Context: an optimization exercise on an open-source flow, tuned for small area and a short achievable clock period. The choices shown serve that exercise and are no tape-out recipe. Function was checked by simulation only, so behaviour that the tests miss may differ from the original. Some runs may be left out. An edit can pass the tests and still lose a function that they never use. No driver is modelled on the clock port, so clocking that relies on it looks cheaper here than on a real chip. Power figures rest on the tool's default switching activity, not on a simulated workload.

Run 1, clock distribution:
The bar under the picture is 50 um long.
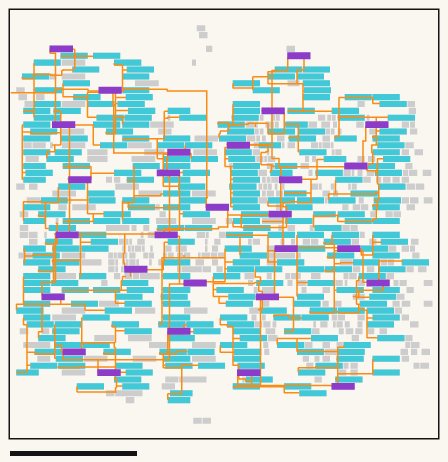
Run 1, register map, names as in the netlist:
Other sequential cells in the stronger gray, the rest of the logic in the fainter gray.
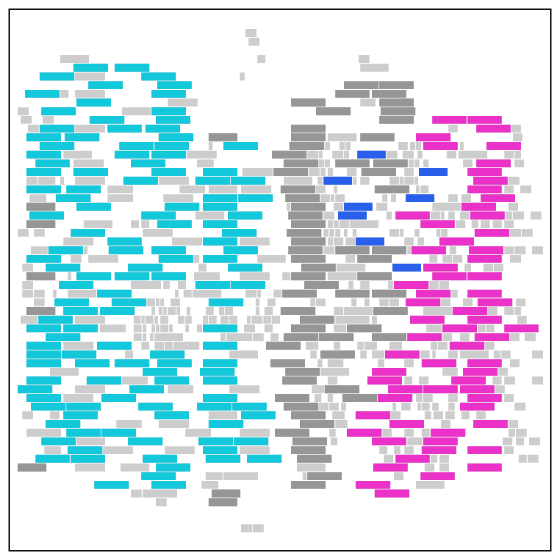
Run 1, pin placement:
The bar under the picture is 50 um long. Pins as bars across the die edge, other pins in gray.
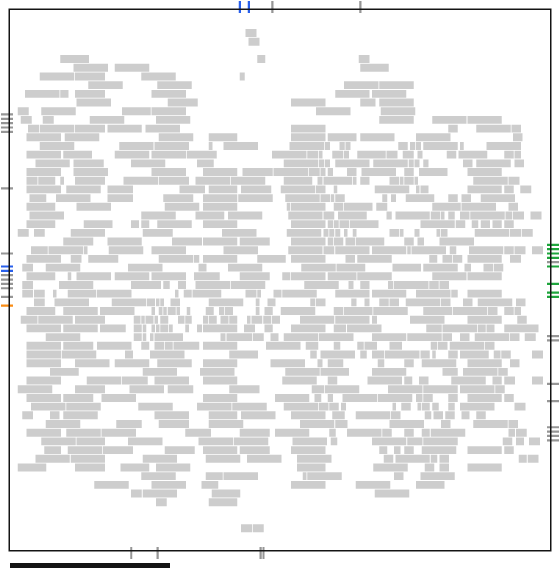
Run 1, gate families picked out:
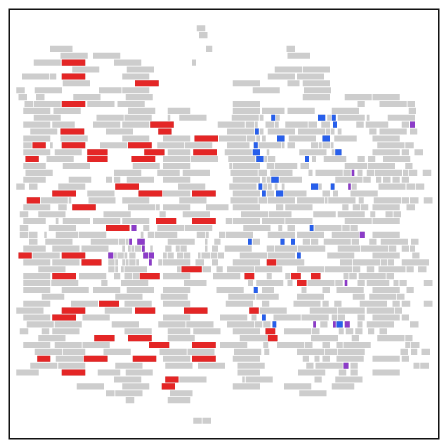
$ cat design/flow/design.v
module memory_unit(
    input CLK, RESET,  
    input [3:0] ADDR,  
    input [7:0] DATA_IN,  
    input READ, WRITE,  
    input [7:0] SEARCH_KEY,  
    output reg [7:0] DATA_OUT,  
    output reg [7:0] SEARCH_RESULT  
);
reg [7:0] cam_memory [7:0];  
reg [7:0] cam_data [7:0];  
reg [7:0] dasd_memory [31:0];  
always @(posedge CLK) begin
    if (!RESET && !READ && WRITE) begin
        dasd_memory[{1'b0, ADDR}] <= DATA_IN;  
        if (ADDR < 4'd8) begin
            cam_memory[ADDR[2:0]] <= DATA_IN;
            cam_data[ADDR[2:0]] <= SEARCH_KEY;
        end
    end
end
integer i;
always @(posedge CLK or posedge RESET) begin
    if (RESET) begin
        DATA_OUT <= 8'b00000000;  
        SEARCH_RESULT <= 8'b00000000;  
    end else if (READ) begin
        DATA_OUT <= dasd_memory[{1'b0, ADDR}];  
        SEARCH_RESULT <= 8'b00000000;  
        for (i = 0; i < 8; i = i + 1) begin
            if (cam_data[i] == SEARCH_KEY) begin
                SEARCH_RESULT <= cam_memory[i];  
            end
        end
    end
end
endmodule
$ cat design/flow/constraint.sdc
create_clock -name core_clock -period 4.0 [get_ports {CLK}]
set_input_delay 0.8000 -clock core_clock [delete_from_list [all_inputs] [get_ports {CLK}]]
set_output_delay 0.8000 -clock core_clock [all_outputs]
set_load 0.01 [all_outputs]
$ cat design/flow/config.mk
export PLATFORM = sky130hd
export DESIGN_NAME = memory_unit
export DESIGN_NICKNAME = memory_unit
export VERILOG_FILES = /design/flow/design.v
export SDC_FILE = /design/flow/constraint.sdc
export NUM_CORES = 4
export LEC_CHECK = 0
export CAP_MARGIN = 20
export CORE_MARGIN = 2
export CORE_UTILIZATION = 40
export SLEW_MARGIN = 20
$ cat design/flow/run.sh
#!/bin/bash
# synth_recipe.tcl (not shown) runs the flow's synth.tcl, then flattens the netlist and writes it again
# the make line also repeats each setting of config.mk as NAME=value (left out here)
make -C /OpenROAD-flow-scripts/flow DESIGN_CONFIG=/design/flow/config.mk WORK_HOME=/design/flow/orfs CLKGATE_MAP_FILE= SYNTH_SCRIPT=/design/flow/synth_recipe.tcl finish
==> metrics.csv, run 1 <==
metric,value,unit
async_flop_share,5.88,%
avgSynthCellArea,19.4,sq um
critical_path_depth,8,
path_class,in -> reg,
path_cells,clkdlybuf4s50_1 -> buf_4 -> xnor2_1 -> nand4_1 -> o211ai_1 -> o22a_1 -> o21ai_0 -> a2bb2oi_1,
wl,22.9,mm
cts_hold_buf,0,
status,timing/DRC/antenna clean,
hpwl,14.3,mm
max_slew_margin,32.1,%
finalCritPeriodShare,78.3,%
yosysMostFrequentCell,edfxtp_1,
grt_antenna_before_repair,0,
vias,5484,
wl_met3,1.15,mm
io_pins,40,
seq_area_frac_synth,74.2,%
multi_input_area,2650,sq um
nets,666,
yosysTopAreaCellShare,70.6,%
drive_above_1_share,17.2,%
vdd_drop_max,0.325,mV
rr_worst_depth,6,
ys.flop_type,edfxtp_1,
grt_pass1_vias,5588,
drv_cap,0,
critPathMaxFanout,10,
clk_pin_slew,0.06,ns
drt_iter0_markers,528,
min_to,DATA_OUT[5]$_DFFE_PP0P_,
h-tree-depth,1,
dr_wl_met2,11.3,mm
finalClockSkew,0.00772,ns
cpPeakStageDelay,0.86,ns
fmax,319,MHz
cts-root-buf,clkbuf_16,
first_pass_iters,5,
grt.overflow.total,0,
netlist_top_cells_count,"256 x edfxtp_1, 48 x xor2_1, 29 x mux4_1, 27 x nor2_1, 24 x nor3_1",
setup_viol,0,
end_kind,flip-flop,
cts_inserted_buffers,28,
fillers,2236,
startpoint_type,primary input,
grt_pass1_wl,34.6,mm
grt_max_degree,37,
synthCells,563,
endpoint,SEARCH_RESULT[2]$_DFFE_PP0P_,
wl_met1,9.84,mm
placedCellCount,953,
max_slew.worst_pin.slew,1.02,ns
synth_cell_types,33,
crit_path_start,SEARCH_KEY[6],
ys_top_cells_by_area,"edfxtp_1 71%, mux4_1 7.0%, xor2_1 3.9%",
synth_edf_count,256,
ys_warn_count,1,
rsz0062_at_grt,false,
die_area,28600,sq um
tns,0,ns
post-route-drc-count,0,
-- 'clock distribution' (at the start) --
orange -> clock wires  # length 3040 um
purple -> clock drivers  # count 28
cyan -> flip-flops  # count 272
routed clock nets = 29
Clock Power: 0.00272 W
Worst-Skew Late Latency: 0.53 ns

-- 'register map, names as in the netlist' (at the start) --
blue -> SEARCH_RESULT  # placed flops 8
cyan -> dasd_memory  # placed flops 128
magenta -> cam_data  # placed flops 64
Register Area: 8090 sq um
Layout Utilization: 47.7%
seq pwr: 0.00316 W
fraction of area in registers: 63.1%

-- 'pin placement' (at the start) --
orange -> WRITE  # pins 1, direction input, edge left
green -> SEARCH_RESULT  # pins 8, direction output, edge right
blue -> ADDR  # pins 4, direction input, edge 2 top, 2 left
all pins by edge = 17 right, 15 left, 4 top, 4 bottom
Die Height: 169 um
PortBufs: 39
die width: 169 um

-- 'gate families picked out' (at the start) --
purple -> nand cells  # cells 17, most used nand2_1
red -> mux cells  # cells 56, most used mux4_1
blue -> aoi and oai cells  # cells 27, most used o21ai_0
fraction of area in multi-input gates: 20.6%
post-route insts no fill: 1005
commonest non-fill, non-tap cell in the layout: edfxtp_1

-- run 1: metrics by stage --
step / total power, W / hold WS (ns) / utilization (%) / area (sq um) / setup WS, ns
after floorplan: 0.00338 / 0.552 / - / 10900 / 0.831
after global placement: 0.00352 / 0.495 / 44.0 / 11800 / 0.491
after detailed placement: 0.00353 / 0.502 / 44.0 / 11800 / 0.406
after CTS: 0.00623 / 0.526 / 47.7 / 12800 / 0.947
after global routing: 0.00637 / 0.544 / 47.7 / 12800 / 0.740
final: 0.00618 / 0.524 / 47.7 / 12800 / 0.868
-- run 1: registers in the layout (all words and copies together), names as in the netlist --
register and flops:
cam_memory 64, DATA_OUT 8, cam_data 64, SEARCH_RESULT 8, dasd_memory 128
-- run 1: area by class of cell --
type                            count  area share, %
Sequential cell                   272           63.1
Multi-Input combinational cell    262           20.6
Clock buffer                       38           6.32
Timing Repair Buffer               76           5.17
Tap cell                          341           3.33
Clock inverter                     14           1.39
Inverter                            2         0.0586
-- run 1: cell usage in the layout, fill, tap and decap left out, types with 5 or more instances in the layout --
master,count
mux2_4,8
xor2_1,48
clkbuf_8,5
o21ai_0,16
mux4_1,29
nor2_1,27
clkbuf_16,29
nor3_1,20
and3_1,9
mux4_2,11
buf_4,37
nor4_1,12
a2bb2oi_1,8
o22a_1,8
mux2_2,8
xnor2_1,16
edfxtp_1,256
nand4_1,5
nand2_1,8
a22o_1,8
dfrtp_1,16
and4b_1,8
clkinv_1,5
clkdlybuf4s50_1,38
-- run 1: kinds of logic (layout without fill, tap and decap cells) --
family | Yosys count | after routing | synth area share (%)
AOI/OAI and AO/OA | 43 | 43 | 2.85
xor gates and xnor gates | 64 | 64 | 5.14
buffers and inverters | 29 | 130 | 1.68
DFF | 272 | 272 | 74.2
muxes | 56 | 56 | 11.2
and+or+nand+nor | 99 | 99 | 4.90
-- run 1: per-layer routing --
layer / GRT usage, % / up-vias
met5: 0 / -
met4: 4.68 / 0
met3: 2.45 / 49
met2: 27.3 / 183
met1: 21.9 / 2814
li1: - / 2438
-- run 1: where the power goes --
group / switching, W / internal, W
logic: 0.000161 / 0.000137
registers: 0.0000149 / 0.00315
clock network: 0.00105 / 0.00167
total: 0.00122 / 0.00496
==> run 1 -> run 2 <==
==> design/flow/design.v (replaced) <==
module memory_unit(
    input CLK, RESET,  
    input [3:0] ADDR,  
    input [7:0] DATA_IN,  
    input READ, WRITE,  
    input [7:0] SEARCH_KEY,  
    output reg [7:0] DATA_OUT,  
    output reg [7:0] SEARCH_RESULT  
);
reg [7:0] dasd_memory [0:15];  
reg [7:0] cam_key [0:7];       
wire we = !RESET && !READ && WRITE;
always @(posedge CLK) begin
    if (we) begin
        dasd_memory[ADDR] <= DATA_IN;
        if (!ADDR[3])
            cam_key[ADDR[2:0]] <= SEARCH_KEY;
    end
end
reg [7:0] search;
integer i;
always @(*) begin
    search = 8'd0;
    for (i = 0; i < 8; i = i + 1)
        if (cam_key[i] == SEARCH_KEY)
            search = dasd_memory[i];
end
always @(posedge CLK or posedge RESET) begin
    if (RESET) begin
        DATA_OUT <= 8'd0;
        SEARCH_RESULT <= 8'd0;
    end else if (READ) begin
        DATA_OUT <= dasd_memory[ADDR];
        SEARCH_RESULT <= search;
    end
end
endmodule
--- a/design/flow/config.mk
+++ b/design/flow/config.mk
@@ -8,4 +8,5 @@
 export CAP_MARGIN = 20
 export CORE_MARGIN = 2
 export CORE_UTILIZATION = 40
+export SETUP_SLACK_MARGIN = 2.2
 export SLEW_MARGIN = 20
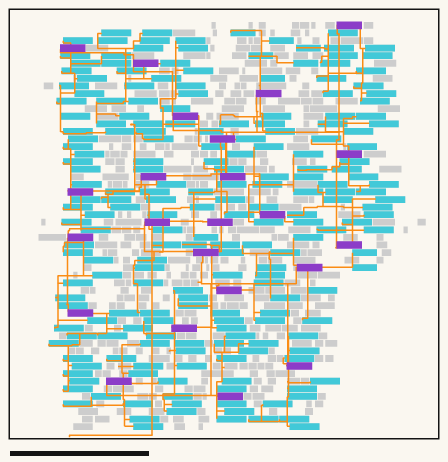
Run 2: clock distribution
The bar under the picture is 50 um long.
cyan -> flip-flops  # count 208
purple -> clock drivers  # count 23
orange -> clock wires  # length 2480 um
flops lie = all over the die
skew final: 0.0179 ns
Worst-Skew Late Latency: 0.51 ns
Clock Power: 0.00220 W
clock power share: 44.0%

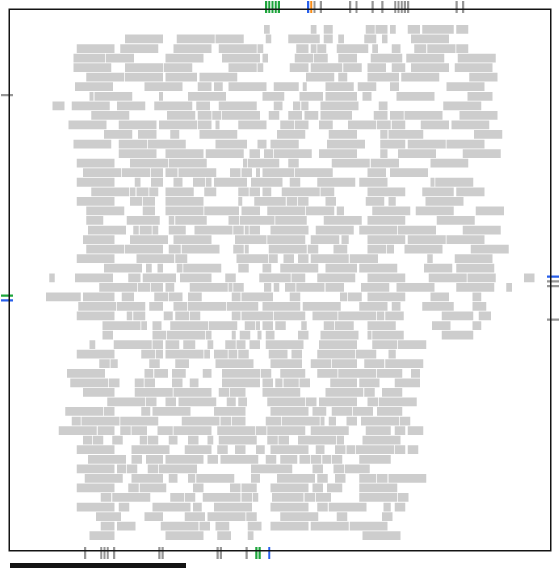
Run 2: pin placement
The bar under the picture is 50 um long. Pins as bars across the die edge, other pins in gray.
blue -> ADDR  # pins 4, direction input, edge 1 left, 1 bottom, 1 top, 1 right
orange -> WRITE  # pins 1, direction input, edge top
green -> SEARCH_RESULT  # pins 8, direction output, edge 5 top, 2 bottom, 1 left
die width: 154 um
Die Height: 154 um

==> run 2 against run 1 <==
Cell area fell by 9.9%. Clock power shrank 19%. Sequential cell count shrank 64. Total power down 19%. Sequential share of layout area fell by 9.7 points. Synthesized area decreased by 18%. Fmax grew 58%. Synthesized cell count is 11% lower. Clock skew increased by 0.010 ns. Via count down 9.3%. Sequential power shrank 23%.
==> metrics.csv, run 2 <==
metric,value,unit,change
synth-xor-area-share,6.25,%,+1.1 points
crit_path_start,ADDR[0],,
startpoint_type,primary input,,
grt_pass1_wl,33.1,mm,-4.3%
path_cells,buf_16 -> buf_12 -> mux4_2 -> mux4_2 -> mux2_4,,
fmax,506,MHz,+58%
synth_top_family_by_area,multiplexers,,
ys_top_cells_by_area,"edfxtp_1 64%, mux4_1 8.2%, xor2_1 4.7%",,
combPwrFrac,7.6,%,+2.8 points
grt_max_degree,36,,-2.7%
h-tree-depth,1,,unchanged
netlist_top_cells_count,"192 x edfxtp_1, 48 x xor2_1, 28 x mux4_1, 27 x nor2_1, 24 x nor3_1",,
synth_compound_area_share,3.46,%,+0.61 points
async_flop_share,7.69,%,+1.8 points
synth_cell_types,35,,+6.1%
yosysTopAreaCellShare,64.3,%,-6.3 points
cts_inserted_buffers,23,,-18%
end_kind,flip-flop,,
synthCells,499,,-11%
avgSynthCellArea,18.0,sq um,-7.1%
critPathMaxFanout,5,,-5
wl,21.9,mm,-4.5%
cpPeakStageDelay,0.56,ns,-0.30 ns
path_class,in -> reg,,
switchingPower,0.00104,W,-15%
first_pass_iters,4,,-1
post-route-drc-count,0,,unchanged
fillers,1769,,-21%
die_area,23600,sq um,-17%
largest_reg_flops,128,,unchanged
seqPwrFrac,48.4,%,-2.8 points
drive_above_1_share,41.9,%,+25 points
io_buffers,39,,unchanged
grt.overflow.total,0,,unchanged
top_register,dasd_memory,,
clk_pin_slew,0.06,ns,about the same
pre_cts_ws,0.416,ns,+0.0105 ns
synthMuxAreaShare,13.6,%,+2.4 points
drt_iter0_markers,390,,-26%
setup_ws,2.02,ns,+1.16 ns
hpwl,13.7,mm,-4.6%
cts-root-buf,clkbuf_16,,
ys.flop_type,edfxtp_1,,
layout_commonest_cell,edfxtp_1,,
synth_edf_count,192,,-25%
ys_warn_count,1,,unchanged
drv_cap,0,,unchanged
p_int,0.00395,W,-20%
status,timing/DRC/antenna clean,,
vias,4975,,-9.3%
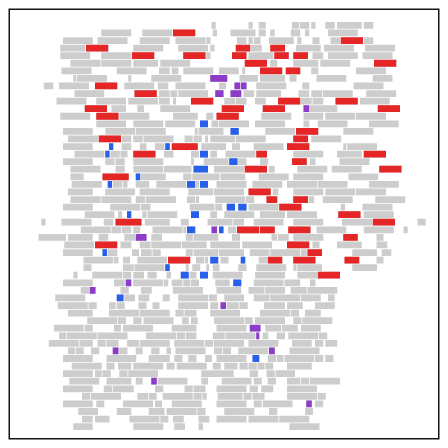
Run 2: gate families picked out
blue -> aoi and oai cells  # cells 27, most used o21ai_0, where center
red -> mux cells  # cells 56, most used mux4_2
purple -> nand cells  # cells 17, most used nand4_1
fraction of area in multi-input gates: 26.3%
post-route insts no fill: 906

## run 2: how the worst max path moves through the flow
| stage | end | cells past startpoint |
|---|---|---|
| 4_1_cts | DATA_OUT[3]$_DFFE_PP0P_ | 5 |
| 6_report | DATA_OUT[7]$_DFFE_PP0P_ | 5 |
| 3_3_place_gp | SEARCH_RESULT[3]$_DFFE_PP0P_ | 7 |
| 3_5_place_dp | SEARCH_RESULT[5]$_DFFE_PP0P_ | 7 |
| 5_1_grt | DATA_OUT[7]$_DFFE_PP0P_ | 5 |
| 2_1_floorplan | DATA_OUT[7]$_DFFE_PP0P_ | 5 |
## run 2: logic make-up after synthesis
logic type	after synthesis
buf+inv	29
mux	56
flops	208
simple gates	99
compound gates	43
xor+xnor	64
## run 2: layer usage
metal,track usage (%),vias up,wire length [um]
li1,-,2216,-
met1,26.8,2549,9230
met2,30.7,178,10500
met3,2.31,32,1610
met4,5.07,0,476
met5,0,-,0
## run 2: power by group through the flow
stage               Sequential [W]  Combinational, W  Clock, W
finish                     0.00242          0.000381   0.00220
global route               0.00242          0.000406   0.00233
CTS                        0.00242          0.000376   0.00223
detailed placement         0.00246          0.000318         0
global placement           0.00246          0.000313         0
floorplan                  0.00247          0.000190         0
## run 2: what timing repair did
action / 4_1_cts / 5_1_grt
setup endpoints to repair: 224 / 133
gates resized for setup: 225 / 6
hold buffers: 0 / 0
pin swaps: 34 / 9
cloned: 5 / 0
setup buffers: 43 / 6
## run 2: metrics by stage
step	instance area (sq um)	power, W	std cells	utilization (%)	hold WS (ns)
floorplan	9270	0.00266	499	-	0.552
global placement	9820	0.00278	810	44.9	0.500
detailed placement	9820	0.00278	810	44.9	0.497
CTS	11500	0.00502	900	52.4	0.524
global route	11600	0.00515	906	52.8	0.415
finish	11600	0.00499	906	52.8	0.393
## run 2: critical path, delay by kind of cell
family	cells	cell delay (ns)
buffers and inverters	2	0.23
multiplexers	3	1.34
## run 2: cell type report
| class | count | area [sq um] | share of cell area (%) |
|---|---|---|---|
| Sequential cell | 208 | 6170 | 53.4 |
| Multi-Input combinational cell | 263 | 3030 | 26.3 |
| Timing Repair Buffer | 111 | 1190 | 10.3 |
| Clock buffer | 32 | 669 | 5.79 |
| Tap cell | 280 | 350 | 3.03 |
| Clock inverter | 10 | 130 | 1.13 |
| Inverter | 2 | 11.3 | 0.0975 |
==> run 2 -> run 3 <==
--- a/design/flow/config.mk
+++ b/design/flow/config.mk
@@ -8,5 +8,5 @@
 export CAP_MARGIN = 20
 export CORE_MARGIN = 2
 export CORE_UTILIZATION = 40
-export SETUP_SLACK_MARGIN = 2.2
+export SETUP_SLACK_MARGIN = 1.5
 export SLEW_MARGIN = 20
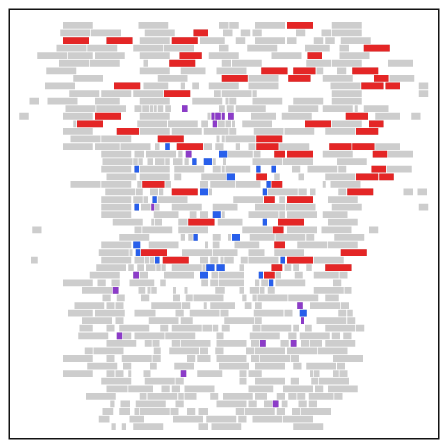
Run 3: gate families picked out
blue -> aoi and oai cells  # cells 27, most used o21ai_0, where center
purple -> nand cells  # cells 17, most used nand4_1
red -> mux cells  # cells 56, most used mux4_1
fraction of area in multi-input gates: 25.5%
post-route insts no fill: 877

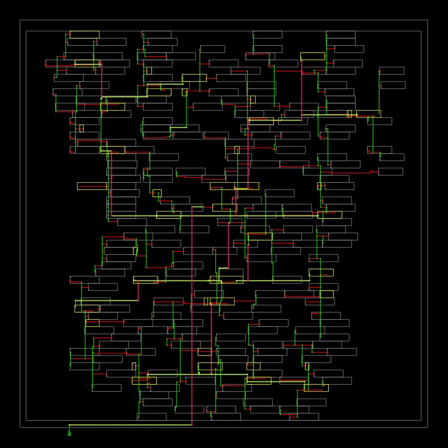
Run 3: the clock network
CLK BUF: 31
CTS Buf Count: 23
Clock Power: 0.00207 W
Seq cells: 208
Worst-Skew Late Latency: 0.50 ns

==> run 3 against run 2 <==
Global-route usage down 1.4 points. Sequential cell count unchanged. Cell area down 7.1%. Non-clock buffer count down 29. Sequential share of layout area up 4.1 points. Routed wire length down 6.3%. Combinational power down 19%. Critical path type unchanged. Highest routed layer unchanged.
==> metrics.csv, run 3 <==
metric,value,unit,change
grt_pass1_wl,31.3,mm,-5.4%
synthCells,499,,unchanged
end_kind,flip-flop,,
status,timing/DRC/antenna clean,,
critPathMaxFanout,8,,+3
drv_cap,0,,unchanged
path_class,in -> reg,,
wl,20.5,mm,-6.3%
cts_hold_buf,0,,unchanged
path_cells,clkdlybuf4s50_1 -> nor2_1 -> nand4_1 -> nor2_2,,
cp_slowest_cell,nor2_2,,
ys_ff_latch,208,,
synth_cell_types,35,,unchanged
crit_buf_inv,1,,-1
fmax,399,MHz,-21%
first_pass_iters,5,,+1
vias,4890,,-1.7%
die_area,23600,sq um,unchanged
cts_tree,done,,
utilization,49.0,%,-3.8 points
hpwl,13.8,mm,+0.77%
post-route-drc-count,0,,unchanged
drive_above_1_share,23.3,%,-19 points
fin_worst_hold_slack,0.511,ns,+0.118 ns
grt_max_degree,36,,unchanged
ys_warn_count,1,,unchanged
crit_path_start,READ,,
avgSynthCellArea,18.0,sq um,unchanged
cp_top_family,simple AND/OR/NAND/NOR gates,,
pre_cts_ws,0.372,ns,-0.0441 ns
largest_reg_flops,128,,unchanged
ys_top_cells_by_area,"edfxtp_1 64%, mux4_1 8.2%, xor2_1 4.7%",,
setup_ws,1.49,ns,-0.531 ns
synth_edf_count,192,,unchanged
die_w,154,um,unchanged
io_buffers,39,,unchanged
clk_pin_slew,0.06,ns,about the same
vdd_drop_max,0.268,mV,
async_flop_share,7.69,%,unchanged
die_h,154,um,unchanged
h-tree-depth,1,,unchanged
layout_commonest_cell,edfxtp_1,,
cts-root-buf,clkbuf_16,,
cpPeakStageDelay,0.63,ns,+0.07 ns
startpoint_type,primary input,,
drt_iter0_markers,634,,+63%
ys.flop_type,edfxtp_1,,
netlist_top_cells_count,"192 x edfxtp_1, 48 x xor2_1, 28 x mux4_1, 27 x nor2_1, 24 x nor3_1",,
yosysTopAreaCellShare,64.3,%,unchanged
top_register,dasd_memory,,
grt.overflow.total,0,,unchanged
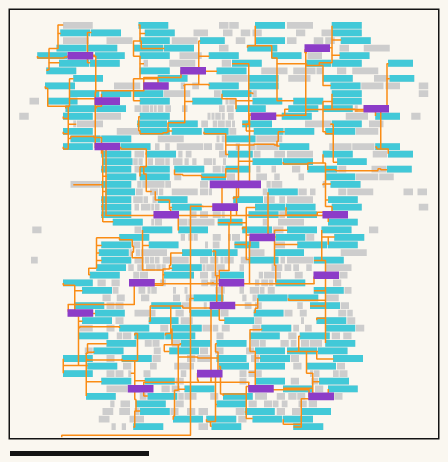
Run 3: clock distribution
The bar under the picture is 50 um long.
orange -> clock wires  # length 2390 um
cyan -> flip-flops  # count 208
purple -> clock drivers  # count 23
routed clock nets = 24
skew final: 0.0185 ns
clock power share: 43.2%

## run 3: through the flow
stage	instance area, sq um	std cells	power [W]
floorplan	8980	499	0.00262
global placement	9810	827	0.00276
detailed placement	9810	827	0.00277
CTS	10600	871	0.00483
global route	10700	877	0.00494
finish	10700	877	0.00480
## run 3: layer usage
layer / up-vias / share of wire (%) / GRT usage (%)
met5: - / 0 / 0
met4: 0 / 1.9 / 4.33
met3: 32 / 5.6 / 2.23
met2: 173 / 48 / 27.9
met1: 2505 / 45 / 25.4
li1: 2180 / - / -
## run 3: what timing repair did
| action | 4_1_cts | 5_1_grt |
|---|---|---|
| gates cloned | 0 | 1 |
| setup buffers | 2 | 5 |
| setup endpoints to repair | 122 | 42 |
| endpoints found under the hold margin | 0 | 0 |
| pin swaps | 3 | 4 |
| resized for setup | 32 | 23 |
## run 3: worst paths after layout
| path | endpoint | cells after the start | slack (ns) |
|---|---|---|---|
| worst max register to register | SEARCH_RESULT[1]$_DFFE_PP0P_ | 7 | 2.01 |
| worst max-delay path | dasd_memory[14][1]$_DFFE_PP_ | 4 | 1.49 |
| worst min-delay path | DATA_OUT[5]$_DFFE_PP0P_ | 1 | 0.51 |
| min in group asynchronous | SEARCH_RESULT[1]$_DFFE_PP0P_ | 3 | 0.77 |
| max in group asynchronous | SEARCH_RESULT[7]$_DFFE_PP0P_ | 3 | 3.01 |
| worst min register to register | DATA_OUT[5]$_DFFE_PP0P_ | 1 | 0.51 |
## run 3: area by class of cell
class,count,area (sq um)
inverter,2,7.51
tap,280,350
clock inverter,11,109
multi-input combinational,263,2740
sequential,208,6170
fill,1833,11200
clock buffer,31,646
timing repair buffer,82,714
## run 3: power by group
part	switching [W]	internal, W
clock network	0.000810	0.00126
registers	0.0000137	0.00240
logic	0.000165	0.000142
total	0.000989	0.00381
## run 3: kinds of logic (layout without fill, tap and decap cells)
kind of cell / after synthesis / after routing / synth area share [%]
compound gates: 43 / 43 / 3.46
xor+xnor: 64 / 64 / 6.25
buf+inv: 29 / 126 / 2.06
flops: 208 / 208 / 68.7
mux: 56 / 56 / 13.6
simple gates: 99 / 100 / 5.95
## run 3: worst reg2reg max path, stage by stage, from the launching register on
cell       delay (ns)
edfxtp_1         0.38
xor2_1           0.20
nor4_4           0.44
nand2_1          0.29
buf_4            0.22
o21ai_0          0.14
nor3_1           0.08
a2bb2oi_1        0.13
==> run 3 -> run 4 <==
--- a/design/flow/config.mk
+++ b/design/flow/config.mk
@@ -8,5 +8,5 @@
 export CAP_MARGIN = 20
 export CORE_MARGIN = 2
 export CORE_UTILIZATION = 40
-export SETUP_SLACK_MARGIN = 1.5
+export SETUP_SLACK_MARGIN = 2.6
 export SLEW_MARGIN = 20
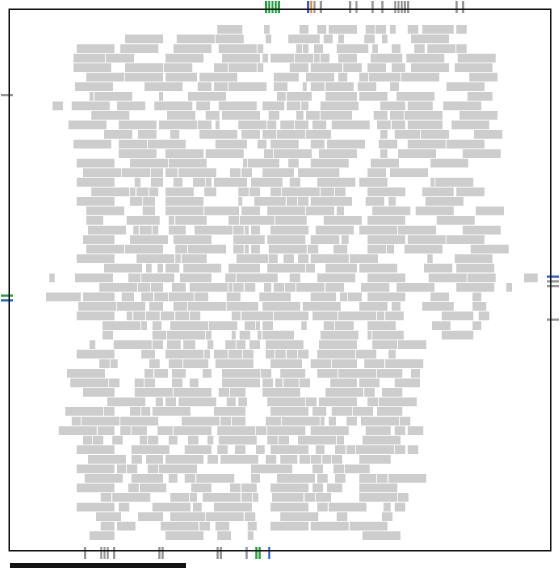
Run 4: pin placement
The bar under the picture is 50 um long. Pins as bars across the die edge, other pins in gray.
green -> SEARCH_RESULT  # pins 8, direction output, edge 5 top, 2 bottom, 1 left
blue -> ADDR  # pins 4, direction input, edge 1 left, 1 bottom, 1 top, 1 right
orange -> WRITE  # pins 1, direction input, edge top

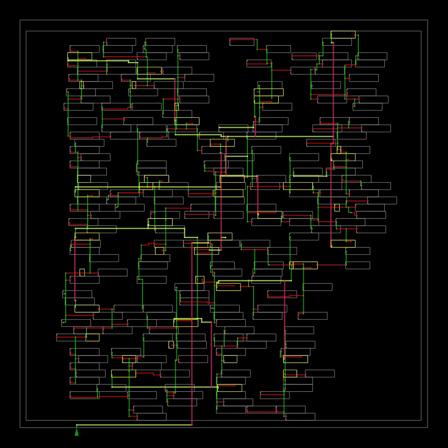
Run 4: the clock network
clk sinks: 208
Worst-Skew Late Latency: 0.51 ns
Clock Power: 0.00219 W

==> run 4 against run 3 <==
Clock power is 6% higher. Combinational power is 35% higher. Sequential power hardly changed. Sequential share of layout area is 5.9 points lower. Critical endpoint is now DATA_OUT[3]$_DFFE_PP0P_.
==> metrics.csv, run 4 <==
metric,value,unit,change
grt_pass1_wl,34.7,mm,+11%
cp_top_family,multiplexers,,
fin_worst_hold_slack,0.383,ns,-0.128 ns
finalPower,0.00502,W,+4.8%
endpoint,DATA_OUT[3]$_DFFE_PP0P_,,
cts_tree,done,,
grt.overflow.total,0,,unchanged
synth_top_family_by_area,multiplexers,,
synth_edf_count,192,,unchanged
critical_path_depth,5,,+1
ys_warn_count,1,,unchanged
synth_cell_types,35,,unchanged
cts_hold_buf,0,,unchanged
largest_reg_flops,128,,unchanged
setup_ws,2.02,ns,+0.531 ns
drv_cap,0,,unchanged
layout_commonest_cell,edfxtp_1,,
die_h,154,um,unchanged
status,timing/DRC/antenna clean,,
ys_top_cells_by_area,"edfxtp_1 64%, mux4_1 8.2%, xor2_1 4.7%",,
yosysTopAreaCellShare,64.3,%,unchanged
cts_inserted_buffers,23,,unchanged
synthCells,499,,unchanged
seqPwrFrac,48.1,%,-2.3 points
cts-root-buf,clkbuf_16,,
startpoint_type,primary input,,
die_w,154,um,unchanged
combPwrFrac,8.3,%,+1.9 points
switchingPower,0.00105,W,+6.3%
path_class,in -> reg,,
drive_above_1_share,44.4,%,+21 points
end_kind,flip-flop,,
drt_iter0_markers,401,,-37%
path_cells,buf_16 -> buf_8 -> mux4_2 -> mux4_2 -> mux2_4,,
post-route-drc-count,0,,unchanged
rr_worst_depth,8,,+1
ys_ff_latch,208,,unchanged
vias,5174,,+5.8%
synth_compound_area_share,3.46,%,unchanged
cpPeakStageDelay,0.57,ns,-0.06 ns
fmax,506,MHz,+27%
synth-xor-area-share,6.25,%,unchanged
top_register,dasd_memory,,
avgSynthCellArea,18.0,sq um,unchanged
ys.flop_type,edfxtp_1,,
hpwl,13.7,mm,-0.76%
sw_frac_of_total,20.9,%,+0.30 points
synthMuxAreaShare,13.6,%,unchanged
wl,23.0,mm,+12%
h-tree-depth,1,,unchanged
utilization,54.6,%,+5.6 points
timing.reg2reg.setup_slack,2.10,ns,+0.09 ns
first_pass_iters,5,,unchanged
grt_max_degree,18,,-50%
netlist_top_cells_count,"192 x edfxtp_1, 48 x xor2_1, 28 x mux4_1, 27 x nor2_1, 24 x nor3_1",,
cp_slowest_cell,mux4_2,,
die_area,23600,sq um,unchanged
clk_pin_slew,0.06,ns,about the same
p_int,0.00397,W,+4.4%
vdd_drop_max,0.249,mV,-7.0%
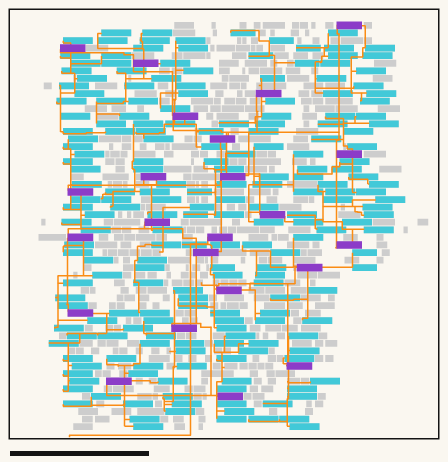
Run 4: clock distribution
The bar under the picture is 50 um long.
purple -> clock drivers  # count 23
cyan -> flip-flops  # count 208
orange -> clock wires  # length 2470 um
flops lie = all over the die
routed clock nets = 24
clock power share: 43.6%
skew final: 0.0182 ns

run 4: cell counts after synthesis:
No cell type changed its count.
run 4: kinds of logic (layout without fill, tap and decap cells):
family / Yosys count / in the layout
compound gates: 43 / 43
xor+xnor: 64 / 64
buf+inv: 29 / 173
flops: 208 / 208
mux: 56 / 56
simple gates: 99 / 100
run 4: power groups by stage:
stage	Combinational (W)	Clock, W	Sequential (W)
after floorplan	0.000190	0	0.00247
after global placement	0.000313	0	0.00246
after detailed placement	0.000318	0	0.00246
after CTS	0.000401	0.00223	0.00242
after global routing	0.000439	0.00233	0.00242
final	0.000415	0.00219	0.00242
run 4: worst min-delay path: cells and delay by family:
kind     cells  cell delay [ns]
buf+inv      3             0.48
run 4: what timing repair did:
| action | 4_1_cts | 5_1_grt |
|---|---|---|
| endpoints found under the setup margin | 413 | 224 |
| gates resized for setup | 269 | 12 |
| buffers inserted | 55 | 9 |
| cloned | 8 | 0 |
| pin swaps | 42 | 19 |
run 4: final cells by class:
cell class	count	area (sq um)
Fill cell	1712	9940
Sequential cell	208	6170
Clock buffer	32	669
Clock inverter	10	130
Tap cell	280	350
Timing Repair Buffer	129	1550
Multi-Input combinational cell	263	3080
Inverter	2	11.3
run 4: how the worst min path moves through the flow:
stage                     cells after the start                       to  slack [ns]               startpoint
after floorplan                               1  DATA_OUT[0]$_DFFE_PP0P_        0.55  DATA_OUT[0]$_DFFE_PP0P_
after global placement                        1  DATA_OUT[7]$_DFFE_PP0P_        0.50  DATA_OUT[7]$_DFFE_PP0P_
after detailed placement                      1  DATA_OUT[0]$_DFFE_PP0P_        0.50  DATA_OUT[0]$_DFFE_PP0P_
after CTS                                     3  DATA_OUT[7]$_DFFE_PP0P_        0.38                    RESET
after global routing                          3  DATA_OUT[0]$_DFFE_PP0P_        0.40                    RESET
final                                         3  DATA_OUT[0]$_DFFE_PP0P_        0.38                    RESET
run 4: metal layers:
| metal | share of wire [%] | GRT usage (%) | routed length, um | vias to the layer above |
|---|---|---|---|---|
| li1 | - | - | - | 2254 |
| met1 | 43 | 27.9 | 9810 | 2660 |
| met2 | 48 | 31.4 | 10900 | 210 |
| met3 | 6.3 | 3.02 | 1450 | 50 |
| met4 | 3.5 | 6.95 | 798 | 0 |
| met5 | 0 | 0 | 0 | - |
run 4: stage by stage:
stage	area (sq um)	std cells
floorplan	9270	499
CTS	11800	915
global placement	9820	810
global route	12000	924
detailed placement	9820	810
finish	12000	924
==> run 4 -> run 5 <==
--- a/design/flow/config.mk
+++ b/design/flow/config.mk
@@ -8,5 +8,4 @@
 export CAP_MARGIN = 20
 export CORE_MARGIN = 2
 export CORE_UTILIZATION = 40
-export SETUP_SLACK_MARGIN = 2.6
 export SLEW_MARGIN = 20
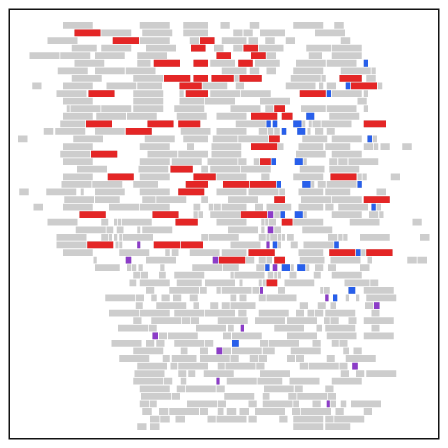
Run 5: gate families picked out
purple -> nand cells  # cells 16, most used nand2_1
red -> mux cells  # cells 56, most used mux4_1
blue -> aoi and oai cells  # cells 27, most used o21ai_0
fraction of area in multi-input gates: 24.9%
post-route insts no fill: 866

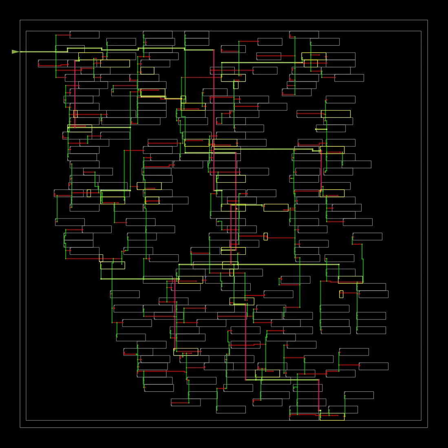
Run 5: the clock network
Worst-Skew Late Latency: 0.50 ns
skew final: 0.0100 ns
Clock Power: 0.00204 W

==> run 5 against run 4 <==
Routed wire length decreased by 15%. Synthesized cell count unchanged. Global-route usage shrank 3.2 points. Sequential power is essentially flat. Highest routed layer unchanged. Sequential share of layout area increased by 6.9 points. Worst setup slack got worse by 1.1 ns. Via count shrank 7.5%. Final cell count is 6.3% lower. Register-to-register slack got worse by 0.36 ns. Die area stayed put. Largest power group unchanged. Fmax decreased by 36%.
==> metrics.csv, run 5 <==
metric,value,unit,change
combPwrFrac,6.1,%,-2.2 points
clk_pin_slew,0.06,ns,about the same
hpwl,13.5,mm,-0.96%
largest_reg_flops,128,,unchanged
die_area,23600,sq um,unchanged
startpoint_type,primary input,,
synth_cell_types,35,,unchanged
path_cells,clkdlybuf4s50_1 -> buf_4 -> xor2_1 -> nor4_1 -> a21oi_1 -> o21ai_0 -> nor3_1 -> a2bb2oi_1,,
io_pins,40,,
layout_commonest_cell,edfxtp_1,,
ys.flop_type,edfxtp_1,,
die_w,154,um,unchanged
wl,19.4,mm,-15%
top_register,dasd_memory,,
grt.overflow.total,0,,unchanged
pre_cts_ws,0.388,ns,
h-tree-depth,1,,unchanged
post_cts_buffers,0,,-100%
final_max_slew_viol_count,0,,
num_rows,54,,
post_cts_resize_count,0,,-100%
status,timing/DRC/antenna clean,,
power_top_consumer,registers,,
path_class,in -> reg,,
ys_warn_count,1,,unchanged
comb_cell_power,0.000292,W,-30%
grt_pass1_wl,30.2,mm,-13%
die_h,154,um,unchanged
min_period,3.11,ns,
setup_ws,0.889,ns,-1.13 ns
drt_iter0_markers,375,,-6.5%
drive_above_1_share,17.1,%,-27 points
seqPwrFrac,50.9,%,+2.8 points
post-route-drc-count,0,,unchanged
wire_per_inst,22.4,um,
cts-root-buf,clkbuf_16,,
cts_inserted_buffers,22,,-4.3%
synth_edf_count,192,,unchanged
yosysTopAreaCellShare,64.3,%,unchanged
netlist_top_cells_count,"192 x edfxtp_1, 48 x xor2_1, 28 x mux4_1, 27 x nor2_1, 24 x nor3_1",,
cts_hold_buf,0,,unchanged
synthCells,499,,unchanged
cpPeakStageDelay,0.85,ns,+0.28 ns
p_int,0.00380,W,-4.4%
vdd_drop_max,0.306,mV,+23%
sw_frac_of_total,20.1,%,-0.87 points
cts_tree,done,,
vias,4788,,-7.5%
end_kind,flip-flop,,
cp_slowest_cell,clkdlybuf4s50_1,,
pwr-share-clk,43.0,%,-0.6 points
cts_sinks,208,,unchanged
drv_cap,0,,unchanged
fmax,321,MHz,-36%
ys_ff_latch,208,,unchanged
switchingPower,0.000953,W,-9.4%
grt_max_degree,36,,+18
cp_top_family,buffers and inverters,,
first_pass_iters,4,,-1
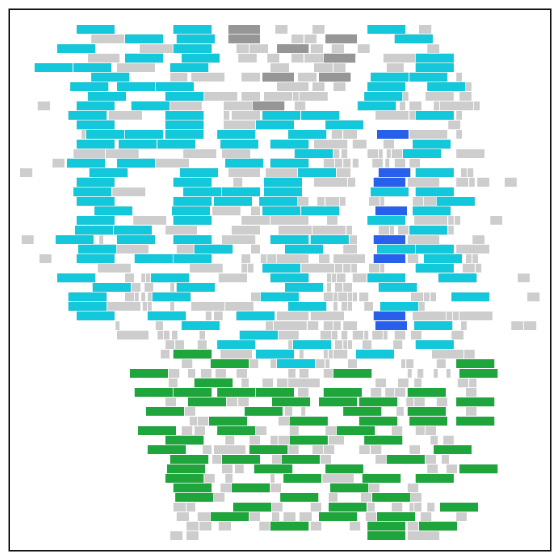
Run 5: register map, names as in the netlist
Other sequential cells in the stronger gray, the rest of the logic in the fainter gray.
cyan -> dasd_memory  # placed flops 128
blue -> SEARCH_RESULT  # placed flops 8
green -> cam_key  # placed flops 64
not colored = 8
seq pwr: 0.00242 W
Layout Utilization: 48.2%
fraction of area in registers: 58.4%

==> run 5: path summary, 6_finish.rpt <==
check | start | to | slack, ns | depth (start not counted)
setup / recovery | SEARCH_KEY[4] | SEARCH_RESULT[6]$_DFFE_PP0P_ | 0.89 | 8
max in group asynchronous | RESET | SEARCH_RESULT[6]$_DFFE_PP0P_ | 3.02 | 3
hold / removal | DATA_OUT[1]$_DFFE_PP0P_ | DATA_OUT[1]$_DFFE_PP0P_ | 0.52 | 1
hold reg to reg | DATA_OUT[1]$_DFFE_PP0P_ | DATA_OUT[1]$_DFFE_PP0P_ | 0.52 | 1
setup reg to reg | cam_key[6][1]$_DFFE_PP_ | SEARCH_RESULT[6]$_DFFE_PP0P_ | 1.74 | 6
min in group asynchronous | RESET | SEARCH_RESULT[4]$_DFFE_PP0P_ | 0.78 | 3
==> run 5: layer usage <==
metal / GRT usage, % / vias to the layer above / routed length [um]
met5: 0 / - / 0
met4: 3.84 / 0 / 263
met3: 3.30 / 23 / 1040
met2: 27.2 / 129 / 9460
met1: 23.0 / 2478 / 8660
li1: - / 2158 / -
==> run 5: through the flow <==
step | power [W] | cells | area [sq um] | util, % | hold slack, ns
finish | 0.00475 | 866 | 10600 | 48.2 | 0.519
global route | 0.00491 | 866 | 10600 | 48.2 | 0.530
CTS | 0.00480 | 866 | 10500 | 48.2 | 0.521
detailed placement | 0.00276 | 829 | 9820 | 44.8 | 0.502
global placement | 0.00275 | 829 | 9820 | 44.8 | 0.503
floorplan | 0.00262 | 499 | 8970 | - | 0.552
==> run 5: logic make-up (layout without fill, tap and decap cells) <==
| family | count (synthesis) | in the layout | share of synthesized area (%) |
|---|---|---|---|
| flops | 208 | 208 | 68.7 |
| simple gates | 99 | 99 | 5.95 |
| xor+xnor | 64 | 64 | 6.25 |
| mux | 56 | 56 | 13.6 |
| compound gates | 43 | 43 | 3.46 |
| buf+inv | 29 | 116 | 2.06 |
==> run 5: area by class of cell <==
type | count | area, sq um
Clock buffer | 28 | 603
Clock inverter | 9 | 128
Fill cell | 1823 | 11300
Inverter | 2 | 7.51
Multi-Input combinational cell | 262 | 2630
Sequential cell | 208 | 6170
Tap cell | 280 | 350
Timing Repair Buffer | 77 | 671
==> run 5 -> run 6 <==
==> design/flow/flow/run.sh (new file) <==
#!/bin/bash
# Own layout flow: the standard synthesis, then the standard ORFS steps with
# extra make variables (flow/make_args.txt, one NAME=VALUE per line).
set -uo pipefail
here=$(cd "$(dirname "$0")" && pwd)
mapfile -t args < <(grep -v '^\s*#' "$here/make_args.txt" | grep -v '^\s*$')
printf '%s\n' "${args[@]}" > make_args_used.log
bash standard.sh synth > synth.log 2>&1 || exit 1
bash standard.sh "${args[@]}" finish > layout.log 2>&1
==> design/flow/flow/make_args.txt (new file) <==
MATCH_CELL_FOOTPRINT=0
BUFFER_PORTS_ARGS=-buffer_cell sky130_fd_sc_hd__buf_2
CTS_ARGS=-sink_clustering_enable -repair_clock_nets -dont_use_dummy_load
==> design/flow/standard.sh (new file) <==
#!/bin/bash
# synth_recipe.tcl (not shown) runs the flow's synth.tcl, then flattens the netlist and writes it again
# the make line also repeats each setting of config.mk as NAME=value (left out here)
make -C /OpenROAD-flow-scripts/flow DESIGN_CONFIG=/design/flow/config.mk WORK_HOME=/design/flow/orfs CLKGATE_MAP_FILE= SYNTH_SCRIPT=/design/flow/synth_recipe.tcl "${@:-finish}"
--- a/design/flow/config.mk
+++ b/design/flow/config.mk
@@ -8,4 +8,5 @@
 export CAP_MARGIN = 20
 export CORE_MARGIN = 2
 export CORE_UTILIZATION = 40
+export SETUP_SLACK_MARGIN = 2.2
 export SLEW_MARGIN = 20
removed: design/flow/run.sh
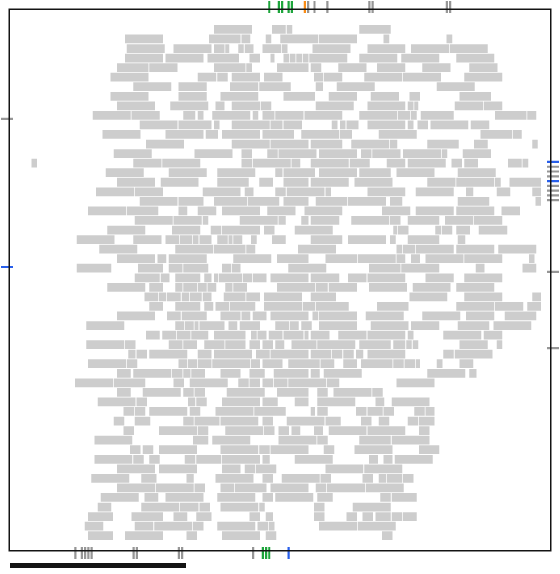
Run 6: pin placement
The bar under the picture is 50 um long. Pins as bars across the die edge, other pins in gray.
green -> SEARCH_RESULT  # pins 8, direction output, edge 5 top, 3 bottom
blue -> ADDR  # pins 4, direction input, edge 2 right, 1 left, 1 bottom
orange -> WRITE  # pins 1, direction input, edge top
all pins by edge = 14 bottom, 13 top, 11 right, 2 left

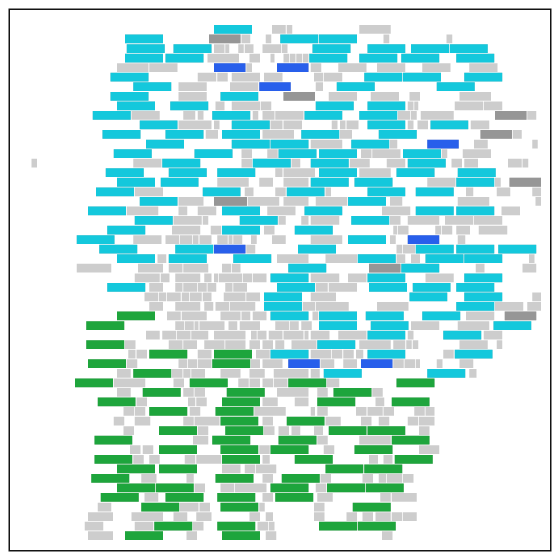
Run 6: register map, names as in the netlist
Other sequential cells in the stronger gray, the rest of the logic in the fainter gray.
green -> cam_key  # placed flops 64
blue -> SEARCH_RESULT  # placed flops 8
cyan -> dasd_memory  # placed flops 128
not colored = 8
Layout Utilization: 51.6%
Register Area: 6170 sq um

==> run 6 against run 5 <==
Non-clock buffer count grew 32. Synthesized cell count is the same. First-iteration DRC count grew 48%. Critical path depth shrank 7. Hold slack lost 0.088 ns. Routed wire length grew 22%. Synthesized area is the same. Global-route usage grew 3.8 points. Register-to-register slack gained 0.44 ns. Largest power group unchanged.
==> metrics.csv, run 6 <==
metric,value,unit,change
status,timing/DRC/antenna clean,,
die_area,23600,sq um,unchanged
place_congestion,0.786,,
die_h,154,um,unchanged
cp_top_family,flip-flops,,
grt_pass1_vias,5351,,
sw_frac_of_total,20.8,%,+0.73 points
grt.overflow.total,0,,unchanged
synth_cell_types,35,,unchanged
ctsLongestPathBuffers,3,,
path_class,reg -> out,,
layout_commonest_cell,edfxtp_1,,
yosysMostFrequentCell,edfxtp_1,,
cts_inserted_buffers,22,,unchanged
reg2reg_from,cam_key[6][4]$_DFFE_PP_,,
layout_common_cells,"192 x edfxtp_1, 46 x xor2_1, 38 x buf_4, 37 x mux4_2, 27 x clkbuf_16",,
p_per_area,397,nW/um^2,
n_antenna_cell,0,,
die_w,154,um,unchanged
post-route-drc-count,0,,unchanged
synth_edf_count,192,,unchanged
p_int,0.00355,W,-6.4%
vdd_drop_max,0.232,mV,-24%
placedCellCount,806,,-2.8%
critPathMaxFanout,2,,
finalClockSkew,0.0204,ns,+0.0104 ns
clock_latency,0.50,ns,about the same
design_area,11300,sq um,+7.1%
combPwrFrac,8.3,%,+2.2 points
hp-class,in -> async,,
cts_tree,done,,
pre_cts_ws,0.905,ns,+0.517 ns
io_pins,40,,unchanged
nets,629,,
fillers,1736,,-4.8%
max_slew_margin,73.1,%,
crit_required,3.20,ns,
end_kind,primary output,,
pwr-share-clk,37.8,%,-5.2 points
grt_max_degree,18,,-50%
areaGrowthSynthToFinish,25.9,%,
fmax,524,MHz,+63%
switchingPower,0.000933,W,-2.1%
ys_ff_latch,208,,unchanged
yosysTopAreaCellShare,64.3,%,unchanged
cp_slowest_cell,dfrtp_1,,
ys_warn_count,1,,unchanged
arrival,1.11,ns,
hpwl,13.5,mm,-0.21%
ant_nets,0,,
min_period,1.91,ns,-1.20 ns
clk_pin_slew,0.06,ns,about the same
crit_buf_inv,1,,
setup_viol,0,,
yosysTopAreaCell,edfxtp_1,,
rsz0062_at_grt,true,,
io_buffers,39,,
vias_per_cell,5.86,,
wire_per_inst,26.8,um,+19%
startpoint_type,flip-flop,,
wl,23.6,mm,+22%
top_register,dasd_memory,,
ys_top_cells_by_area,"edfxtp_1 64%, mux4_1 8.2%, xor2_1 4.7%",,
grt_usage,20.4,%,
synth_area,8970,sq um,
hold_violations,0,,
synth_fp_nets,523,,
final_max_slew_viol_count,0,,unchanged
synthCells,499,,unchanged
cpPeakStageDelay,0.43,ns,-0.42 ns
num_rows,54,,unchanged
cts_sinks,208,,unchanged
finalCritPeriodShare,47.7,%,
tns,0,ns,
drt_iter0_markers,556,,+48%
fin_worst_hold_slack,0.432,ns,-0.0876 ns
finalPower,0.00449,W,-5.6%
ys.flop_type,edfxtp_1,,
setup_ws,2.09,ns,+1.20 ns
cts-root-buf,clkbuf_16,,
power.leakage,3.88,nW,
h-tree-depth,1,,unchanged
crit_path_start,SEARCH_RESULT[6]$_DFFE_PP0P_,,
first_pass_iters,5,,+1
core,21900,sq um,
seq_area_frac_synth,68.7,%,
max_slew.worst_pin.slew,0.403,ns,
drive_above_1_share,42.3,%,+25 points
grt_pass1_wl,35.1,mm,+16%
start_util,41.0,%,
vias,5172,,+8.0%
place_area,9600,sq um,-2.2%
drv_cap,0,,unchanged
avgSynthCellArea,18.0,sq um,
seqPwrFrac,54.0,%,+3.1 points
largest_reg_flops,128,,unchanged
cts_hold_buf,0,,unchanged
path_cells,buf_2,,
async_flop_share,7.69,%,
grt_antenna_before_repair,0,,
netlist_top_cells_count,"192 x edfxtp_1, 48 x xor2_1, 28 x mux4_1, 27 x nor2_1, 24 x nor3_1",,
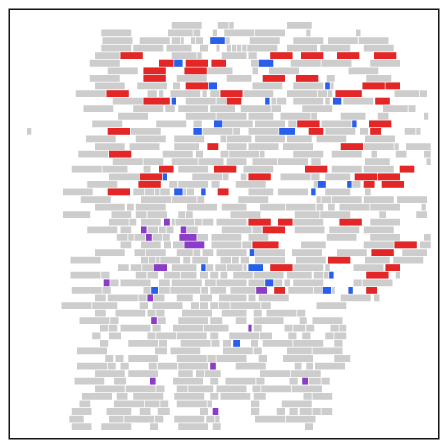
Run 6: gate families picked out
blue -> aoi and oai cells  # cells 27, most used o21ai_0
red -> mux cells  # cells 56, most used mux4_2
purple -> nand cells  # cells 16, most used nand4_1
post-route insts no fill: 883
fraction of area in multi-input gates: 26.5%

[run 6: changes by cell type in the layout (fill, tap and decap cells not counted), sizes merged, moves of 2 or more]
cell | previous run | this run
buf | 39 | 104
bufinv | 3 | 0
clkdlybuf4s50 | 38 | 0
clkinv | 7 | 0
clkinvlp | 0 | 2
[run 6: area by class of cell]
type	instances	area (sq um)	area share [%]
Inverter	2	15.0	0.133
Tap cell	280	350	3.10
Timing Repair Buffer	109	1220	10.8
Sequential cell	208	6170	54.6
Multi-Input combinational cell	262	3000	26.5
Clock buffer	22	551	4.87
[run 6: logic make-up after synthesis]
family	count (synthesis)	share of synthesized area, %
xor+xnor	64	6.25
mux	56	13.6
simple gates	99	5.95
compound gates	43	3.46
buf+inv	29	2.06
flops	208	68.7
[run 6: worst reg2reg max path, delay by kind of cell (launching register included)]
kind	cells	cell delay (ns)
compound gates	2	0.24
buf+inv	2	0.38
xor+xnor	1	0.18
flops	1	0.38
simple gates	3	0.55
[run 6: per-layer routing]
layer / wire length [um] / vias to the layer above / track usage, %
met2: 11600 / 255 / 33.1
met1: 9220 / 2677 / 27.7
met3: 2180 / 47 / 4.23
met5: 0 / - / 0
li1: - / 2193 / -
met4: 652 / 0 / 6.82
[run 6: final timing paths]
kind | cells after the start | end | slack [ns]
worst max-delay path | 1 | SEARCH_RESULT[6] | 2.09
worst min-delay path | 3 | SEARCH_RESULT[4]$_DFFE_PP0P_ | 0.43
worst max register to register | 8 | SEARCH_RESULT[7]$_DFFE_PP0P_ | 2.18
worst min register to register | 2 | DATA_OUT[5]$_DFFE_PP0P_ | 0.59
max in group asynchronous | 3 | DATA_OUT[7]$_DFFE_PP0P_ | 3.31
min in group core_clock | 1 | cam_key[5][6]$_DFFE_PP_ | 0.52
[run 6: power groups by stage]
stage | registers (W) | clock network (W) | logic [W]
global route | 0.00242 | 0.00180 | 0.000395
floorplan | 0.00247 | 0 | 0.000189
global placement | 0.00246 | 0 | 0.000270
detailed placement | 0.00247 | 0 | 0.000276
CTS | 0.00242 | 0.00172 | 0.000360
finish | 0.00242 | 0.00169 | 0.000370
[run 6: repair_timing]
action	4_1_cts	5_1_grt
gates cloned	6	0
buffers inserted	46	3
setup endpoints to repair	224	80
pin swaps	36	22
endpoints found under the hold margin	0	0
resized for setup	108	31
==> run 6 -> run 7 <==
--- a/design/flow/config.mk
+++ b/design/flow/config.mk
@@ -8,5 +8,5 @@
 export CAP_MARGIN = 20
 export CORE_MARGIN = 2
 export CORE_UTILIZATION = 40
-export SETUP_SLACK_MARGIN = 2.2
+export SETUP_SLACK_MARGIN = 2.4
 export SLEW_MARGIN = 20
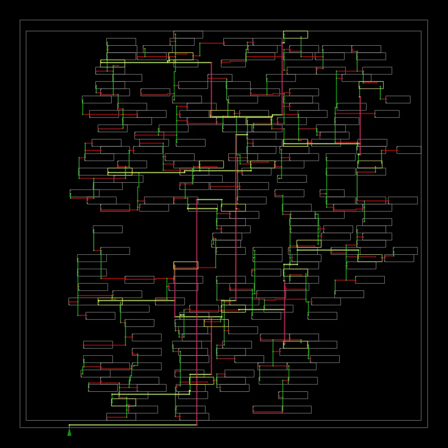
Run 7: the clock network
CTS Buf Count: 22
Worst-Skew Late Latency: 0.51 ns

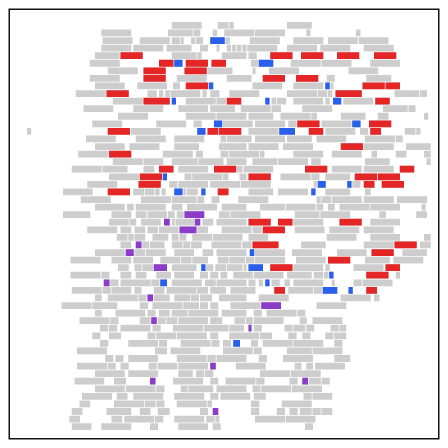
Run 7: gate families picked out
red -> mux cells  # cells 56, most used mux4_2
blue -> aoi and oai cells  # cells 27, most used o21ai_0
purple -> nand cells  # cells 16, most used nand4_1
post-route insts no fill: 891
fraction of area in multi-input gates: 26.2%

==> run 7 against run 6 <==
Highest routed layer unchanged. Utilization rose by 0.72 points. Total power is essentially flat. Synthesized area is the same. Clock power hardly changed. Final cell count increased by 0.91%. Critical path depth rose by 8. Combinational power grew 2%.
==> metrics.csv, run 7 <==
metric,value,unit,change
rsz0062_at_grt,true,,
ys_warn_count,1,,unchanged
grt_pass1_wl,35.5,mm,+1.1%
clock_area_share,4.81,%,-0.067 points
seq_share,53.8,%,-0.75 points
largest_reg_flops,128,,unchanged
hold_violations,0,,unchanged
die_area,23600,sq um,unchanged
first_pass_iters,4,,-1
grt_antenna_before_repair,0,,unchanged
avgSynthCellArea,18.0,sq um,unchanged
ff_latch_area,6170,sq um,unchanged
yosysMostFrequentCell,edfxtp_1,,
nWellTaps,280,,unchanged
crit_required,4.42,ns,+1.22 ns
io_buffers,39,,unchanged
die_w,154,um,unchanged
combPwrFrac,8.4,%,about the same
grt_pass1_vias,5440,,+1.7%
layout_commonest_cell,edfxtp_1,,
vdd_drop_max,0.234,mV,+1.2%
vias,5209,,+0.72%
tns,0,ns,unchanged
ys.flop_type,edfxtp_1,,
setup_viol,0,,unchanged
path_class,in -> reg,,
drive_above_1_share,42.6,%,+0.26 points
top_layer,met4,,
wire_per_inst,27.0,um,+0.76%
fmax,521,MHz,-0.59%
multi_input_cells,262,,unchanged
biggestCellCategory,flip-flops and latches,,
areaGrowthSynthToFinish,27.7,%,
core,21900,sq um,unchanged
cts_tree,done,,
netlist_top_cells_count,"192 x edfxtp_1, 48 x xor2_1, 28 x mux4_1, 27 x nor2_1, 24 x nor3_1",,
num-nonclk-buffers,117,,+7.3%
die_h,154,um,unchanged
ant_nets,0,,unchanged
dr_wl_met2,11.8,mm,+2.3%
nets,637,,+1.3%
yosysTopAreaCell,edfxtp_1,,
final_max_slew_viol_count,0,,unchanged
sw_frac_of_total,20.8,%,about the same
finalCritPeriodShare,48.0,%,+0.28 points
hpwl,13.5,mm,unchanged
async_flop_share,7.69,%,unchanged
grt.overflow.total,0,,unchanged
cts_sinks,208,,unchanged
grt_max_degree,18,,unchanged
buf_share,12.0,%,+1.2 points
ctsLongestPathBuffers,3,,unchanged
multi_input_area,3000,sq um,about the same
h-tree-depth,1,,unchanged
wl_met3,2.02,mm,-7.7%
place_area,9600,sq um,unchanged
pwr-share-clk,37.7,%,about the same
fillers,1723,,-0.75%
max_slew_margin,75.4,%,+2.3 points
wl,24.0,mm,+1.7%
status,timing/DRC/antenna clean,,
seq_cell_count,208,,unchanged
hp-class,in -> async,,
power.leakage,3.94,nW,+1.6%
yosysTopAreaCellShare,64.3,%,unchanged
design_area,11500,sq um,+1.4%
inverters_excl_clock,2,,unchanged
min_period,1.92,ns,+0.0113 ns
nClkBuffers,22,,unchanged
arrival,2.34,ns,+1.23 ns
ys_ff_latch,208,,unchanged
vias_per_cell,5.85,,-0.19%
critPathMaxFanout,8,,+6
layout_common_cells,"192 x edfxtp_1, 46 x xor2_1, 37 x mux4_2, 36 x buf_4, 28 x buf_6",,
end_kind,flip-flop,,
io_pins,40,,unchanged
synthCells,499,,unchanged
start_util,41.0,%,unchanged
cts-root-buf,clkbuf_16,,
p_per_area,392,nW/um^2,-1.3%
seqPwrFrac,53.9,%,about the same
startpoint_type,primary input,,
clk_pin_slew,0.06,ns,about the same
drv_cap,0,,unchanged
drt_iter0_markers,569,,+2.3%
wl_met1,9.40,mm,+2.0%
synth_area,8970,sq um,unchanged
switchingPower,0.000933,W,about the same
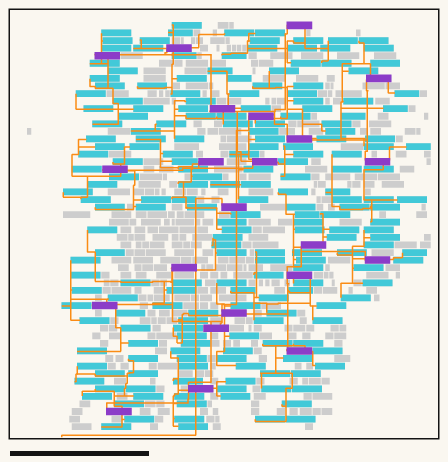
Run 7: clock distribution
The bar under the picture is 50 um long.
cyan -> flip-flops  # count 208
orange -> clock wires  # length 2350 um
purple -> clock drivers  # count 22
routed clock nets = 23
skew final: 0.0256 ns
Clock Power: 0.00169 W

-- run 7: cell counts after synthesis --
No cell type changed its count.
-- run 7: worst max-delay path, stage by stage --
cell	delay, ns
buf_12	0.11
buf_4	0.13
buf_4	0.15
xor2_2	0.17
nor4_2	0.21
and3_4	0.38
a22o_1	0.20
nor2_1	0.06
a2bb2oi_2	0.11
-- run 7: per-layer routing --
layer | track usage, % | vias to the layer above
met5 | 0 | -
met1 | 27.7 | 2696
met2 | 33.4 | 255
li1 | - | 2209
met3 | 4.43 | 49
met4 | 7.30 | 0
-- run 7: repair_timing --
| action | in CTS | in global routing |
|---|---|---|
| pin swaps | 39 | 28 |
| gates cloned | 6 | 0 |
| gates resized for setup | 124 | 23 |
| setup buffers | 53 | 4 |
| endpoints found under the setup margin | 224 | 207 |
-- run 7: per-stage QoR --
step                hold slack [ns]  setup WS [ns]  power, W  std cells
finish                        0.441           2.08   0.00449        891
global route                  0.449           2.03   0.00462        891
CTS                           0.429           2.06   0.00450        887
detailed placement            0.512          0.905   0.00274        806
global placement              0.496          0.727   0.00274        806
floorplan                     0.552           1.63   0.00266        499
-- run 7: kinds of logic after synthesis --
logic type                after synthesis  share of synthesized area, %
DFF                                   208                          68.7
and+or+nand+nor                        99                          5.95
buffers and inverters                  29                          2.06
muxes                                  56                          13.6
AOI/OAI and AO/OA                      43                          3.46
xor gates and xnor gates               64                          6.25
-- run 7: worst paths after layout --
check                                   startpoint                      endpoint  slack, ns  cells after the start
max                                  SEARCH_KEY[6]  SEARCH_RESULT[7]$_DFFE_PP0P_       2.08                      9
min in group core_clock              SEARCH_KEY[6]       cam_key[5][6]$_DFFE_PP_       0.52                      1
max reg2reg                cam_key[6][4]$_DFFE_PP_  SEARCH_RESULT[1]$_DFFE_PP0P_       2.16                      8
min reg2reg                DATA_OUT[5]$_DFFE_PP0P_       DATA_OUT[5]$_DFFE_PP0P_       0.59                      2
max in group asynchronous                    RESET       DATA_OUT[7]$_DFFE_PP0P_       3.30                      3
min                                          RESET  SEARCH_RESULT[4]$_DFFE_PP0P_       0.44                      3
-- run 7: power groups by stage --
stage,sequential [W],clock [W],combinational (W)
2_1_floorplan,0.00247,0,0.000189
3_3_place_gp,0.00246,0,0.000270
3_5_place_dp,0.00247,0,0.000276
4_1_cts,0.00242,0.00172,0.000366
5_1_grt,0.00242,0.00180,0.000401
6_report,0.00242,0.00169,0.000376
==> run 7 -> run 8 <==
==> design/flow/flow/make_args.txt (replaced) <==
MATCH_CELL_FOOTPRINT=0
BUFFER_PORTS_ARGS=-buffer_cell sky130_fd_sc_hd__buf_2
CTS_ARGS=-sink_clustering_enable -repair_clock_nets -dont_use_dummy_load -buf_list sky130_fd_sc_hd__clkbuf_16 -sink_clustering_size 30 -sink_clustering_max_diameter 100
--- a/design/flow/config.mk
+++ b/design/flow/config.mk
@@ -8,5 +8,5 @@
 export CAP_MARGIN = 20
 export CORE_MARGIN = 2
 export CORE_UTILIZATION = 40
-export SETUP_SLACK_MARGIN = 2.4
+export SETUP_SLACK_MARGIN = 2.2
 export SLEW_MARGIN = 20
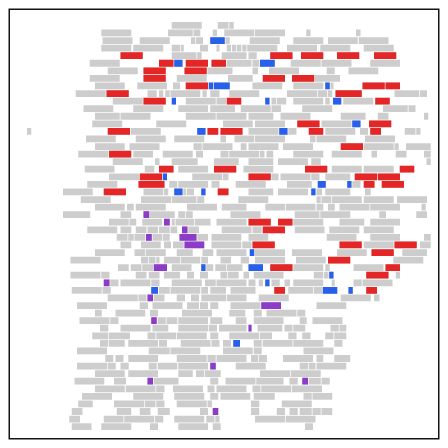
Run 8: gate families picked out
blue -> aoi and oai cells  # cells 27
purple -> nand cells  # cells 16, most used nand4_1
red -> mux cells  # cells 56, most used mux4_2
fraction of area in multi-input gates: 27.7%
post-route insts no fill: 867

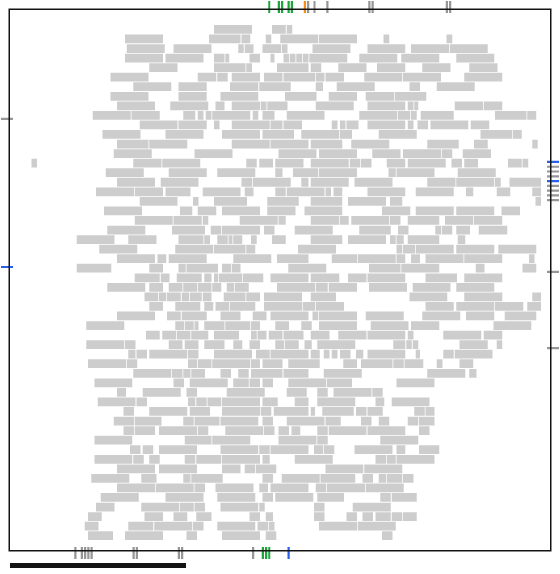
Run 8: pin placement
The bar under the picture is 50 um long. Pins as bars across the die edge, other pins in gray.
blue -> ADDR  # pins 4, direction input, edge 2 right, 1 left, 1 bottom
orange -> WRITE  # pins 1, direction input, edge top
green -> SEARCH_RESULT  # pins 8, direction output, edge 5 top, 3 bottom
all pins by edge = 14 bottom, 13 top, 11 right, 2 left

==> run 8 against run 7 <==
Sequential power hardly changed. Register-to-register slack worse by 0.10 ns. Synthesized cell count stayed put. Still clean on timing, DRC and antenna. Hold slack better by 0.0036 ns. Clock skew is 0.0080 ns higher. Sequential share of layout area is 2.1 points higher. Fmax is 1.6% lower. Highest routed layer unchanged. Utilization is 2.0 points lower.
==> metrics.csv, run 8 <==
metric,value,unit,change
status,timing/DRC/antenna clean,,
cts_inserted_buffers,10,,-55%
path_cells,buf_12 -> xor2_2 -> nor4_4 -> nand2_2 -> buf_12 -> o211ai_1 -> buf_6 -> nor2_1 -> a2bb2oi_2,,
finalClockSkew,0.0335,ns,+0.00796 ns
async_flop_share,7.69,%,unchanged
grt_pass1_vias,5237,,-3.7%
power.leakage,3.71,nW,-5.8%
tns,0,ns,unchanged
layout_commonest_cell,edfxtp_1,,
cts_sinks,208,,unchanged
wl_met1,9.07,mm,-3.5%
arrival,2.34,ns,about the same
crit_required,4.39,ns,-0.03 ns
io_pins,40,,unchanged
ys_ff_latch,208,,unchanged
crit_buf_inv,3,,unchanged
first_pass_iters,5,,+1
yosysTopAreaCell,edfxtp_1,,
finalCritPeriodShare,48.8,%,+0.78 points
drv_cap,0,,unchanged
ant_nets,0,,unchanged
die_area,23600,sq um,unchanged
reg2reg_from,cam_key[6][4]$_DFFE_PP_,,
hpwl,13.5,mm,unchanged
max_slew_margin,72.5,%,-2.9 points
grt.overflow.total,0,,unchanged
yosysMostFrequentCell,edfxtp_1,,
hp-class,in -> async,,
ys_warn_count,1,,unchanged
cts-root-buf,clkbuf_16,,
critPathMaxFanout,16,,+8
ys.flop_type,edfxtp_1,,
areaGrowthSynthToFinish,22.9,%,
fillers,1763,,+2.3%
setup_viol,0,,unchanged
synth_area,8970,sq um,unchanged
vdd_drop_max,0.219,mV,-6.6%
place_area,9600,sq um,unchanged
avgSynthCellArea,18.0,sq um,unchanged
clock_latency,0.48,ns,-0.03 ns
largest_reg_flops,128,,unchanged
wire_per_inst,26.8,um,-0.55%
vias_per_cell,5.84,,-0.11%
cpPeakStageDelay,0.32,ns,-0.06 ns
cp_top_family,simple AND/OR/NAND/NOR gates,,
fin_worst_hold_slack,0.444,ns,+0.00358 ns
drive_above_1_share,41.2,%,-1.3 points
nets,613,,-3.8%
wl_met3,1.92,mm,-4.7%
rr_worst_depth,8,,unchanged
start_util,41.0,%,unchanged
ctsLongestPathBuffers,3,,unchanged
ys_top_cells_by_area,"edfxtp_1 64%, mux4_1 8.2%, xor2_1 4.7%",,
design_area,11000,sq um,-3.7%
regToRegEndpoint,SEARCH_RESULT[7]$_DFFE_PP0P_,,
yosysTopAreaCellShare,64.3,%,unchanged
hold_violations,0,,unchanged
cpMostUsedCell,buf_12,,
timing.reg2reg.setup_slack,2.06,ns,-0.10 ns
clk_pin_slew,0.12,ns,+0.06 ns
dr_wl_met2,11.5,mm,-3.1%
wl,23.3,mm,-3.2%
grt_max_degree,31,,+13
netlist_top_cells_count,"192 x edfxtp_1, 48 x xor2_1, 28 x mux4_1, 27 x nor2_1, 24 x nor3_1",,
rsz0062_at_grt,true,,
drt_iter0_markers,480,,-16%
p_per_area,350,nW/um^2,-11%
core,21900,sq um,unchanged
cts_tree,done,,
startpoint_type,primary input,,
path_class,in -> reg,,
vias,5063,,-2.8%
io_buffers,39,,unchanged
synthCells,499,,unchanged
fmax,512,MHz,-1.6%
end_kind,flip-flop,,
die_h,154,um,unchanged
min_period,1.95,ns,+0.0313 ns
final_max_slew_viol_count,0,,unchanged
n_antenna_cell,0,,
h-tree-depth,1,,unchanged
grt_antenna_before_repair,0,,unchanged
top_layer,met4,,
die_w,154,um,unchanged
layout_common_cells,"192 x edfxtp_1, 43 x xor2_1, 38 x mux4_2, 36 x buf_4, 21 x buf_2",,
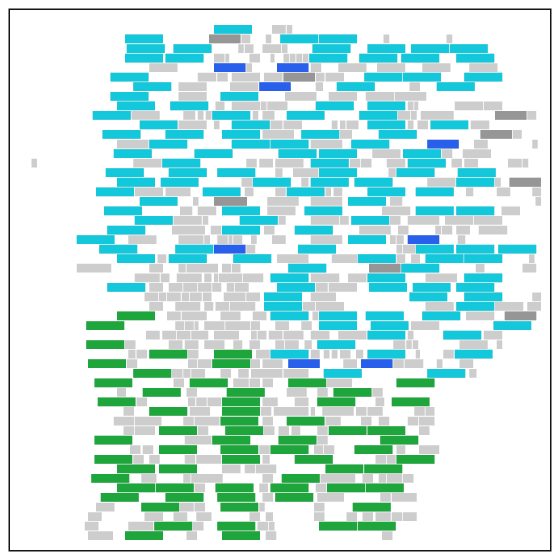
Run 8: register map, names as in the netlist
Other sequential cells in the stronger gray, the rest of the logic in the fainter gray.
blue -> SEARCH_RESULT  # placed flops 8
cyan -> dasd_memory  # placed flops 128
green -> cam_key  # placed flops 64
not colored = 8
fraction of area in registers: 55.9%
Layout Utilization: 50.4%

## run 8: cell counts after synthesis
Identical to the previous run, type by type.
## run 8: layout make-up
cell class	instances	area (sq um)	area share, %
flip-flops and latches	208	6170	55.9
inverters	2	15.0	0.136
clock buffers	10	250	2.27
well taps	280	350	3.18
multi-input cells	262	3050	27.7
repair buffers	105	1190	10.8
## run 8: worst reg2reg max path, stage by stage (launching register included)
cell,delay [ns]
edfxtp_1,0.43
xor2_2,0.21
nor4_4,0.32
nand2_2,0.19
buf_12,0.20
o211ai_1,0.11
buf_6,0.23
nor2_1,0.08
a2bb2oi_2,0.12
## run 8: worst max path at each step
stage / startpoint / end / depth (start not counted)
after floorplan: ADDR[0] / DATA_OUT[7]$_DFFE_PP0P_ / 5
after global placement: ADDR[0] / DATA_OUT[7]$_DFFE_PP0P_ / 4
after detailed placement: SEARCH_KEY[2] / SEARCH_RESULT[1]$_DFFE_PP0P_ / 7
after CTS: SEARCH_KEY[6] / SEARCH_RESULT[0]$_DFFE_PP0P_ / 9
after global routing: cam_key[6][7]$_DFFE_PP_ / SEARCH_RESULT[6]$_DFFE_PP0P_ / 8
final: SEARCH_KEY[4] / SEARCH_RESULT[7]$_DFFE_PP0P_ / 9
## run 8: report_power, final
group	internal [W]	leakage (nW)	switching, W	total [W]
Sequential	0.00240	1.93	0.0000173	0.00242
Clock	0.000454	0.123	0.000621	0.00108
Combinational	0.000186	1.66	0.000186	0.000372
## run 8: cells by family after synthesis
logic type / share of synthesized area, %
compound gates: 3.46
simple gates: 5.95
buf+inv: 2.06
mux: 13.6
xor+xnor: 6.25
flops: 68.7
## run 8: per-layer routing
metal,vias to the layer above,track usage (%)
met5,-,0
met4,0,6.33
met3,48,3.18
met2,244,33.4
met1,2619,27.2
li1,2152,-
## run 8: per-stage QoR
stage                     setup WS (ns)  cells  power (W)
after floorplan                    1.63    499    0.00266
after global routing               1.99    867    0.00398
after CTS                          2.08    864    0.00388
after global placement            0.727    806    0.00274
after detailed placement          0.905    806    0.00274
final                              2.05    867    0.00386
## run 8: repair_timing
action                                  CTS  global route
gates cloned                              6             1
pin swaps                                38            11
setup buffers                            42             2
resized for setup                       118            25
endpoints found under the setup margin  224            73
==> run 8 -> run 9 <==
==> design/flow/flow/make_args.txt (replaced) <==
MATCH_CELL_FOOTPRINT=0
BUFFER_PORTS_ARGS=-buffer_cell sky130_fd_sc_hd__buf_2
CTS_ARGS=-sink_clustering_enable -repair_clock_nets -dont_use_dummy_load -buf_list sky130_fd_sc_hd__clkbuf_8 -sink_clustering_size 16 -sink_clustering_max_diameter 50
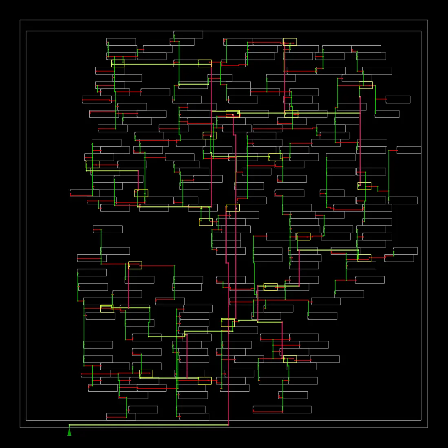
Run 9: the clock network
skew final: 0.0643 ns
Worst-Skew Late Latency: 0.56 ns

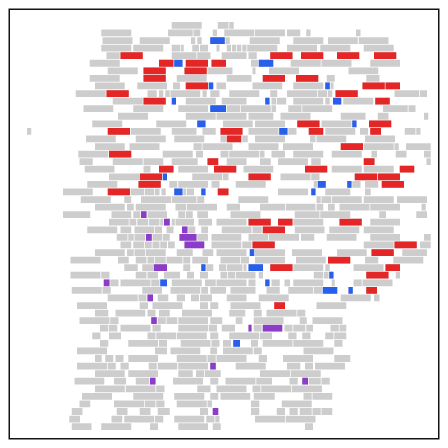
Run 9: gate families picked out
red -> mux cells  # cells 56, most used mux4_2
blue -> aoi and oai cells  # cells 27, most used o21ai_0
purple -> nand cells  # cells 16, most used nand4_1
post-route insts no fill: 884
fraction of area in multi-input gates: 27.2%

==> run 9 against run 8 <==
Still clean on timing, DRC and antenna. Hold slack worse by 0.058 ns. Sequential power hardly changed. First-iteration DRC count is 1.5% lower. Critical path type is now reg -> out. Critical endpoint is now SEARCH_RESULT[6]. Largest power group unchanged.
==> metrics.csv, run 9 <==
metric,value,unit,change
timing.reg2reg.setup_slack,2.18,ns,+0.12 ns
wire_per_inst,26.4,um,-1.6%
ff_latch_area,6170,sq um,unchanged
path_cells,buf_2,,
hpwl,13.5,mm,unchanged
status,timing/DRC/antenna clean,,
ys_warn_count,1,,unchanged
fillers,1784,,+1.2%
critPathMaxFanout,2,,-14
startpoint_type,flip-flop,,
die_h,154,um,unchanged
synthCells,499,,unchanged
crit_path_start,SEARCH_RESULT[6]$_DFFE_PP0P_,,
areaGrowthSynthToFinish,22.2,%,
cts_inserted_buffers,22,,+12
synth_area,8970,sq um,unchanged
regToRegEndpoint,SEARCH_RESULT[5]$_DFFE_PP0P_,,
min_period,1.95,ns,-0.00321 ns
setup_viol,0,,unchanged
yosysTopAreaCell,edfxtp_1,,
yosysTopAreaCellShare,64.3,%,unchanged
grt_max_degree,21,,-32%
nets,630,,+2.8%
drt_iter0_markers,473,,-1.5%
power.leakage,3.72,nW,+0.16%
vdd_drop_max,0.169,mV,-23%
clk_pin_slew,0.08,ns,-0.04 ns
cpPeakStageDelay,0.43,ns,+0.11 ns
vias,5143,,+1.6%
seqPwrFrac,61.3,%,-1.2 points
cts-root-buf,clkbuf_8,,
crit_required,3.20,ns,-1.19 ns
finalCritPeriodShare,48.7,%,-0.080 points
start_util,41.0,%,unchanged
reg2reg_from,cam_key[6][7]$_DFFE_PP_,,
rsz0062_at_grt,true,,
grt_antenna_before_repair,0,,unchanged
p_int,0.00307,W,+0.93%
ant_nets,0,,unchanged
critical_path_depth,1,,-8
core,21900,sq um,unchanged
yosysMostFrequentCell,edfxtp_1,,
netlist_top_cells_count,"192 x edfxtp_1, 48 x xor2_1, 28 x mux4_1, 27 x nor2_1, 24 x nor3_1",,
drv_cap,0,,unchanged
vias_per_cell,5.82,,-0.37%
ys_ff_latch,208,,unchanged
switchingPower,0.000874,W,+5.9%
ctsLongestPathBuffers,3,,unchanged
first_pass_iters,5,,unchanged
layout_common_cells,"192 x edfxtp_1, 47 x buf_4, 46 x xor2_1, 40 x mux4_2, 22 x clkbuf_8",,
tns,0,ns,unchanged
async_flop_share,7.69,%,unchanged
arrival,1.15,ns,-1.19 ns
cp_top_family,flip-flops,,
ys_top_cells_by_area,"edfxtp_1 64%, mux4_1 8.2%, xor2_1 4.7%",,
h-tree-depth,1,,unchanged
path_class,reg -> out,,
sw_frac_of_total,22.2,%,+0.82 points
fmax,513,MHz,+0.16%
cts_tree,done,,
end_kind,primary output,,
cts_sinks,208,,unchanged
pwr-share-clk,29.5,%,+1.7 points
die_area,23600,sq um,unchanged
p_per_area,360,nW/um^2,+2.6%
setup_ws,2.05,ns,+0.00321 ns
fin_worst_hold_slack,0.386,ns,-0.0585 ns
n_antenna_cell,0,,unchanged
hp-class,in -> async,,
largest_reg_flops,128,,unchanged
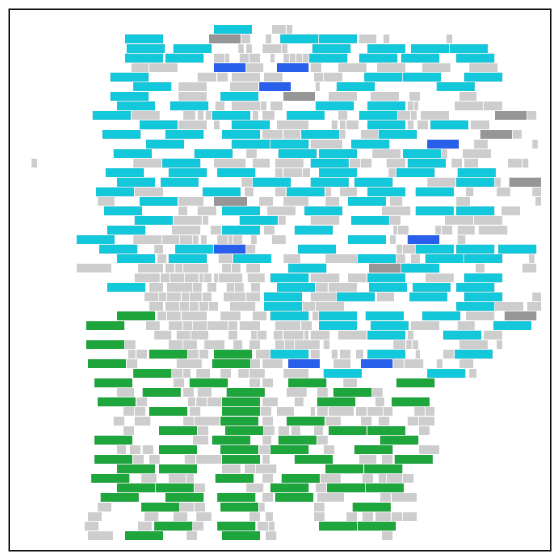
Run 9: register map, names as in the netlist
Other sequential cells in the stronger gray, the rest of the logic in the fainter gray.
blue -> SEARCH_RESULT  # placed flops 8
cyan -> dasd_memory  # placed flops 128
green -> cam_key  # placed flops 64
not colored = 8
fraction of area in registers: 56.3%
Layout Utilization: 50.1%

-- run 9: cell type report --
cell class | instances | share of cell area [%]
tap | 280 | 3.20
multi-input combinational | 262 | 27.2
clock buffer | 22 | 2.76
timing repair buffer | 110 | 10.5
inverter | 2 | 0.137
sequential | 208 | 56.3
-- run 9: worst max path at each step --
| stage | to |
|---|---|
| after floorplan | DATA_OUT[7]$_DFFE_PP0P_ |
| after global placement | DATA_OUT[7]$_DFFE_PP0P_ |
| after detailed placement | SEARCH_RESULT[1]$_DFFE_PP0P_ |
| after CTS | SEARCH_RESULT[6] |
| after global routing | SEARCH_RESULT[6] |
| final | SEARCH_RESULT[6] |
-- run 9: repair_timing --
action / CTS / global route
endpoints found under the setup margin: 224 / 81
setup buffers: 49 / 2
cloned: 3 / 2
hold buffers: 0 / 0
pin swaps: 39 / 14
gates resized for setup: 100 / 22
-- run 9: per-stage QoR --
step	std cells	instance area (sq um)	power, W	util [%]
floorplan	499	9250	0.00266	-
global placement	806	9600	0.00274	43.8
detailed placement	806	9600	0.00274	43.8
CTS	880	10800	0.00395	49.4
global route	884	11000	0.00407	50.1
finish	884	11000	0.00394	50.1
-- run 9: cell families after synthesis --
logic type | count (synthesis) | synth area share, %
compound gates | 43 | 3.46
xor+xnor | 64 | 6.25
buf+inv | 29 | 2.06
flops | 208 | 68.7
mux | 56 | 13.6
simple gates | 99 | 5.95
-- run 9: power by group through the flow --
stage	sequential [W]	combinational, W	clock (W)
after global placement	0.00246	0.000270	0
after CTS	0.00242	0.000348	0.00119
final	0.00242	0.000361	0.00116
after global routing	0.00242	0.000385	0.00126
after floorplan	0.00247	0.000189	0
after detailed placement	0.00247	0.000276	0
-- run 9: layer usage --
| metal | track usage, % | vias to the layer above | part of all wire, % |
|---|---|---|---|
| met1 | 27.0 | 2681 | 40 |
| met3 | 3.33 | 54 | 7.9 |
| li1 | - | 2178 | - |
| met5 | 0 | - | 0 |
| met2 | 33.0 | 230 | 49 |
| met4 | 6.64 | 0 | 3.1 |
-- run 9: tightest hold or removal path: cells and delay by family --
kind	cells	cell delay, ns
buffers and inverters	3	0.52
==> run 9 -> run 10 <==
--- a/design/flow/config.mk
+++ b/design/flow/config.mk
@@ -7,6 +7,6 @@
 export LEC_CHECK = 0
 export CAP_MARGIN = 20
 export CORE_MARGIN = 2
-export CORE_UTILIZATION = 40
+export CORE_UTILIZATION = 60
 export SETUP_SLACK_MARGIN = 2.2
 export SLEW_MARGIN = 20
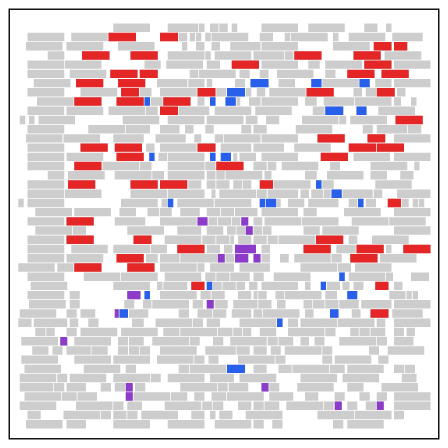
Run 10: gate families picked out
purple -> nand cells  # cells 16, most used nand4_1
blue -> aoi and oai cells  # cells 27, most used o21ai_0
red -> mux cells  # cells 56, most used mux4_2
post-route insts no fill: 793
fraction of area in multi-input gates: 27.9%

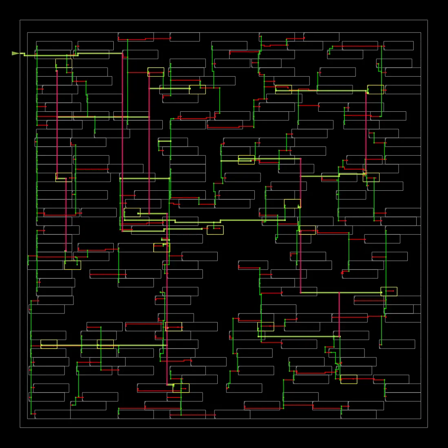
Run 10: the clock network
Worst-Skew Late Latency: 0.52 ns
Clock Power: 0.00111 W
CTS Buf Count: 21
skew final: 0.0353 ns

==> run 10 against run 9 <==
Routed wire length shrank 0.85%. Critical path depth up 6. First-iteration DRC count up 45%. Sequential share of layout area is 0.44 points higher. Clock power shrank 4%. Count of clock-buffer cells in the layout fell by 1. Worst setup slack lost 0.083 ns. Via count rose by 1.7%. Critical endpoint is now SEARCH_RESULT[4]$_DFFE_PP0P_.
==> metrics.csv, run 10 <==
metric,value,unit,change
status,timing/DRC/antenna clean,,
areaGrowthSynthToFinish,21.2,%,
clk_pin_slew,0.10,ns,+0.02 ns
cts_tree,done,,
largest_reg_flops,128,,unchanged
grt_antenna_before_repair,0,,unchanged
tns,0,ns,unchanged
h-tree-depth,1,,unchanged
hpwl,13.0,mm,-3.9%
yosysMostFrequentCell,edfxtp_1,,
path_class,in -> reg,,
power.leakage,3.76,nW,+1.1%
wire_per_inst,29.2,um,+11%
ctsLongestPathBuffers,3,,unchanged
end_kind,flip-flop,,
first_pass_iters,5,,unchanged
ys_ff_latch,208,,unchanged
yosysTopAreaCellShare,64.3,%,unchanged
fmax,492,MHz,-4.1%
critPathMaxFanout,9,,+7
switchingPower,0.000851,W,-2.6%
die_area,15900,sq um,-33%
fillers,889,,-50%
pg_seq,0.00242,W,about the same
start_util,61.5,%,+21 points
design_area,10900,sq um,-0.79%
die_h,126,um,-18%
vdd_drop_max,0.309,mV,+83%
yosysTopAreaCell,edfxtp_1,,
post_cts_resize_count,92,,-8.0%
startpoint_type,primary input,,
post_cts_buffers,41,,-16%
arrival,2.46,ns,+1.31 ns
regToRegEndpoint,SEARCH_RESULT[4]$_DFFE_PP0P_,,
nets,635,,+0.79%
finalCritPeriodShare,50.8,%,+2.1 points
vias_per_cell,6.60,,+13%
seqPwrFrac,62.1,%,+0.8 points
drv_cap,0,,unchanged
n_antenna_cell,0,,unchanged
placedCellCount,707,,-12%
drt_iter0_markers,685,,+45%
layout_common_cells,"192 x edfxtp_1, 56 x buf_4, 44 x xor2_1, 40 x mux4_2",,
rsz0062_at_grt,true,,
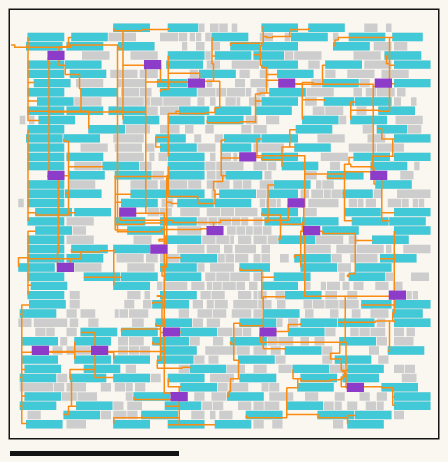
Run 10: clock distribution
The bar under the picture is 50 um long.
cyan -> flip-flops  # count 208
purple -> clock drivers  # count 21
orange -> clock wires  # length 2170 um
routed clock nets = 22
clock power share: 28.6%

## run 10: cell counts after synthesis
Identical to the previous run, type by type.
## run 10: worst max-delay path by stage
| stage | start | end | slack (ns) | depth (start not counted) |
|---|---|---|---|---|
| 2_1_floorplan | ADDR[0] | DATA_OUT[7]$_DFFE_PP0P_ | 1.63 | 5 |
| 3_3_place_gp | ADDR[0] | DATA_OUT[0]$_DFFE_PP0P_ | 0.84 | 5 |
| 3_5_place_dp | ADDR[1] | cam_key[6][5]$_DFFE_PP_ | 0.81 | 3 |
| 4_1_cts | cam_key[5][6]$_DFFE_PP_ | SEARCH_RESULT[0]$_DFFE_PP0P_ | 2.07 | 7 |
| 5_1_grt | SEARCH_KEY[1] | SEARCH_RESULT[4]$_DFFE_PP0P_ | 1.92 | 8 |
| 6_report | SEARCH_KEY[7] | SEARCH_RESULT[4]$_DFFE_PP0P_ | 1.97 | 7 |
## run 10: worst max-delay path, cell delays in order
cell       delay, ns
buf_16          0.13
xor2_2          0.17
nor4_2          0.34
nand2_2         0.24
and4b_1         0.29
nor3_2          0.30
a2bb2oi_2       0.19
## run 10: through the flow
step / hold slack [ns] / util [%] / setup slack, ns
after floorplan: 0.552 / - / 1.63
after global placement: 0.510 / 64.9 / 0.844
after detailed placement: 0.503 / 64.9 / 0.812
after CTS: 0.432 / 71.9 / 2.07
after global routing: 0.460 / 74.5 / 1.92
final: 0.468 / 74.5 / 1.97
## run 10: cell families (layout without fill, tap and decap cells)
group,count (synthesis),after routing,share of synthesized area [%]
XOR/XNOR,64,64,6.25
AO/OA/AOI/OAI,43,43,3.46
buffers and inverters,29,139,2.06
flip-flops,208,208,68.7
multiplexers,56,56,13.6
AND/OR/NAND/NOR,99,99,5.95
## run 10: per-layer routing
layer | up-vias | share of wire, % | global-route usage, %
met5 | - | 0 | 0
met4 | 0 | 3.4 | 10.7
met3 | 69 | 8.3 | 5.86
met2 | 261 | 48 | 45.6
met1 | 2712 | 40 | 40.7
li1 | 2188 | - | -
## run 10: layout make-up
class / instances / share of cell area, %
inverter: 2 / 0.138
clock buffer: 21 / 2.66
multi-input combinational: 262 / 27.9
tap: 184 / 2.12
timing repair buffer: 116 / 10.4
sequential: 208 / 56.7
==> run 10 -> run 11 <==
--- a/design/flow/config.mk
+++ b/design/flow/config.mk
@@ -7,6 +7,7 @@
 export LEC_CHECK = 0
 export CAP_MARGIN = 20
 export CORE_MARGIN = 2
-export CORE_UTILIZATION = 60
+export CORE_UTILIZATION = 70
+export PLACE_DENSITY = 0.8
 export SETUP_SLACK_MARGIN = 2.2
 export SLEW_MARGIN = 20
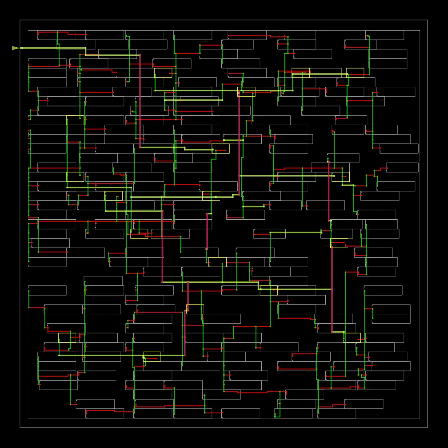
Run 11: the clock network
Clock Power: 0.00107 W
CLK BUF: 18
skew final: 0.0442 ns
CTS Buf Count: 18

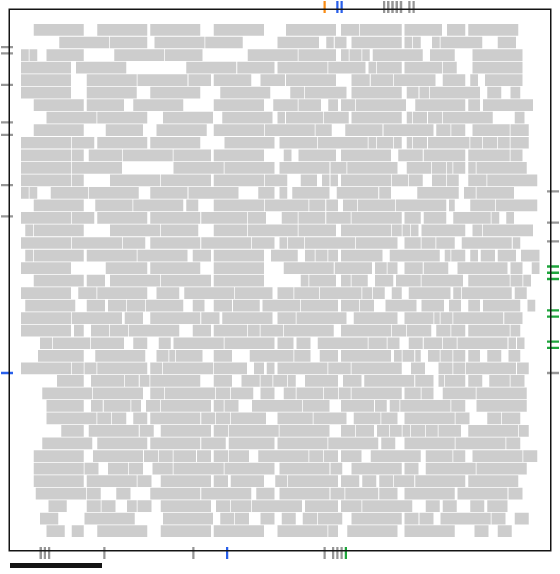
Run 11: pin placement
The bar under the picture is 20 um long. Pins as bars across the die edge, other pins in gray.
blue -> ADDR  # pins 4, direction input, edge 2 top, 1 left, 1 bottom
orange -> WRITE  # pins 1, direction input, edge top
green -> SEARCH_RESULT  # pins 8, direction output, edge 7 right, 1 bottom
all pins by edge = 11 bottom, 11 right, 10 top, 8 left
die width: 117 um
Die Height: 117 um

==> run 11 against run 10 <==
Cell area down 0.83%. Synthesized area did not move. Die area down 14%. Clock power shrank 4%. Non-clock buffer count is 9 lower. Via count rose by 4.3%. Synthesized cell count unchanged. Utilization up 11 points. First-iteration DRC count increased by 6.3%. Sequential share of layout area is 0.47 points higher. Critical path type unchanged. Largest power group unchanged. Highest routed layer unchanged.
==> metrics.csv, run 11 <==
metric,value,unit,change
finalPower,0.00386,W,
drt_iter0_markers,728,,+6.3%
yosysMostFrequentCell,edfxtp_1,,
cts_tree,done,,
vdd_drop_max,0.342,mV,+11%
path_cells,buf_6 -> xor2_1 -> nor4_2 -> nand2_2 -> buf_12 -> mux2_2 -> o21ai_1 -> a2bb2oi_2,,
num_rows,41,,
post-route-drc-count,0,,
grt_usage,33.6,%,
cpPeakStageDelay,0.34,ns,about the same
power.leakage,3.71,nW,-1.1%
start_util,71.4,%,+9.9 points
seqPwrFrac,62.7,%,+0.6 points
drv_cap,0,,unchanged
cp_slowest_cell,nor4_2,,
path_class,in -> reg,,
arrival,2.41,ns,-0.05 ns
layout_common_cells,"192 x edfxtp_1, 50 x buf_4, 46 x xor2_1, 36 x mux4_2, 21 x buf_2",,
wire_per_inst,30.2,um,+3.4%
clock_latency,0.52,ns,about the same
critPathMaxFanout,16,,+7
cp_top_family,simple AND/OR/NAND/NOR gates,,
switchingPower,0.000878,W,+3.1%
top_register,dasd_memory,,
rsz0062_at_grt,true,,
h-tree-depth,1,,unchanged
finalCritPeriodShare,50.9,%,+0.15 points
vias_per_cell,7.08,,+7.3%
post_cts_buffers,36,,-12%
grt_antenna_before_repair,0,,unchanged
startpoint_type,primary input,,
tns,0,ns,unchanged
grt_max_degree,36,,
ys_ff_latch,208,,unchanged
die_area,13700,sq um,-14%
ctsLongestPathBuffers,3,,unchanged
yosysTopAreaCell,edfxtp_1,,
crit_path_start,SEARCH_KEY[3],,
wl,23.3,mm,
nets,625,,-1.6%
status,timing/DRC/antenna clean,,
fmax,491,MHz,-0.30%
ys_top_cells_by_area,"edfxtp_1 64%, mux4_1 8.2%, xor2_1 4.7%",,
crit_buf_inv,2,,+1
first_pass_iters,5,,unchanged
post_cts_resize_count,93,,+1.1%
largest_reg_flops,128,,unchanged
areaGrowthSynthToFinish,20.2,%,
async_flop_share,7.69,%,
hpwl,13.0,mm,-0.13%
end_kind,flip-flop,,
yosysTopAreaCellShare,64.3,%,unchanged
n_antenna_cell,0,,unchanged
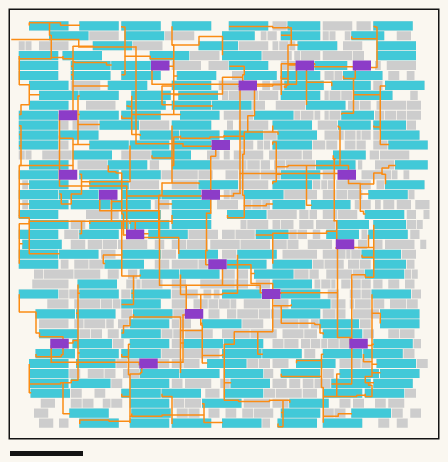
Run 11: clock distribution
The bar under the picture is 20 um long.
orange -> clock wires  # length 2210 um
purple -> clock drivers  # count 18
cyan -> flip-flops  # count 208
routed clock nets = 19
clock power share: 27.6%

==> run 11: area by class of cell <==
class	count	area (sq um)
tap	172	215
multi-input combinational	264	3060
inverter	2	15.0
clock buffer	18	248
sequential	208	6170
timing repair buffer	107	1080
fill	520	1780
==> run 11: path summary, 6_finish.rpt <==
check                      slack (ns)  cells past startpoint                            to
max reg2reg                      2.00                      7  SEARCH_RESULT[2]$_DFFE_PP0P_
min in group core_clock          0.52                      1       DATA_OUT[0]$_DFFE_PP0P_
max                              1.96                      8  SEARCH_RESULT[5]$_DFFE_PP0P_
min                              0.39                      3       DATA_OUT[5]$_DFFE_PP0P_
max in group asynchronous        3.35                      3       DATA_OUT[6]$_DFFE_PP0P_
min reg2reg                      0.52                      1       DATA_OUT[0]$_DFFE_PP0P_
==> run 11: through the flow <==
step           cells  instance area (sq um)  hold WS [ns]  util (%)  worst slack [ns]
2_1_floorplan    499                   9250         0.552         -              1.63
3_3_place_gp     693                   9440         0.492      75.1             0.969
3_5_place_dp     693                   9440         0.488      75.1             0.872
4_1_cts          752                  10400         0.389      83.1              2.04
5_1_grt          771                  10800         0.399      85.8              1.95
6_report         771                  10800         0.393      85.8              1.96
==> run 11: power groups by stage <==
stage,Clock (W),Combinational [W],Sequential [W]
2_1_floorplan,0,0.000189,0.00247
3_3_place_gp,0,0.000268,0.00246
3_5_place_dp,0,0.000276,0.00246
4_1_cts,0.00105,0.000335,0.00241
5_1_grt,0.00113,0.000389,0.00242
6_report,0.00107,0.000373,0.00242
==> run 11: cell families (layout without fill, tap and decap cells) <==
| logic type | count (synthesis) | after routing | synth area share [%] |
|---|---|---|---|
| AO/OA/AOI/OAI | 43 | 43 | 3.46 |
| XOR/XNOR | 64 | 64 | 6.25 |
| buffers and inverters | 29 | 127 | 2.06 |
| flip-flops | 208 | 208 | 68.7 |
| multiplexers | 56 | 56 | 13.6 |
| AND/OR/NAND/NOR | 99 | 101 | 5.95 |
==> run 11: worst min-delay path: stages <==
cell        delay, ns
buf_2            0.15
clkinvlp_4       0.10
buf_4            0.26
==> run 11: metal layers <==
metal	GRT usage (%)	wire, um	vias to the layer above
li1	-	-	2176
met4	12.2	879	0
met1	47.8	8330	2735
met2	51.1	11200	450
met5	0	0	-
met3	9.11	2860	95
==> run 11 -> run 12 <==
==> design/flow/flow/run.sh (replaced) <==
#!/bin/bash
# Own layout flow: the standard synthesis, then the standard ORFS steps with
# extra make variables (flow/make_args.txt, one NAME=VALUE per line; @FLOW@ is
# replaced by this folder's absolute path, for hook scripts).
set -uo pipefail
here=$(cd "$(dirname "$0")" && pwd)
mapfile -t args < <(grep -v '^\s*#' "$here/make_args.txt" | grep -v '^\s*$' | sed "s#@FLOW@#$here#g")
printf '%s\n' "${args[@]}" > make_args_used.log
bash standard.sh synth > synth.log 2>&1 || exit 1
bash standard.sh "${args[@]}" finish > layout.log 2>&1
==> design/flow/flow/make_args.txt (replaced) <==
MATCH_CELL_FOOTPRINT=0
BUFFER_PORTS_ARGS=-buffer_cell sky130_fd_sc_hd__buf_2
CTS_ARGS=-sink_clustering_enable -repair_clock_nets -dont_use_dummy_load -buf_list sky130_fd_sc_hd__clkbuf_8 -sink_clustering_size 16 -sink_clustering_max_diameter 50
PRE_CTS_TCL=@FLOW@/pre_cts.tcl
RECOVER_POWER=100
==> design/flow/flow/pre_cts.tcl (new file) <==
# Upsize the output registers and the output port buffers: the paths from the
# output registers to the ports are the slowest in the design.
foreach inst [get_cells -filter "ref_name == sky130_fd_sc_hd__dfrtp_1"] {
  replace_cell $inst sky130_fd_sc_hd__dfrtp_4
}
foreach port [get_ports {DATA_OUT* SEARCH_RESULT*}] {
  foreach pin [get_pins -of_objects [get_nets -of_objects $port] -filter "direction == output"] {
    replace_cell [get_cells -of_objects $pin] sky130_fd_sc_hd__buf_4
  }
}
--- a/design/flow/config.mk
+++ b/design/flow/config.mk
@@ -7,7 +7,6 @@
 export LEC_CHECK = 0
 export CAP_MARGIN = 20
 export CORE_MARGIN = 2
-export CORE_UTILIZATION = 70
-export PLACE_DENSITY = 0.8
+export CORE_UTILIZATION = 40
 export SETUP_SLACK_MARGIN = 2.2
 export SLEW_MARGIN = 20
==> run 12 against run 11 <==
The flow now stops in clock tree synthesis (4_1_cts). Synthesized cell count is the same. Synthesized area unchanged.
==> metrics.csv, run 12 <==
metric,value,unit,change
async_flop_share,7.69,%,unchanged
pre_cts_ws,0.905,ns,+0.0334 ns
yosysTopAreaCell,edfxtp_1,,
start_util,41.0,%,-30 points
io_pins,40,,
die_h,154,um,+31%
synth_fp_nets,523,,
synth_edf_count,192,,
io_buffers,39,,
placedCellCount,806,,+16%
hpwl,13.5,mm,+4.2%
netlist_top_cells_count,"192 x edfxtp_1, 48 x xor2_1, 28 x mux4_1, 27 x nor2_1, 24 x nor3_1",,
die_w,154,um,+31%
avgSynthCellArea,18.0,sq um,
status,did not finish,,
seq_area_frac_synth,68.7,%,
lastStage,clock tree synthesis (4_1_cts),,
error,[ERROR STA-0100] unsupported object type Port.,,
synth_area,8970,sq um,
ys_warn_count,1,,
yosysMostFrequentCell,edfxtp_1,,
ys.flop_type,edfxtp_1,,
num_rows,54,,+32%
ys_ff_latch,208,,unchanged
synth_cell_types,35,,
yosysTopAreaCellShare,64.3,%,unchanged
synthCells,499,,
place_congestion,0.786,,
ys_top_cells_by_area,"edfxtp_1 64%, mux4_1 8.2%, xor2_1 4.7%",,
## run 12: cell counts after synthesis
Identical to the previous run, type by type.
## run 12: kinds of logic after synthesis
kind of cell / count (synthesis) / share of synthesized area (%)
AO/OA/AOI/OAI: 43 / 3.46
AND/OR/NAND/NOR: 99 / 5.95
buffers and inverters: 29 / 2.06
flip-flops: 208 / 68.7
multiplexers: 56 / 13.6
XOR/XNOR: 64 / 6.25
## run 12: power groups by stage
stage	Clock (W)	Sequential (W)	Combinational (W)
after floorplan	0	0.00247	0.000189
after global placement	0	0.00246	0.000270
after detailed placement	0	0.00247	0.000276
## run 12: worst min-delay path by stage
stage / endpoint / slack [ns] / depth (start not counted)
after detailed placement: DATA_OUT[6]$_DFFE_PP0P_ / 0.51 / 1
after global placement: DATA_OUT[6]$_DFFE_PP0P_ / 0.50 / 1
after floorplan: DATA_OUT[0]$_DFFE_PP0P_ / 0.55 / 1
## run 12: metrics by stage
step	utilization [%]	cell area, sq um
3_5_place_dp	43.8	9600
2_1_floorplan	-	9250
3_3_place_gp	43.8	9600
==> run 12 -> run 13 <==
==> design/flow/flow/make_args.txt (replaced) <==
MATCH_CELL_FOOTPRINT=0
BUFFER_PORTS_ARGS=-buffer_cell sky130_fd_sc_hd__buf_2
CTS_ARGS=-sink_clustering_enable -repair_clock_nets -dont_use_dummy_load -buf_list sky130_fd_sc_hd__clkbuf_8 -sink_clustering_size 16 -sink_clustering_max_diameter 50
PRE_CTS_TCL=@FLOW@/pre_cts.tcl
==> run 13 against run 12 <==
The flow again stops in clock tree synthesis (4_1_cts). Synthesized area unchanged. Synthesized cell count unchanged.
==> metrics.csv, run 13 <==
metric,value,unit,change
ys_top_cells_by_area,"edfxtp_1 64%, mux4_1 8.2%, xor2_1 4.7%",,
yosysTopAreaCellShare,64.3,%,unchanged
start_util,41.0,%,unchanged
ys.flop_type,edfxtp_1,,
ys_ff_latch,208,,unchanged
status,did not finish,,
die_w,154,um,unchanged
die_h,154,um,unchanged
ys_warn_count,1,,unchanged
synth_edf_count,192,,unchanged
avgSynthCellArea,18.0,sq um,unchanged
synth_cell_types,35,,unchanged
netlist_top_cells_count,"192 x edfxtp_1, 48 x xor2_1, 28 x mux4_1, 27 x nor2_1, 24 x nor3_1",,
placedCellCount,806,,unchanged
io_buffers,39,,unchanged
error,[ERROR STA-0100] unsupported object type Port.,,
synth_area,8970,sq um,unchanged
place_congestion,0.786,,unchanged
num_rows,54,,unchanged
synthCells,499,,unchanged
lastStage,clock tree synthesis (4_1_cts),,
async_flop_share,7.69,%,unchanged
yosysTopAreaCell,edfxtp_1,,
seq_area_frac_synth,68.7,%,unchanged
yosysMostFrequentCell,edfxtp_1,,
hpwl,13.5,mm,unchanged
io_pins,40,,unchanged
synth_fp_nets,523,,unchanged
run 13: cell counts after synthesis:
No cell type changed its count.
run 13: logic make-up after synthesis:
kind of cell,Yosys count,synth area share (%)
AOI/OAI and AO/OA,43,3.46
xor gates and xnor gates,64,6.25
buffers and inverters,29,2.06
DFF,208,68.7
muxes,56,13.6
and+or+nand+nor,99,5.95
run 13: stage by stage:
| step | area (sq um) | hold WS [ns] | worst slack (ns) | utilization, % | total power (W) |
|---|---|---|---|---|---|
| after floorplan | 9250 | 0.552 | 1.63 | - | 0.00266 |
| after global placement | 9600 | 0.496 | 0.727 | 43.8 | 0.00274 |
| after detailed placement | 9600 | 0.512 | 0.905 | 43.8 | 0.00274 |
run 13: worst max path at each step:
stage                     slack (ns)                      endpoint  depth (start not counted)          start
after floorplan                 1.63       DATA_OUT[7]$_DFFE_PP0P_                          5        ADDR[0]
after global placement          0.73       DATA_OUT[7]$_DFFE_PP0P_                          4        ADDR[0]
after detailed placement        0.91  SEARCH_RESULT[1]$_DFFE_PP0P_                          7  SEARCH_KEY[2]
run 13: power groups by stage:
| stage | Combinational [W] | Clock (W) | Sequential (W) |
|---|---|---|---|
| 2_1_floorplan | 0.000189 | 0 | 0.00247 |
| 3_3_place_gp | 0.000270 | 0 | 0.00246 |
| 3_5_place_dp | 0.000276 | 0 | 0.00247 |
==> run 13 -> run 14 <==
==> design/flow/flow/pre_cts.tcl (replaced) <==
# Upsize the output registers and the output port buffers: the paths from the
# output registers to the ports are the slowest in the design.
set block [ord::get_db_block]
set master_ff [[ord::get_db] findMaster sky130_fd_sc_hd__dfrtp_4]
set master_buf [[ord::get_db] findMaster sky130_fd_sc_hd__buf_4]
foreach inst [$block getInsts] {
  if {[[$inst getMaster] getName] eq "sky130_fd_sc_hd__dfrtp_1"} {
    $inst swapMaster $master_ff
  }
}
foreach bterm [$block getBTerms] {
  if {[$bterm getIoType] ne "OUTPUT"} { continue }
  foreach iterm [[$bterm getNet] getITerms] {
    if {[$iterm isOutputSignal]} { [$iterm getInst] swapMaster $master_buf }
  }
}
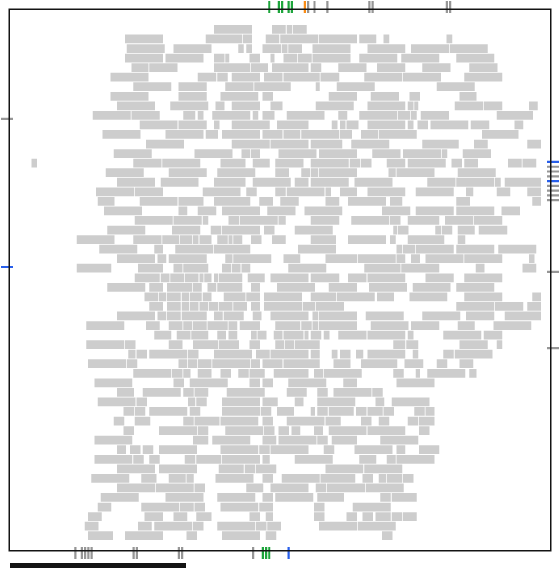
Run 14: pin placement
The bar under the picture is 50 um long. Pins as bars across the die edge, other pins in gray.
orange -> WRITE  # pins 1, direction input, edge top
blue -> ADDR  # pins 4, direction input, edge 2 right, 1 left, 1 bottom
green -> SEARCH_RESULT  # pins 8, direction output, edge 5 top, 3 bottom
die width: 154 um
Die Height: 154 um

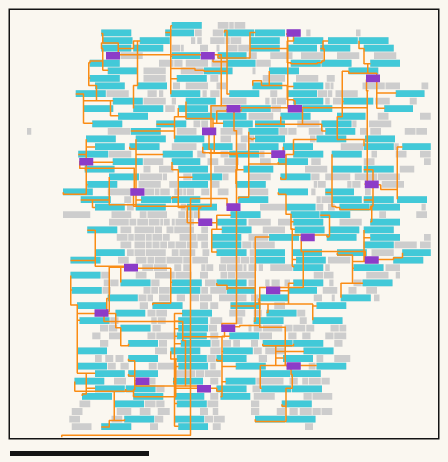
Run 14: clock distribution
The bar under the picture is 50 um long.
purple -> clock drivers  # count 22
orange -> clock wires  # length 2420 um
cyan -> flip-flops  # count 208
routed clock nets = 23
skew final: 0.0575 ns
Clock Power: 0.00116 W

==> run 14 against run 13 <==
The run now finishes clean. Synthesized area stayed put. Synthesized cell count stayed put.
==> metrics.csv, run 14 <==
metric,value,unit,change
core,21900,sq um,
layout_common_cells,"192 x edfxtp_1, 50 x buf_4, 46 x xor2_1, 40 x mux4_2, 28 x buf_6",,
cts_tree,done,,
critPathMaxFanout,2,,
synthCells,499,,unchanged
yosysTopAreaCellShare,64.3,%,unchanged
setup_viol,0,,
ys_top_cells_by_area,"edfxtp_1 64%, mux4_1 8.2%, xor2_1 4.7%",,
wl,23.5,mm,
crit_buf_inv,1,,
nets,636,,
wire_per_inst,26.4,um,
tns,0,ns,
yosysTopAreaCell,edfxtp_1,,
fin_worst_hold_slack,0.379,ns,
areaGrowthSynthToFinish,25.1,%,
avgSynthCellArea,18.0,sq um,unchanged
async_flop_share,7.69,%,unchanged
pwr-share-clk,29.3,%,
seq_area_frac_synth,68.7,%,unchanged
arrival,1.20,ns,
finalPower,0.00397,W,
grt_antenna_before_repair,0,,
ys_ff_latch,208,,unchanged
synth_area,8970,sq um,unchanged
p_int,0.00309,W,
end_kind,primary output,,
clock_latency,0.56,ns,
startpoint_type,flip-flop,,
hp-class,in -> async,,
io_buffers,39,,unchanged
vias_per_cell,5.79,,
hpwl,13.5,mm,unchanged
final_max_slew_viol_count,0,,
post-route-drc-count,0,,
place_congestion,0.786,,unchanged
status,timing/DRC/antenna clean,,
grt.overflow.total,0,,
hold_violations,0,,
ys_warn_count,1,,unchanged
cts_hold_buf,0,,
power.leakage,3.78,nW,
combPwrFrac,9.5,%,
placedCellCount,806,,unchanged
io_pins,40,,unchanged
die_area,23600,sq um,
n_antenna_cell,0,,
rsz0062_at_grt,true,,
critical_path_depth,1,,
drive_above_1_share,45.9,%,
synth_edf_count,192,,unchanged
cp_top_family,flip-flops,,
synth_fp_nets,523,,unchanged
ys.flop_type,edfxtp_1,,
yosysMostFrequentCell,edfxtp_1,,
grt_pass1_vias,5365,,
vdd_drop_max,0.170,mV,
vias,5153,,
path_class,reg -> out,,
p_per_area,354,nW/um^2,
sw_frac_of_total,22.1,%,
largest_reg_flops,128,,
seqPwrFrac,61.2,%,
fmax,500,MHz,
cts_inserted_buffers,22,,
start_util,41.0,%,unchanged
synth_cell_types,35,,unchanged
switchingPower,0.000876,W,
max_slew.worst_pin.slew,0.395,ns,
clk_pin_slew,0.07,ns,
timing.reg2reg.setup_slack,2.18,ns,
crit_required,3.20,ns,
netlist_top_cells_count,"192 x edfxtp_1, 48 x xor2_1, 28 x mux4_1, 27 x nor2_1, 24 x nor3_1",,
rr_worst_depth,8,,
num_rows,54,,unchanged
layout_commonest_cell,edfxtp_1,,
first_pass_iters,5,,
grt_pass1_wl,35.0,mm,
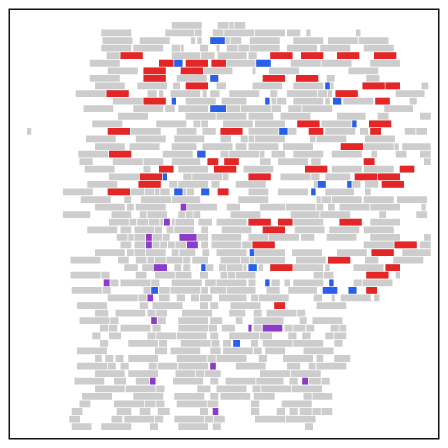
Run 14: gate families picked out
purple -> nand cells  # cells 16, most used nand4_1
blue -> aoi and oai cells  # cells 27, most used o21ai_0
red -> mux cells  # cells 56, most used mux4_2
post-route insts no fill: 890
fraction of area in multi-input gates: 26.8%

==> run 14: cell counts after synthesis <==
Identical to the previous run, type by type.
==> run 14: area by class of cell <==
type | count | area, sq um
sequential | 208 | 6230
inverter | 2 | 15.0
tap | 280 | 350
fill | 1744 | 10700
clock buffer | 22 | 303
timing repair buffer | 116 | 1320
multi-input combinational | 262 | 3010
==> run 14: path summary, 6_finish.rpt <==
kind                                         start                           end
min                                          RESET  SEARCH_RESULT[4]$_DFFE_PP0P_
min in group core_clock              SEARCH_KEY[6]       cam_key[5][6]$_DFFE_PP_
max in group asynchronous                    RESET       DATA_OUT[7]$_DFFE_PP0P_
max                        DATA_OUT[4]$_DFFE_PP0P_                   DATA_OUT[4]
max reg2reg                cam_key[6][7]$_DFFE_PP_  SEARCH_RESULT[2]$_DFFE_PP0P_
min reg2reg                DATA_OUT[1]$_DFFE_PP0P_       DATA_OUT[1]$_DFFE_PP0P_
==> run 14: metrics by stage <==
step	setup slack [ns]	utilization [%]	instance area (sq um)
2_1_floorplan	1.63	-	9250
4_1_cts	1.98	50.2	11000
3_3_place_gp	0.727	43.8	9600
5_1_grt	1.97	51.3	11200
6_report	2.00	51.3	11200
3_5_place_dp	0.905	43.8	9600
==> run 14: layer usage <==
layer  vias to the layer above  part of all wire [%]  global-route usage [%]
met2                       220                    49                    33.0
met5                         -                     0                       0
met4                         0                   3.1                    7.38
met3                        50                   7.3                    3.80
met1                      2688                    40                    27.3
li1                       2195                     -                       -
==> run 14: power by group through the flow <==
stage | Clock [W] | Combinational (W) | Sequential, W
after global placement | 0 | 0.000270 | 0.00246
after floorplan | 0 | 0.000189 | 0.00247
after global routing | 0.00127 | 0.000400 | 0.00243
final | 0.00116 | 0.000376 | 0.00243
after detailed placement | 0 | 0.000276 | 0.00247
after CTS | 0.00119 | 0.000362 | 0.00243
==> run 14: repair_timing <==
action | CTS | global route
gates resized for setup | 108 | 31
buffers inserted | 46 | 10
pin swaps | 42 | 19
gates cloned | 5 | 1
setup endpoints to repair | 224 | 70
hold endpoints to repair | 0 | 0
==> run 14: cells by family (layout without fill, tap and decap cells) <==
family | Yosys count | count (layout) | synth area share [%]
buffers and inverters | 29 | 140 | 2.06
AOI/OAI and AO/OA | 43 | 43 | 3.46
muxes | 56 | 56 | 13.6
xor gates and xnor gates | 64 | 64 | 6.25
and+or+nand+nor | 99 | 99 | 5.95
DFF | 208 | 208 | 68.7
==> run 14 -> run 15 <==
==> design/flow/flow/make_args.txt (replaced) <==
MATCH_CELL_FOOTPRINT=0
BUFFER_PORTS_ARGS=-buffer_cell sky130_fd_sc_hd__buf_2
CTS_ARGS=-sink_clustering_enable -repair_clock_nets -dont_use_dummy_load -buf_list sky130_fd_sc_hd__clkbuf_8 -sink_clustering_size 16 -sink_clustering_max_diameter 50
PRE_CTS_TCL=@FLOW@/pre_cts.tcl
RECOVER_POWER=100
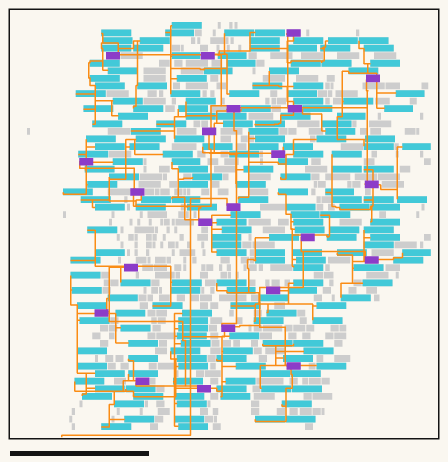
Run 15: clock distribution
The bar under the picture is 50 um long.
cyan -> flip-flops  # count 208
purple -> clock drivers  # count 22
orange -> clock wires  # length 2420 um
routed clock nets = 23
Worst-Skew Late Latency: 0.55 ns
skew final: 0.0607 ns
clock power share: 29.8%

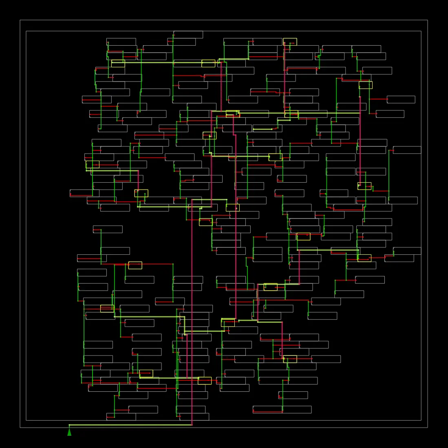
Run 15: the clock network
CLK BUF: 22
CTS Buf Count: 22

==> run 15 against run 14 <==
Worst setup slack worse by 0.88 ns. Fmax is 31% lower. Sequential power hardly changed. Still clean on timing, DRC and antenna. Critical path type is now in -> reg.
==> metrics.csv, run 15 <==
metric,value,unit,change
status,timing/DRC/antenna clean,,
synthMuxAreaShare,13.6,%,unchanged
fin_worst_hold_slack,0.603,ns,+0.225 ns
vdd_drop_max,0.169,mV,-0.54%
cts_hold_buf,0,,unchanged
largest_reg_flops,128,,unchanged
nets,636,,unchanged
ys_ff_latch,208,,unchanged
synth-xor-area-share,6.25,%,unchanged
n_antenna_cell,0,,unchanged
tns,0,ns,unchanged
hpwl,13.5,mm,unchanged
netlist_top_cells_count,"192 x edfxtp_1, 48 x xor2_1, 28 x mux4_1, 27 x nor2_1, 24 x nor3_1",,
synth_fa_ha_area_share,0,%,unchanged
avgSynthCellArea,18.0,sq um,unchanged
io_buffers,39,,unchanged
layout_commonest_cell,edfxtp_1,,
cts_tree,done,,
ys.flop_type,edfxtp_1,,
wl,23.7,mm,+0.93%
p_per_area,372,nW/um^2,+5.2%
grt_pass1_vias,5365,,unchanged
seq_area_frac_synth,68.7,%,unchanged
final_cells,890,,unchanged
vias_per_cell,5.79,,about the same
regToRegEndpoint,SEARCH_RESULT[1]$_DFFE_PP0P_,,
rr_worst_depth,7,,-1
max_slew.worst_pin.slew,1.24,ns,+0.845 ns
placedCellCount,806,,unchanged
synth-simple-area-share,5.95,%,unchanged
grt_pass1_wl,35.0,mm,unchanged
grt_antenna_before_repair,0,,unchanged
endpoint,dasd_memory[1][7]$_DFFE_PP_,,
rsz0062_at_grt,true,,
fmax,347,MHz,-31%
post-route-drc-count,0,,unchanged
yosysTopAreaCell,edfxtp_1,,
final_max_slew_viol_count,0,,unchanged
hp-class,reg -> reg,,
vias,5149,,-0.078%
power.leakage,3.37,nW,-11%
arrival,3.04,ns,+1.84 ns
layout_common_cells,"192 x edfxtp_1, 69 x clkbuf_1, 46 x xor2_1, 40 x mux4_2, 23 x buf_4",,
clk_pin_slew,0.07,ns,about the same
synthCells,499,,unchanged
startpoint_type,primary input,,
ys_warn_count,1,,unchanged
yosysTopAreaCellShare,64.3,%,unchanged
num_rows,54,,unchanged
ys_top_cells_by_area,"edfxtp_1 64%, mux4_1 8.2%, xor2_1 4.7%",,
core,21900,sq um,unchanged
start_util,41.0,%,unchanged
synth_edf_count,192,,unchanged
wire_per_inst,26.6,um,+0.93%
place_congestion,0.786,,unchanged
first_pass_iters,5,,unchanged
hold_violations,0,,unchanged
synth_fp_nets,523,,unchanged
die_w,154,um,unchanged
areaGrowthSynthToFinish,17.1,%,
timing.reg2reg.setup_slack,1.99,ns,-0.19 ns
crit_required,4.16,ns,+0.96 ns
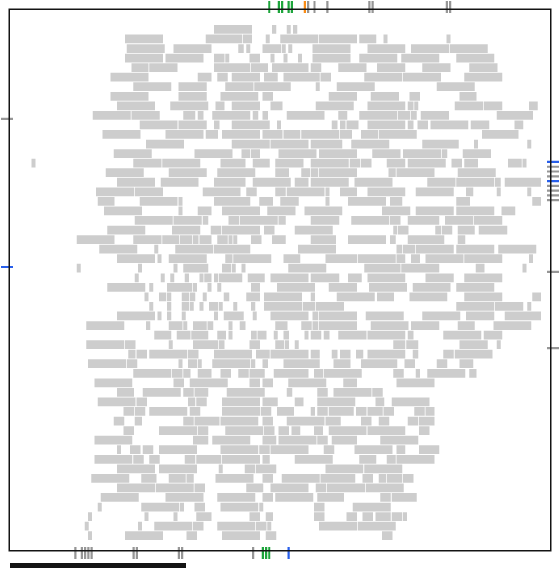
Run 15: pin placement
The bar under the picture is 50 um long. Pins as bars across the die edge, other pins in gray.
blue -> ADDR  # pins 4, direction input, edge 2 right, 1 left, 1 bottom
green -> SEARCH_RESULT  # pins 8, direction output, edge 5 top, 3 bottom
orange -> WRITE  # pins 1, direction input, edge top
all pins by edge = 14 bottom, 13 top, 11 right, 2 left

==> run 15: report_power, final <==
part / switching (W) / leakage [nW] / internal [W]
registers: 0.0000164 / 1.91 / 0.00241
clock network: 0.000674 / 0.158 / 0.000490
logic: 0.000174 / 1.30 / 0.000142
==> run 15: timing repair <==
item                                    in CTS  in global routing
gates cloned                                 5                  1
endpoints found under the setup margin     224                 70
gates resized for setup                    108                 31
setup buffers                               46                 10
pin swaps                                   42                 19
==> run 15: logic make-up after synthesis <==
family	after synthesis
AO/OA/AOI/OAI	43
buffers and inverters	29
flip-flops	208
AND/OR/NAND/NOR	99
multiplexers	56
XOR/XNOR	64
==> run 15: worst min-delay path by stage <==
stage                                        from                            to  slack [ns]  cells past startpoint
final                     DATA_OUT[1]$_DFFE_PP0P_       DATA_OUT[1]$_DFFE_PP0P_        0.60                      1
after global routing      DATA_OUT[1]$_DFFE_PP0P_       DATA_OUT[1]$_DFFE_PP0P_        0.61                      1
after CTS                                   RESET  SEARCH_RESULT[6]$_DFFE_PP0P_        0.37                      3
after detailed placement  DATA_OUT[6]$_DFFE_PP0P_       DATA_OUT[6]$_DFFE_PP0P_        0.51                      1
after global placement    DATA_OUT[6]$_DFFE_PP0P_       DATA_OUT[6]$_DFFE_PP0P_        0.50                      1
after floorplan           DATA_OUT[0]$_DFFE_PP0P_       DATA_OUT[0]$_DFFE_PP0P_        0.55                      1
==> run 15: metrics by stage <==
step           worst slack (ns)  area (sq um)  util (%)
6_report                   1.12         10500      48.0
5_1_grt                    1.02         10500      48.0
4_1_cts                    1.98         11000      50.2
3_5_place_dp              0.905          9600      43.8
3_3_place_gp              0.727          9600      43.8
2_1_floorplan              1.63          9250         -
==> run 15: cell type report <==
cell class	count	area, sq um
tap	280	350
clock buffer	22	303
fill	1877	11400
multi-input combinational	262	2780
inverter	2	15.0
timing repair buffer	116	831
sequential	208	6230
==> run 15: metal layers <==
metal  global-route usage, %  up-vias  share of wire [%]
met2                    33.0      226                 49
met1                    27.3     2687                 41
li1                        -     2191                  -
met4                    7.38        0                2.8
met3                    3.80       45                7.0
met5                       0        -                  0
==> run 15: worst max-delay path: stages <==
cell and delay (ns):
clkbuf_1 0.44, clkinvlp_4 0.24, clkbuf_1 0.41, nand3_1 0.31, nor3_1 0.32, clkdlybuf4s25_1 0.53

==> layout pictures side by side <==
The clock network.
(a)
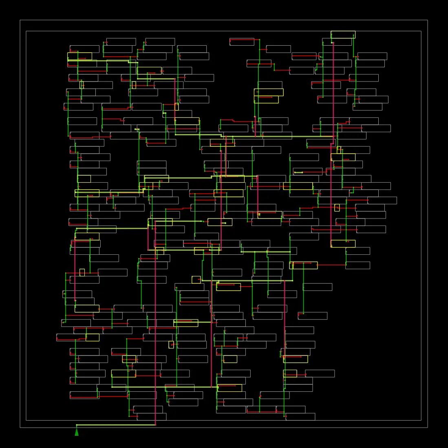
(b)
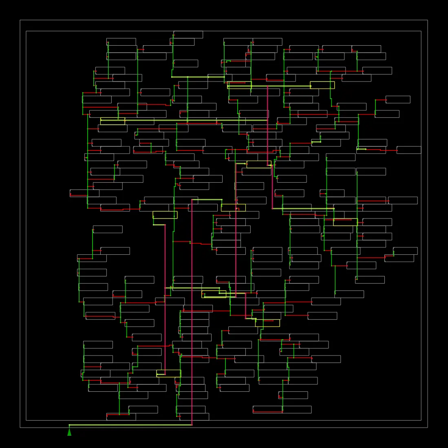
(c)
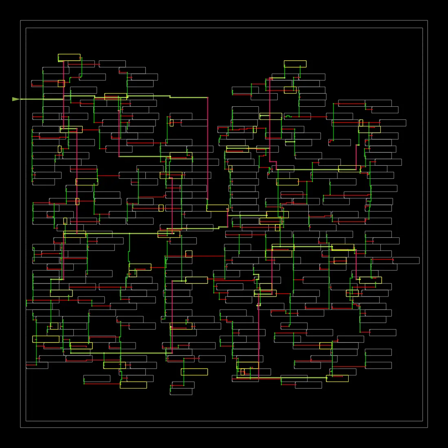
Of these, most sequential cells: (c)
Of these, fewest clock buffers: (b)
| picture | from |
|---|---|
| (a) | run 2 |
| (b) | run 8 |
| (c) | run 1 |

-- afterwards: timing with drivers on the ports --
Ports are ideal in the flow. The routed layouts listed here were re-timed in OpenROAD.
Step 1 assumes that a clkbuf_16 drives the clock port and a buf_2 every other input.
Step 2, shift: input delay + t, output delay - t, t = (earliest + latest rising clock arrival at the registers) / 2. This alone moves slack from input paths to output paths.
a / b / c = ideal ports / drivers / drivers and shift; a / b = the first two.
run | shift t [ns] | setup WS [ns] | hold slack, ns | cell pins on the clock port's net
run 1 | 0.575 | 0.868 / 0.876 / 0.301 | 0.524 / 0.524 / 0.524 | 1
run 2 | 0.550 | 2.023 / 1.805 / 1.255 | 0.393 / 0.371 / 0.597 | 1
run 3 | 0.539 | 1.492 / 1.515 / 0.976 | 0.511 / 0.511 / 0.511 | 1
run 4 | 0.548 | 2.023 / 1.800 / 1.252 | 0.383 / 0.366 / 0.601 | 1
run 5 | 0.546 | 0.889 / 0.911 / 0.365 | 0.519 / 0.519 / 0.519 | 1
run 6 | 0.536 | 2.091 / 1.885 / 1.349 | 0.432 / 0.425 / 0.591 | 1
run 7 | 0.540 | 2.080 / 1.861 / 1.321 | 0.441 / 0.431 / 0.591 | 1
run 8 | 0.507 | 2.048 / 1.859 / 1.352 | 0.444 / 0.439 / 0.604 | 1
run 9 | 0.568 | 2.052 / 1.937 / 1.369 | 0.386 / 0.381 / 0.595 | 1
run 10 | 0.545 | 1.969 / 1.871 / 1.326 | 0.468 / 0.449 / 0.579 | 1
run 11 | 0.532 | 1.963 / 1.877 / 1.345 | 0.393 / 0.381 / 0.521 | 1
run 14 | 0.570 | 2.000 / 1.925 / 1.355 | 0.379 / 0.375 / 0.619 | 1
run 15 | 0.569 | 1.118 / 1.056 / 0.487 | 0.603 / 0.603 / 0.603 | 1
After both steps every run listed still meets setup and hold. The setup slack of run 4, which loses most, moves by -0.223 ns with the drivers and by -0.771 ns with both steps.
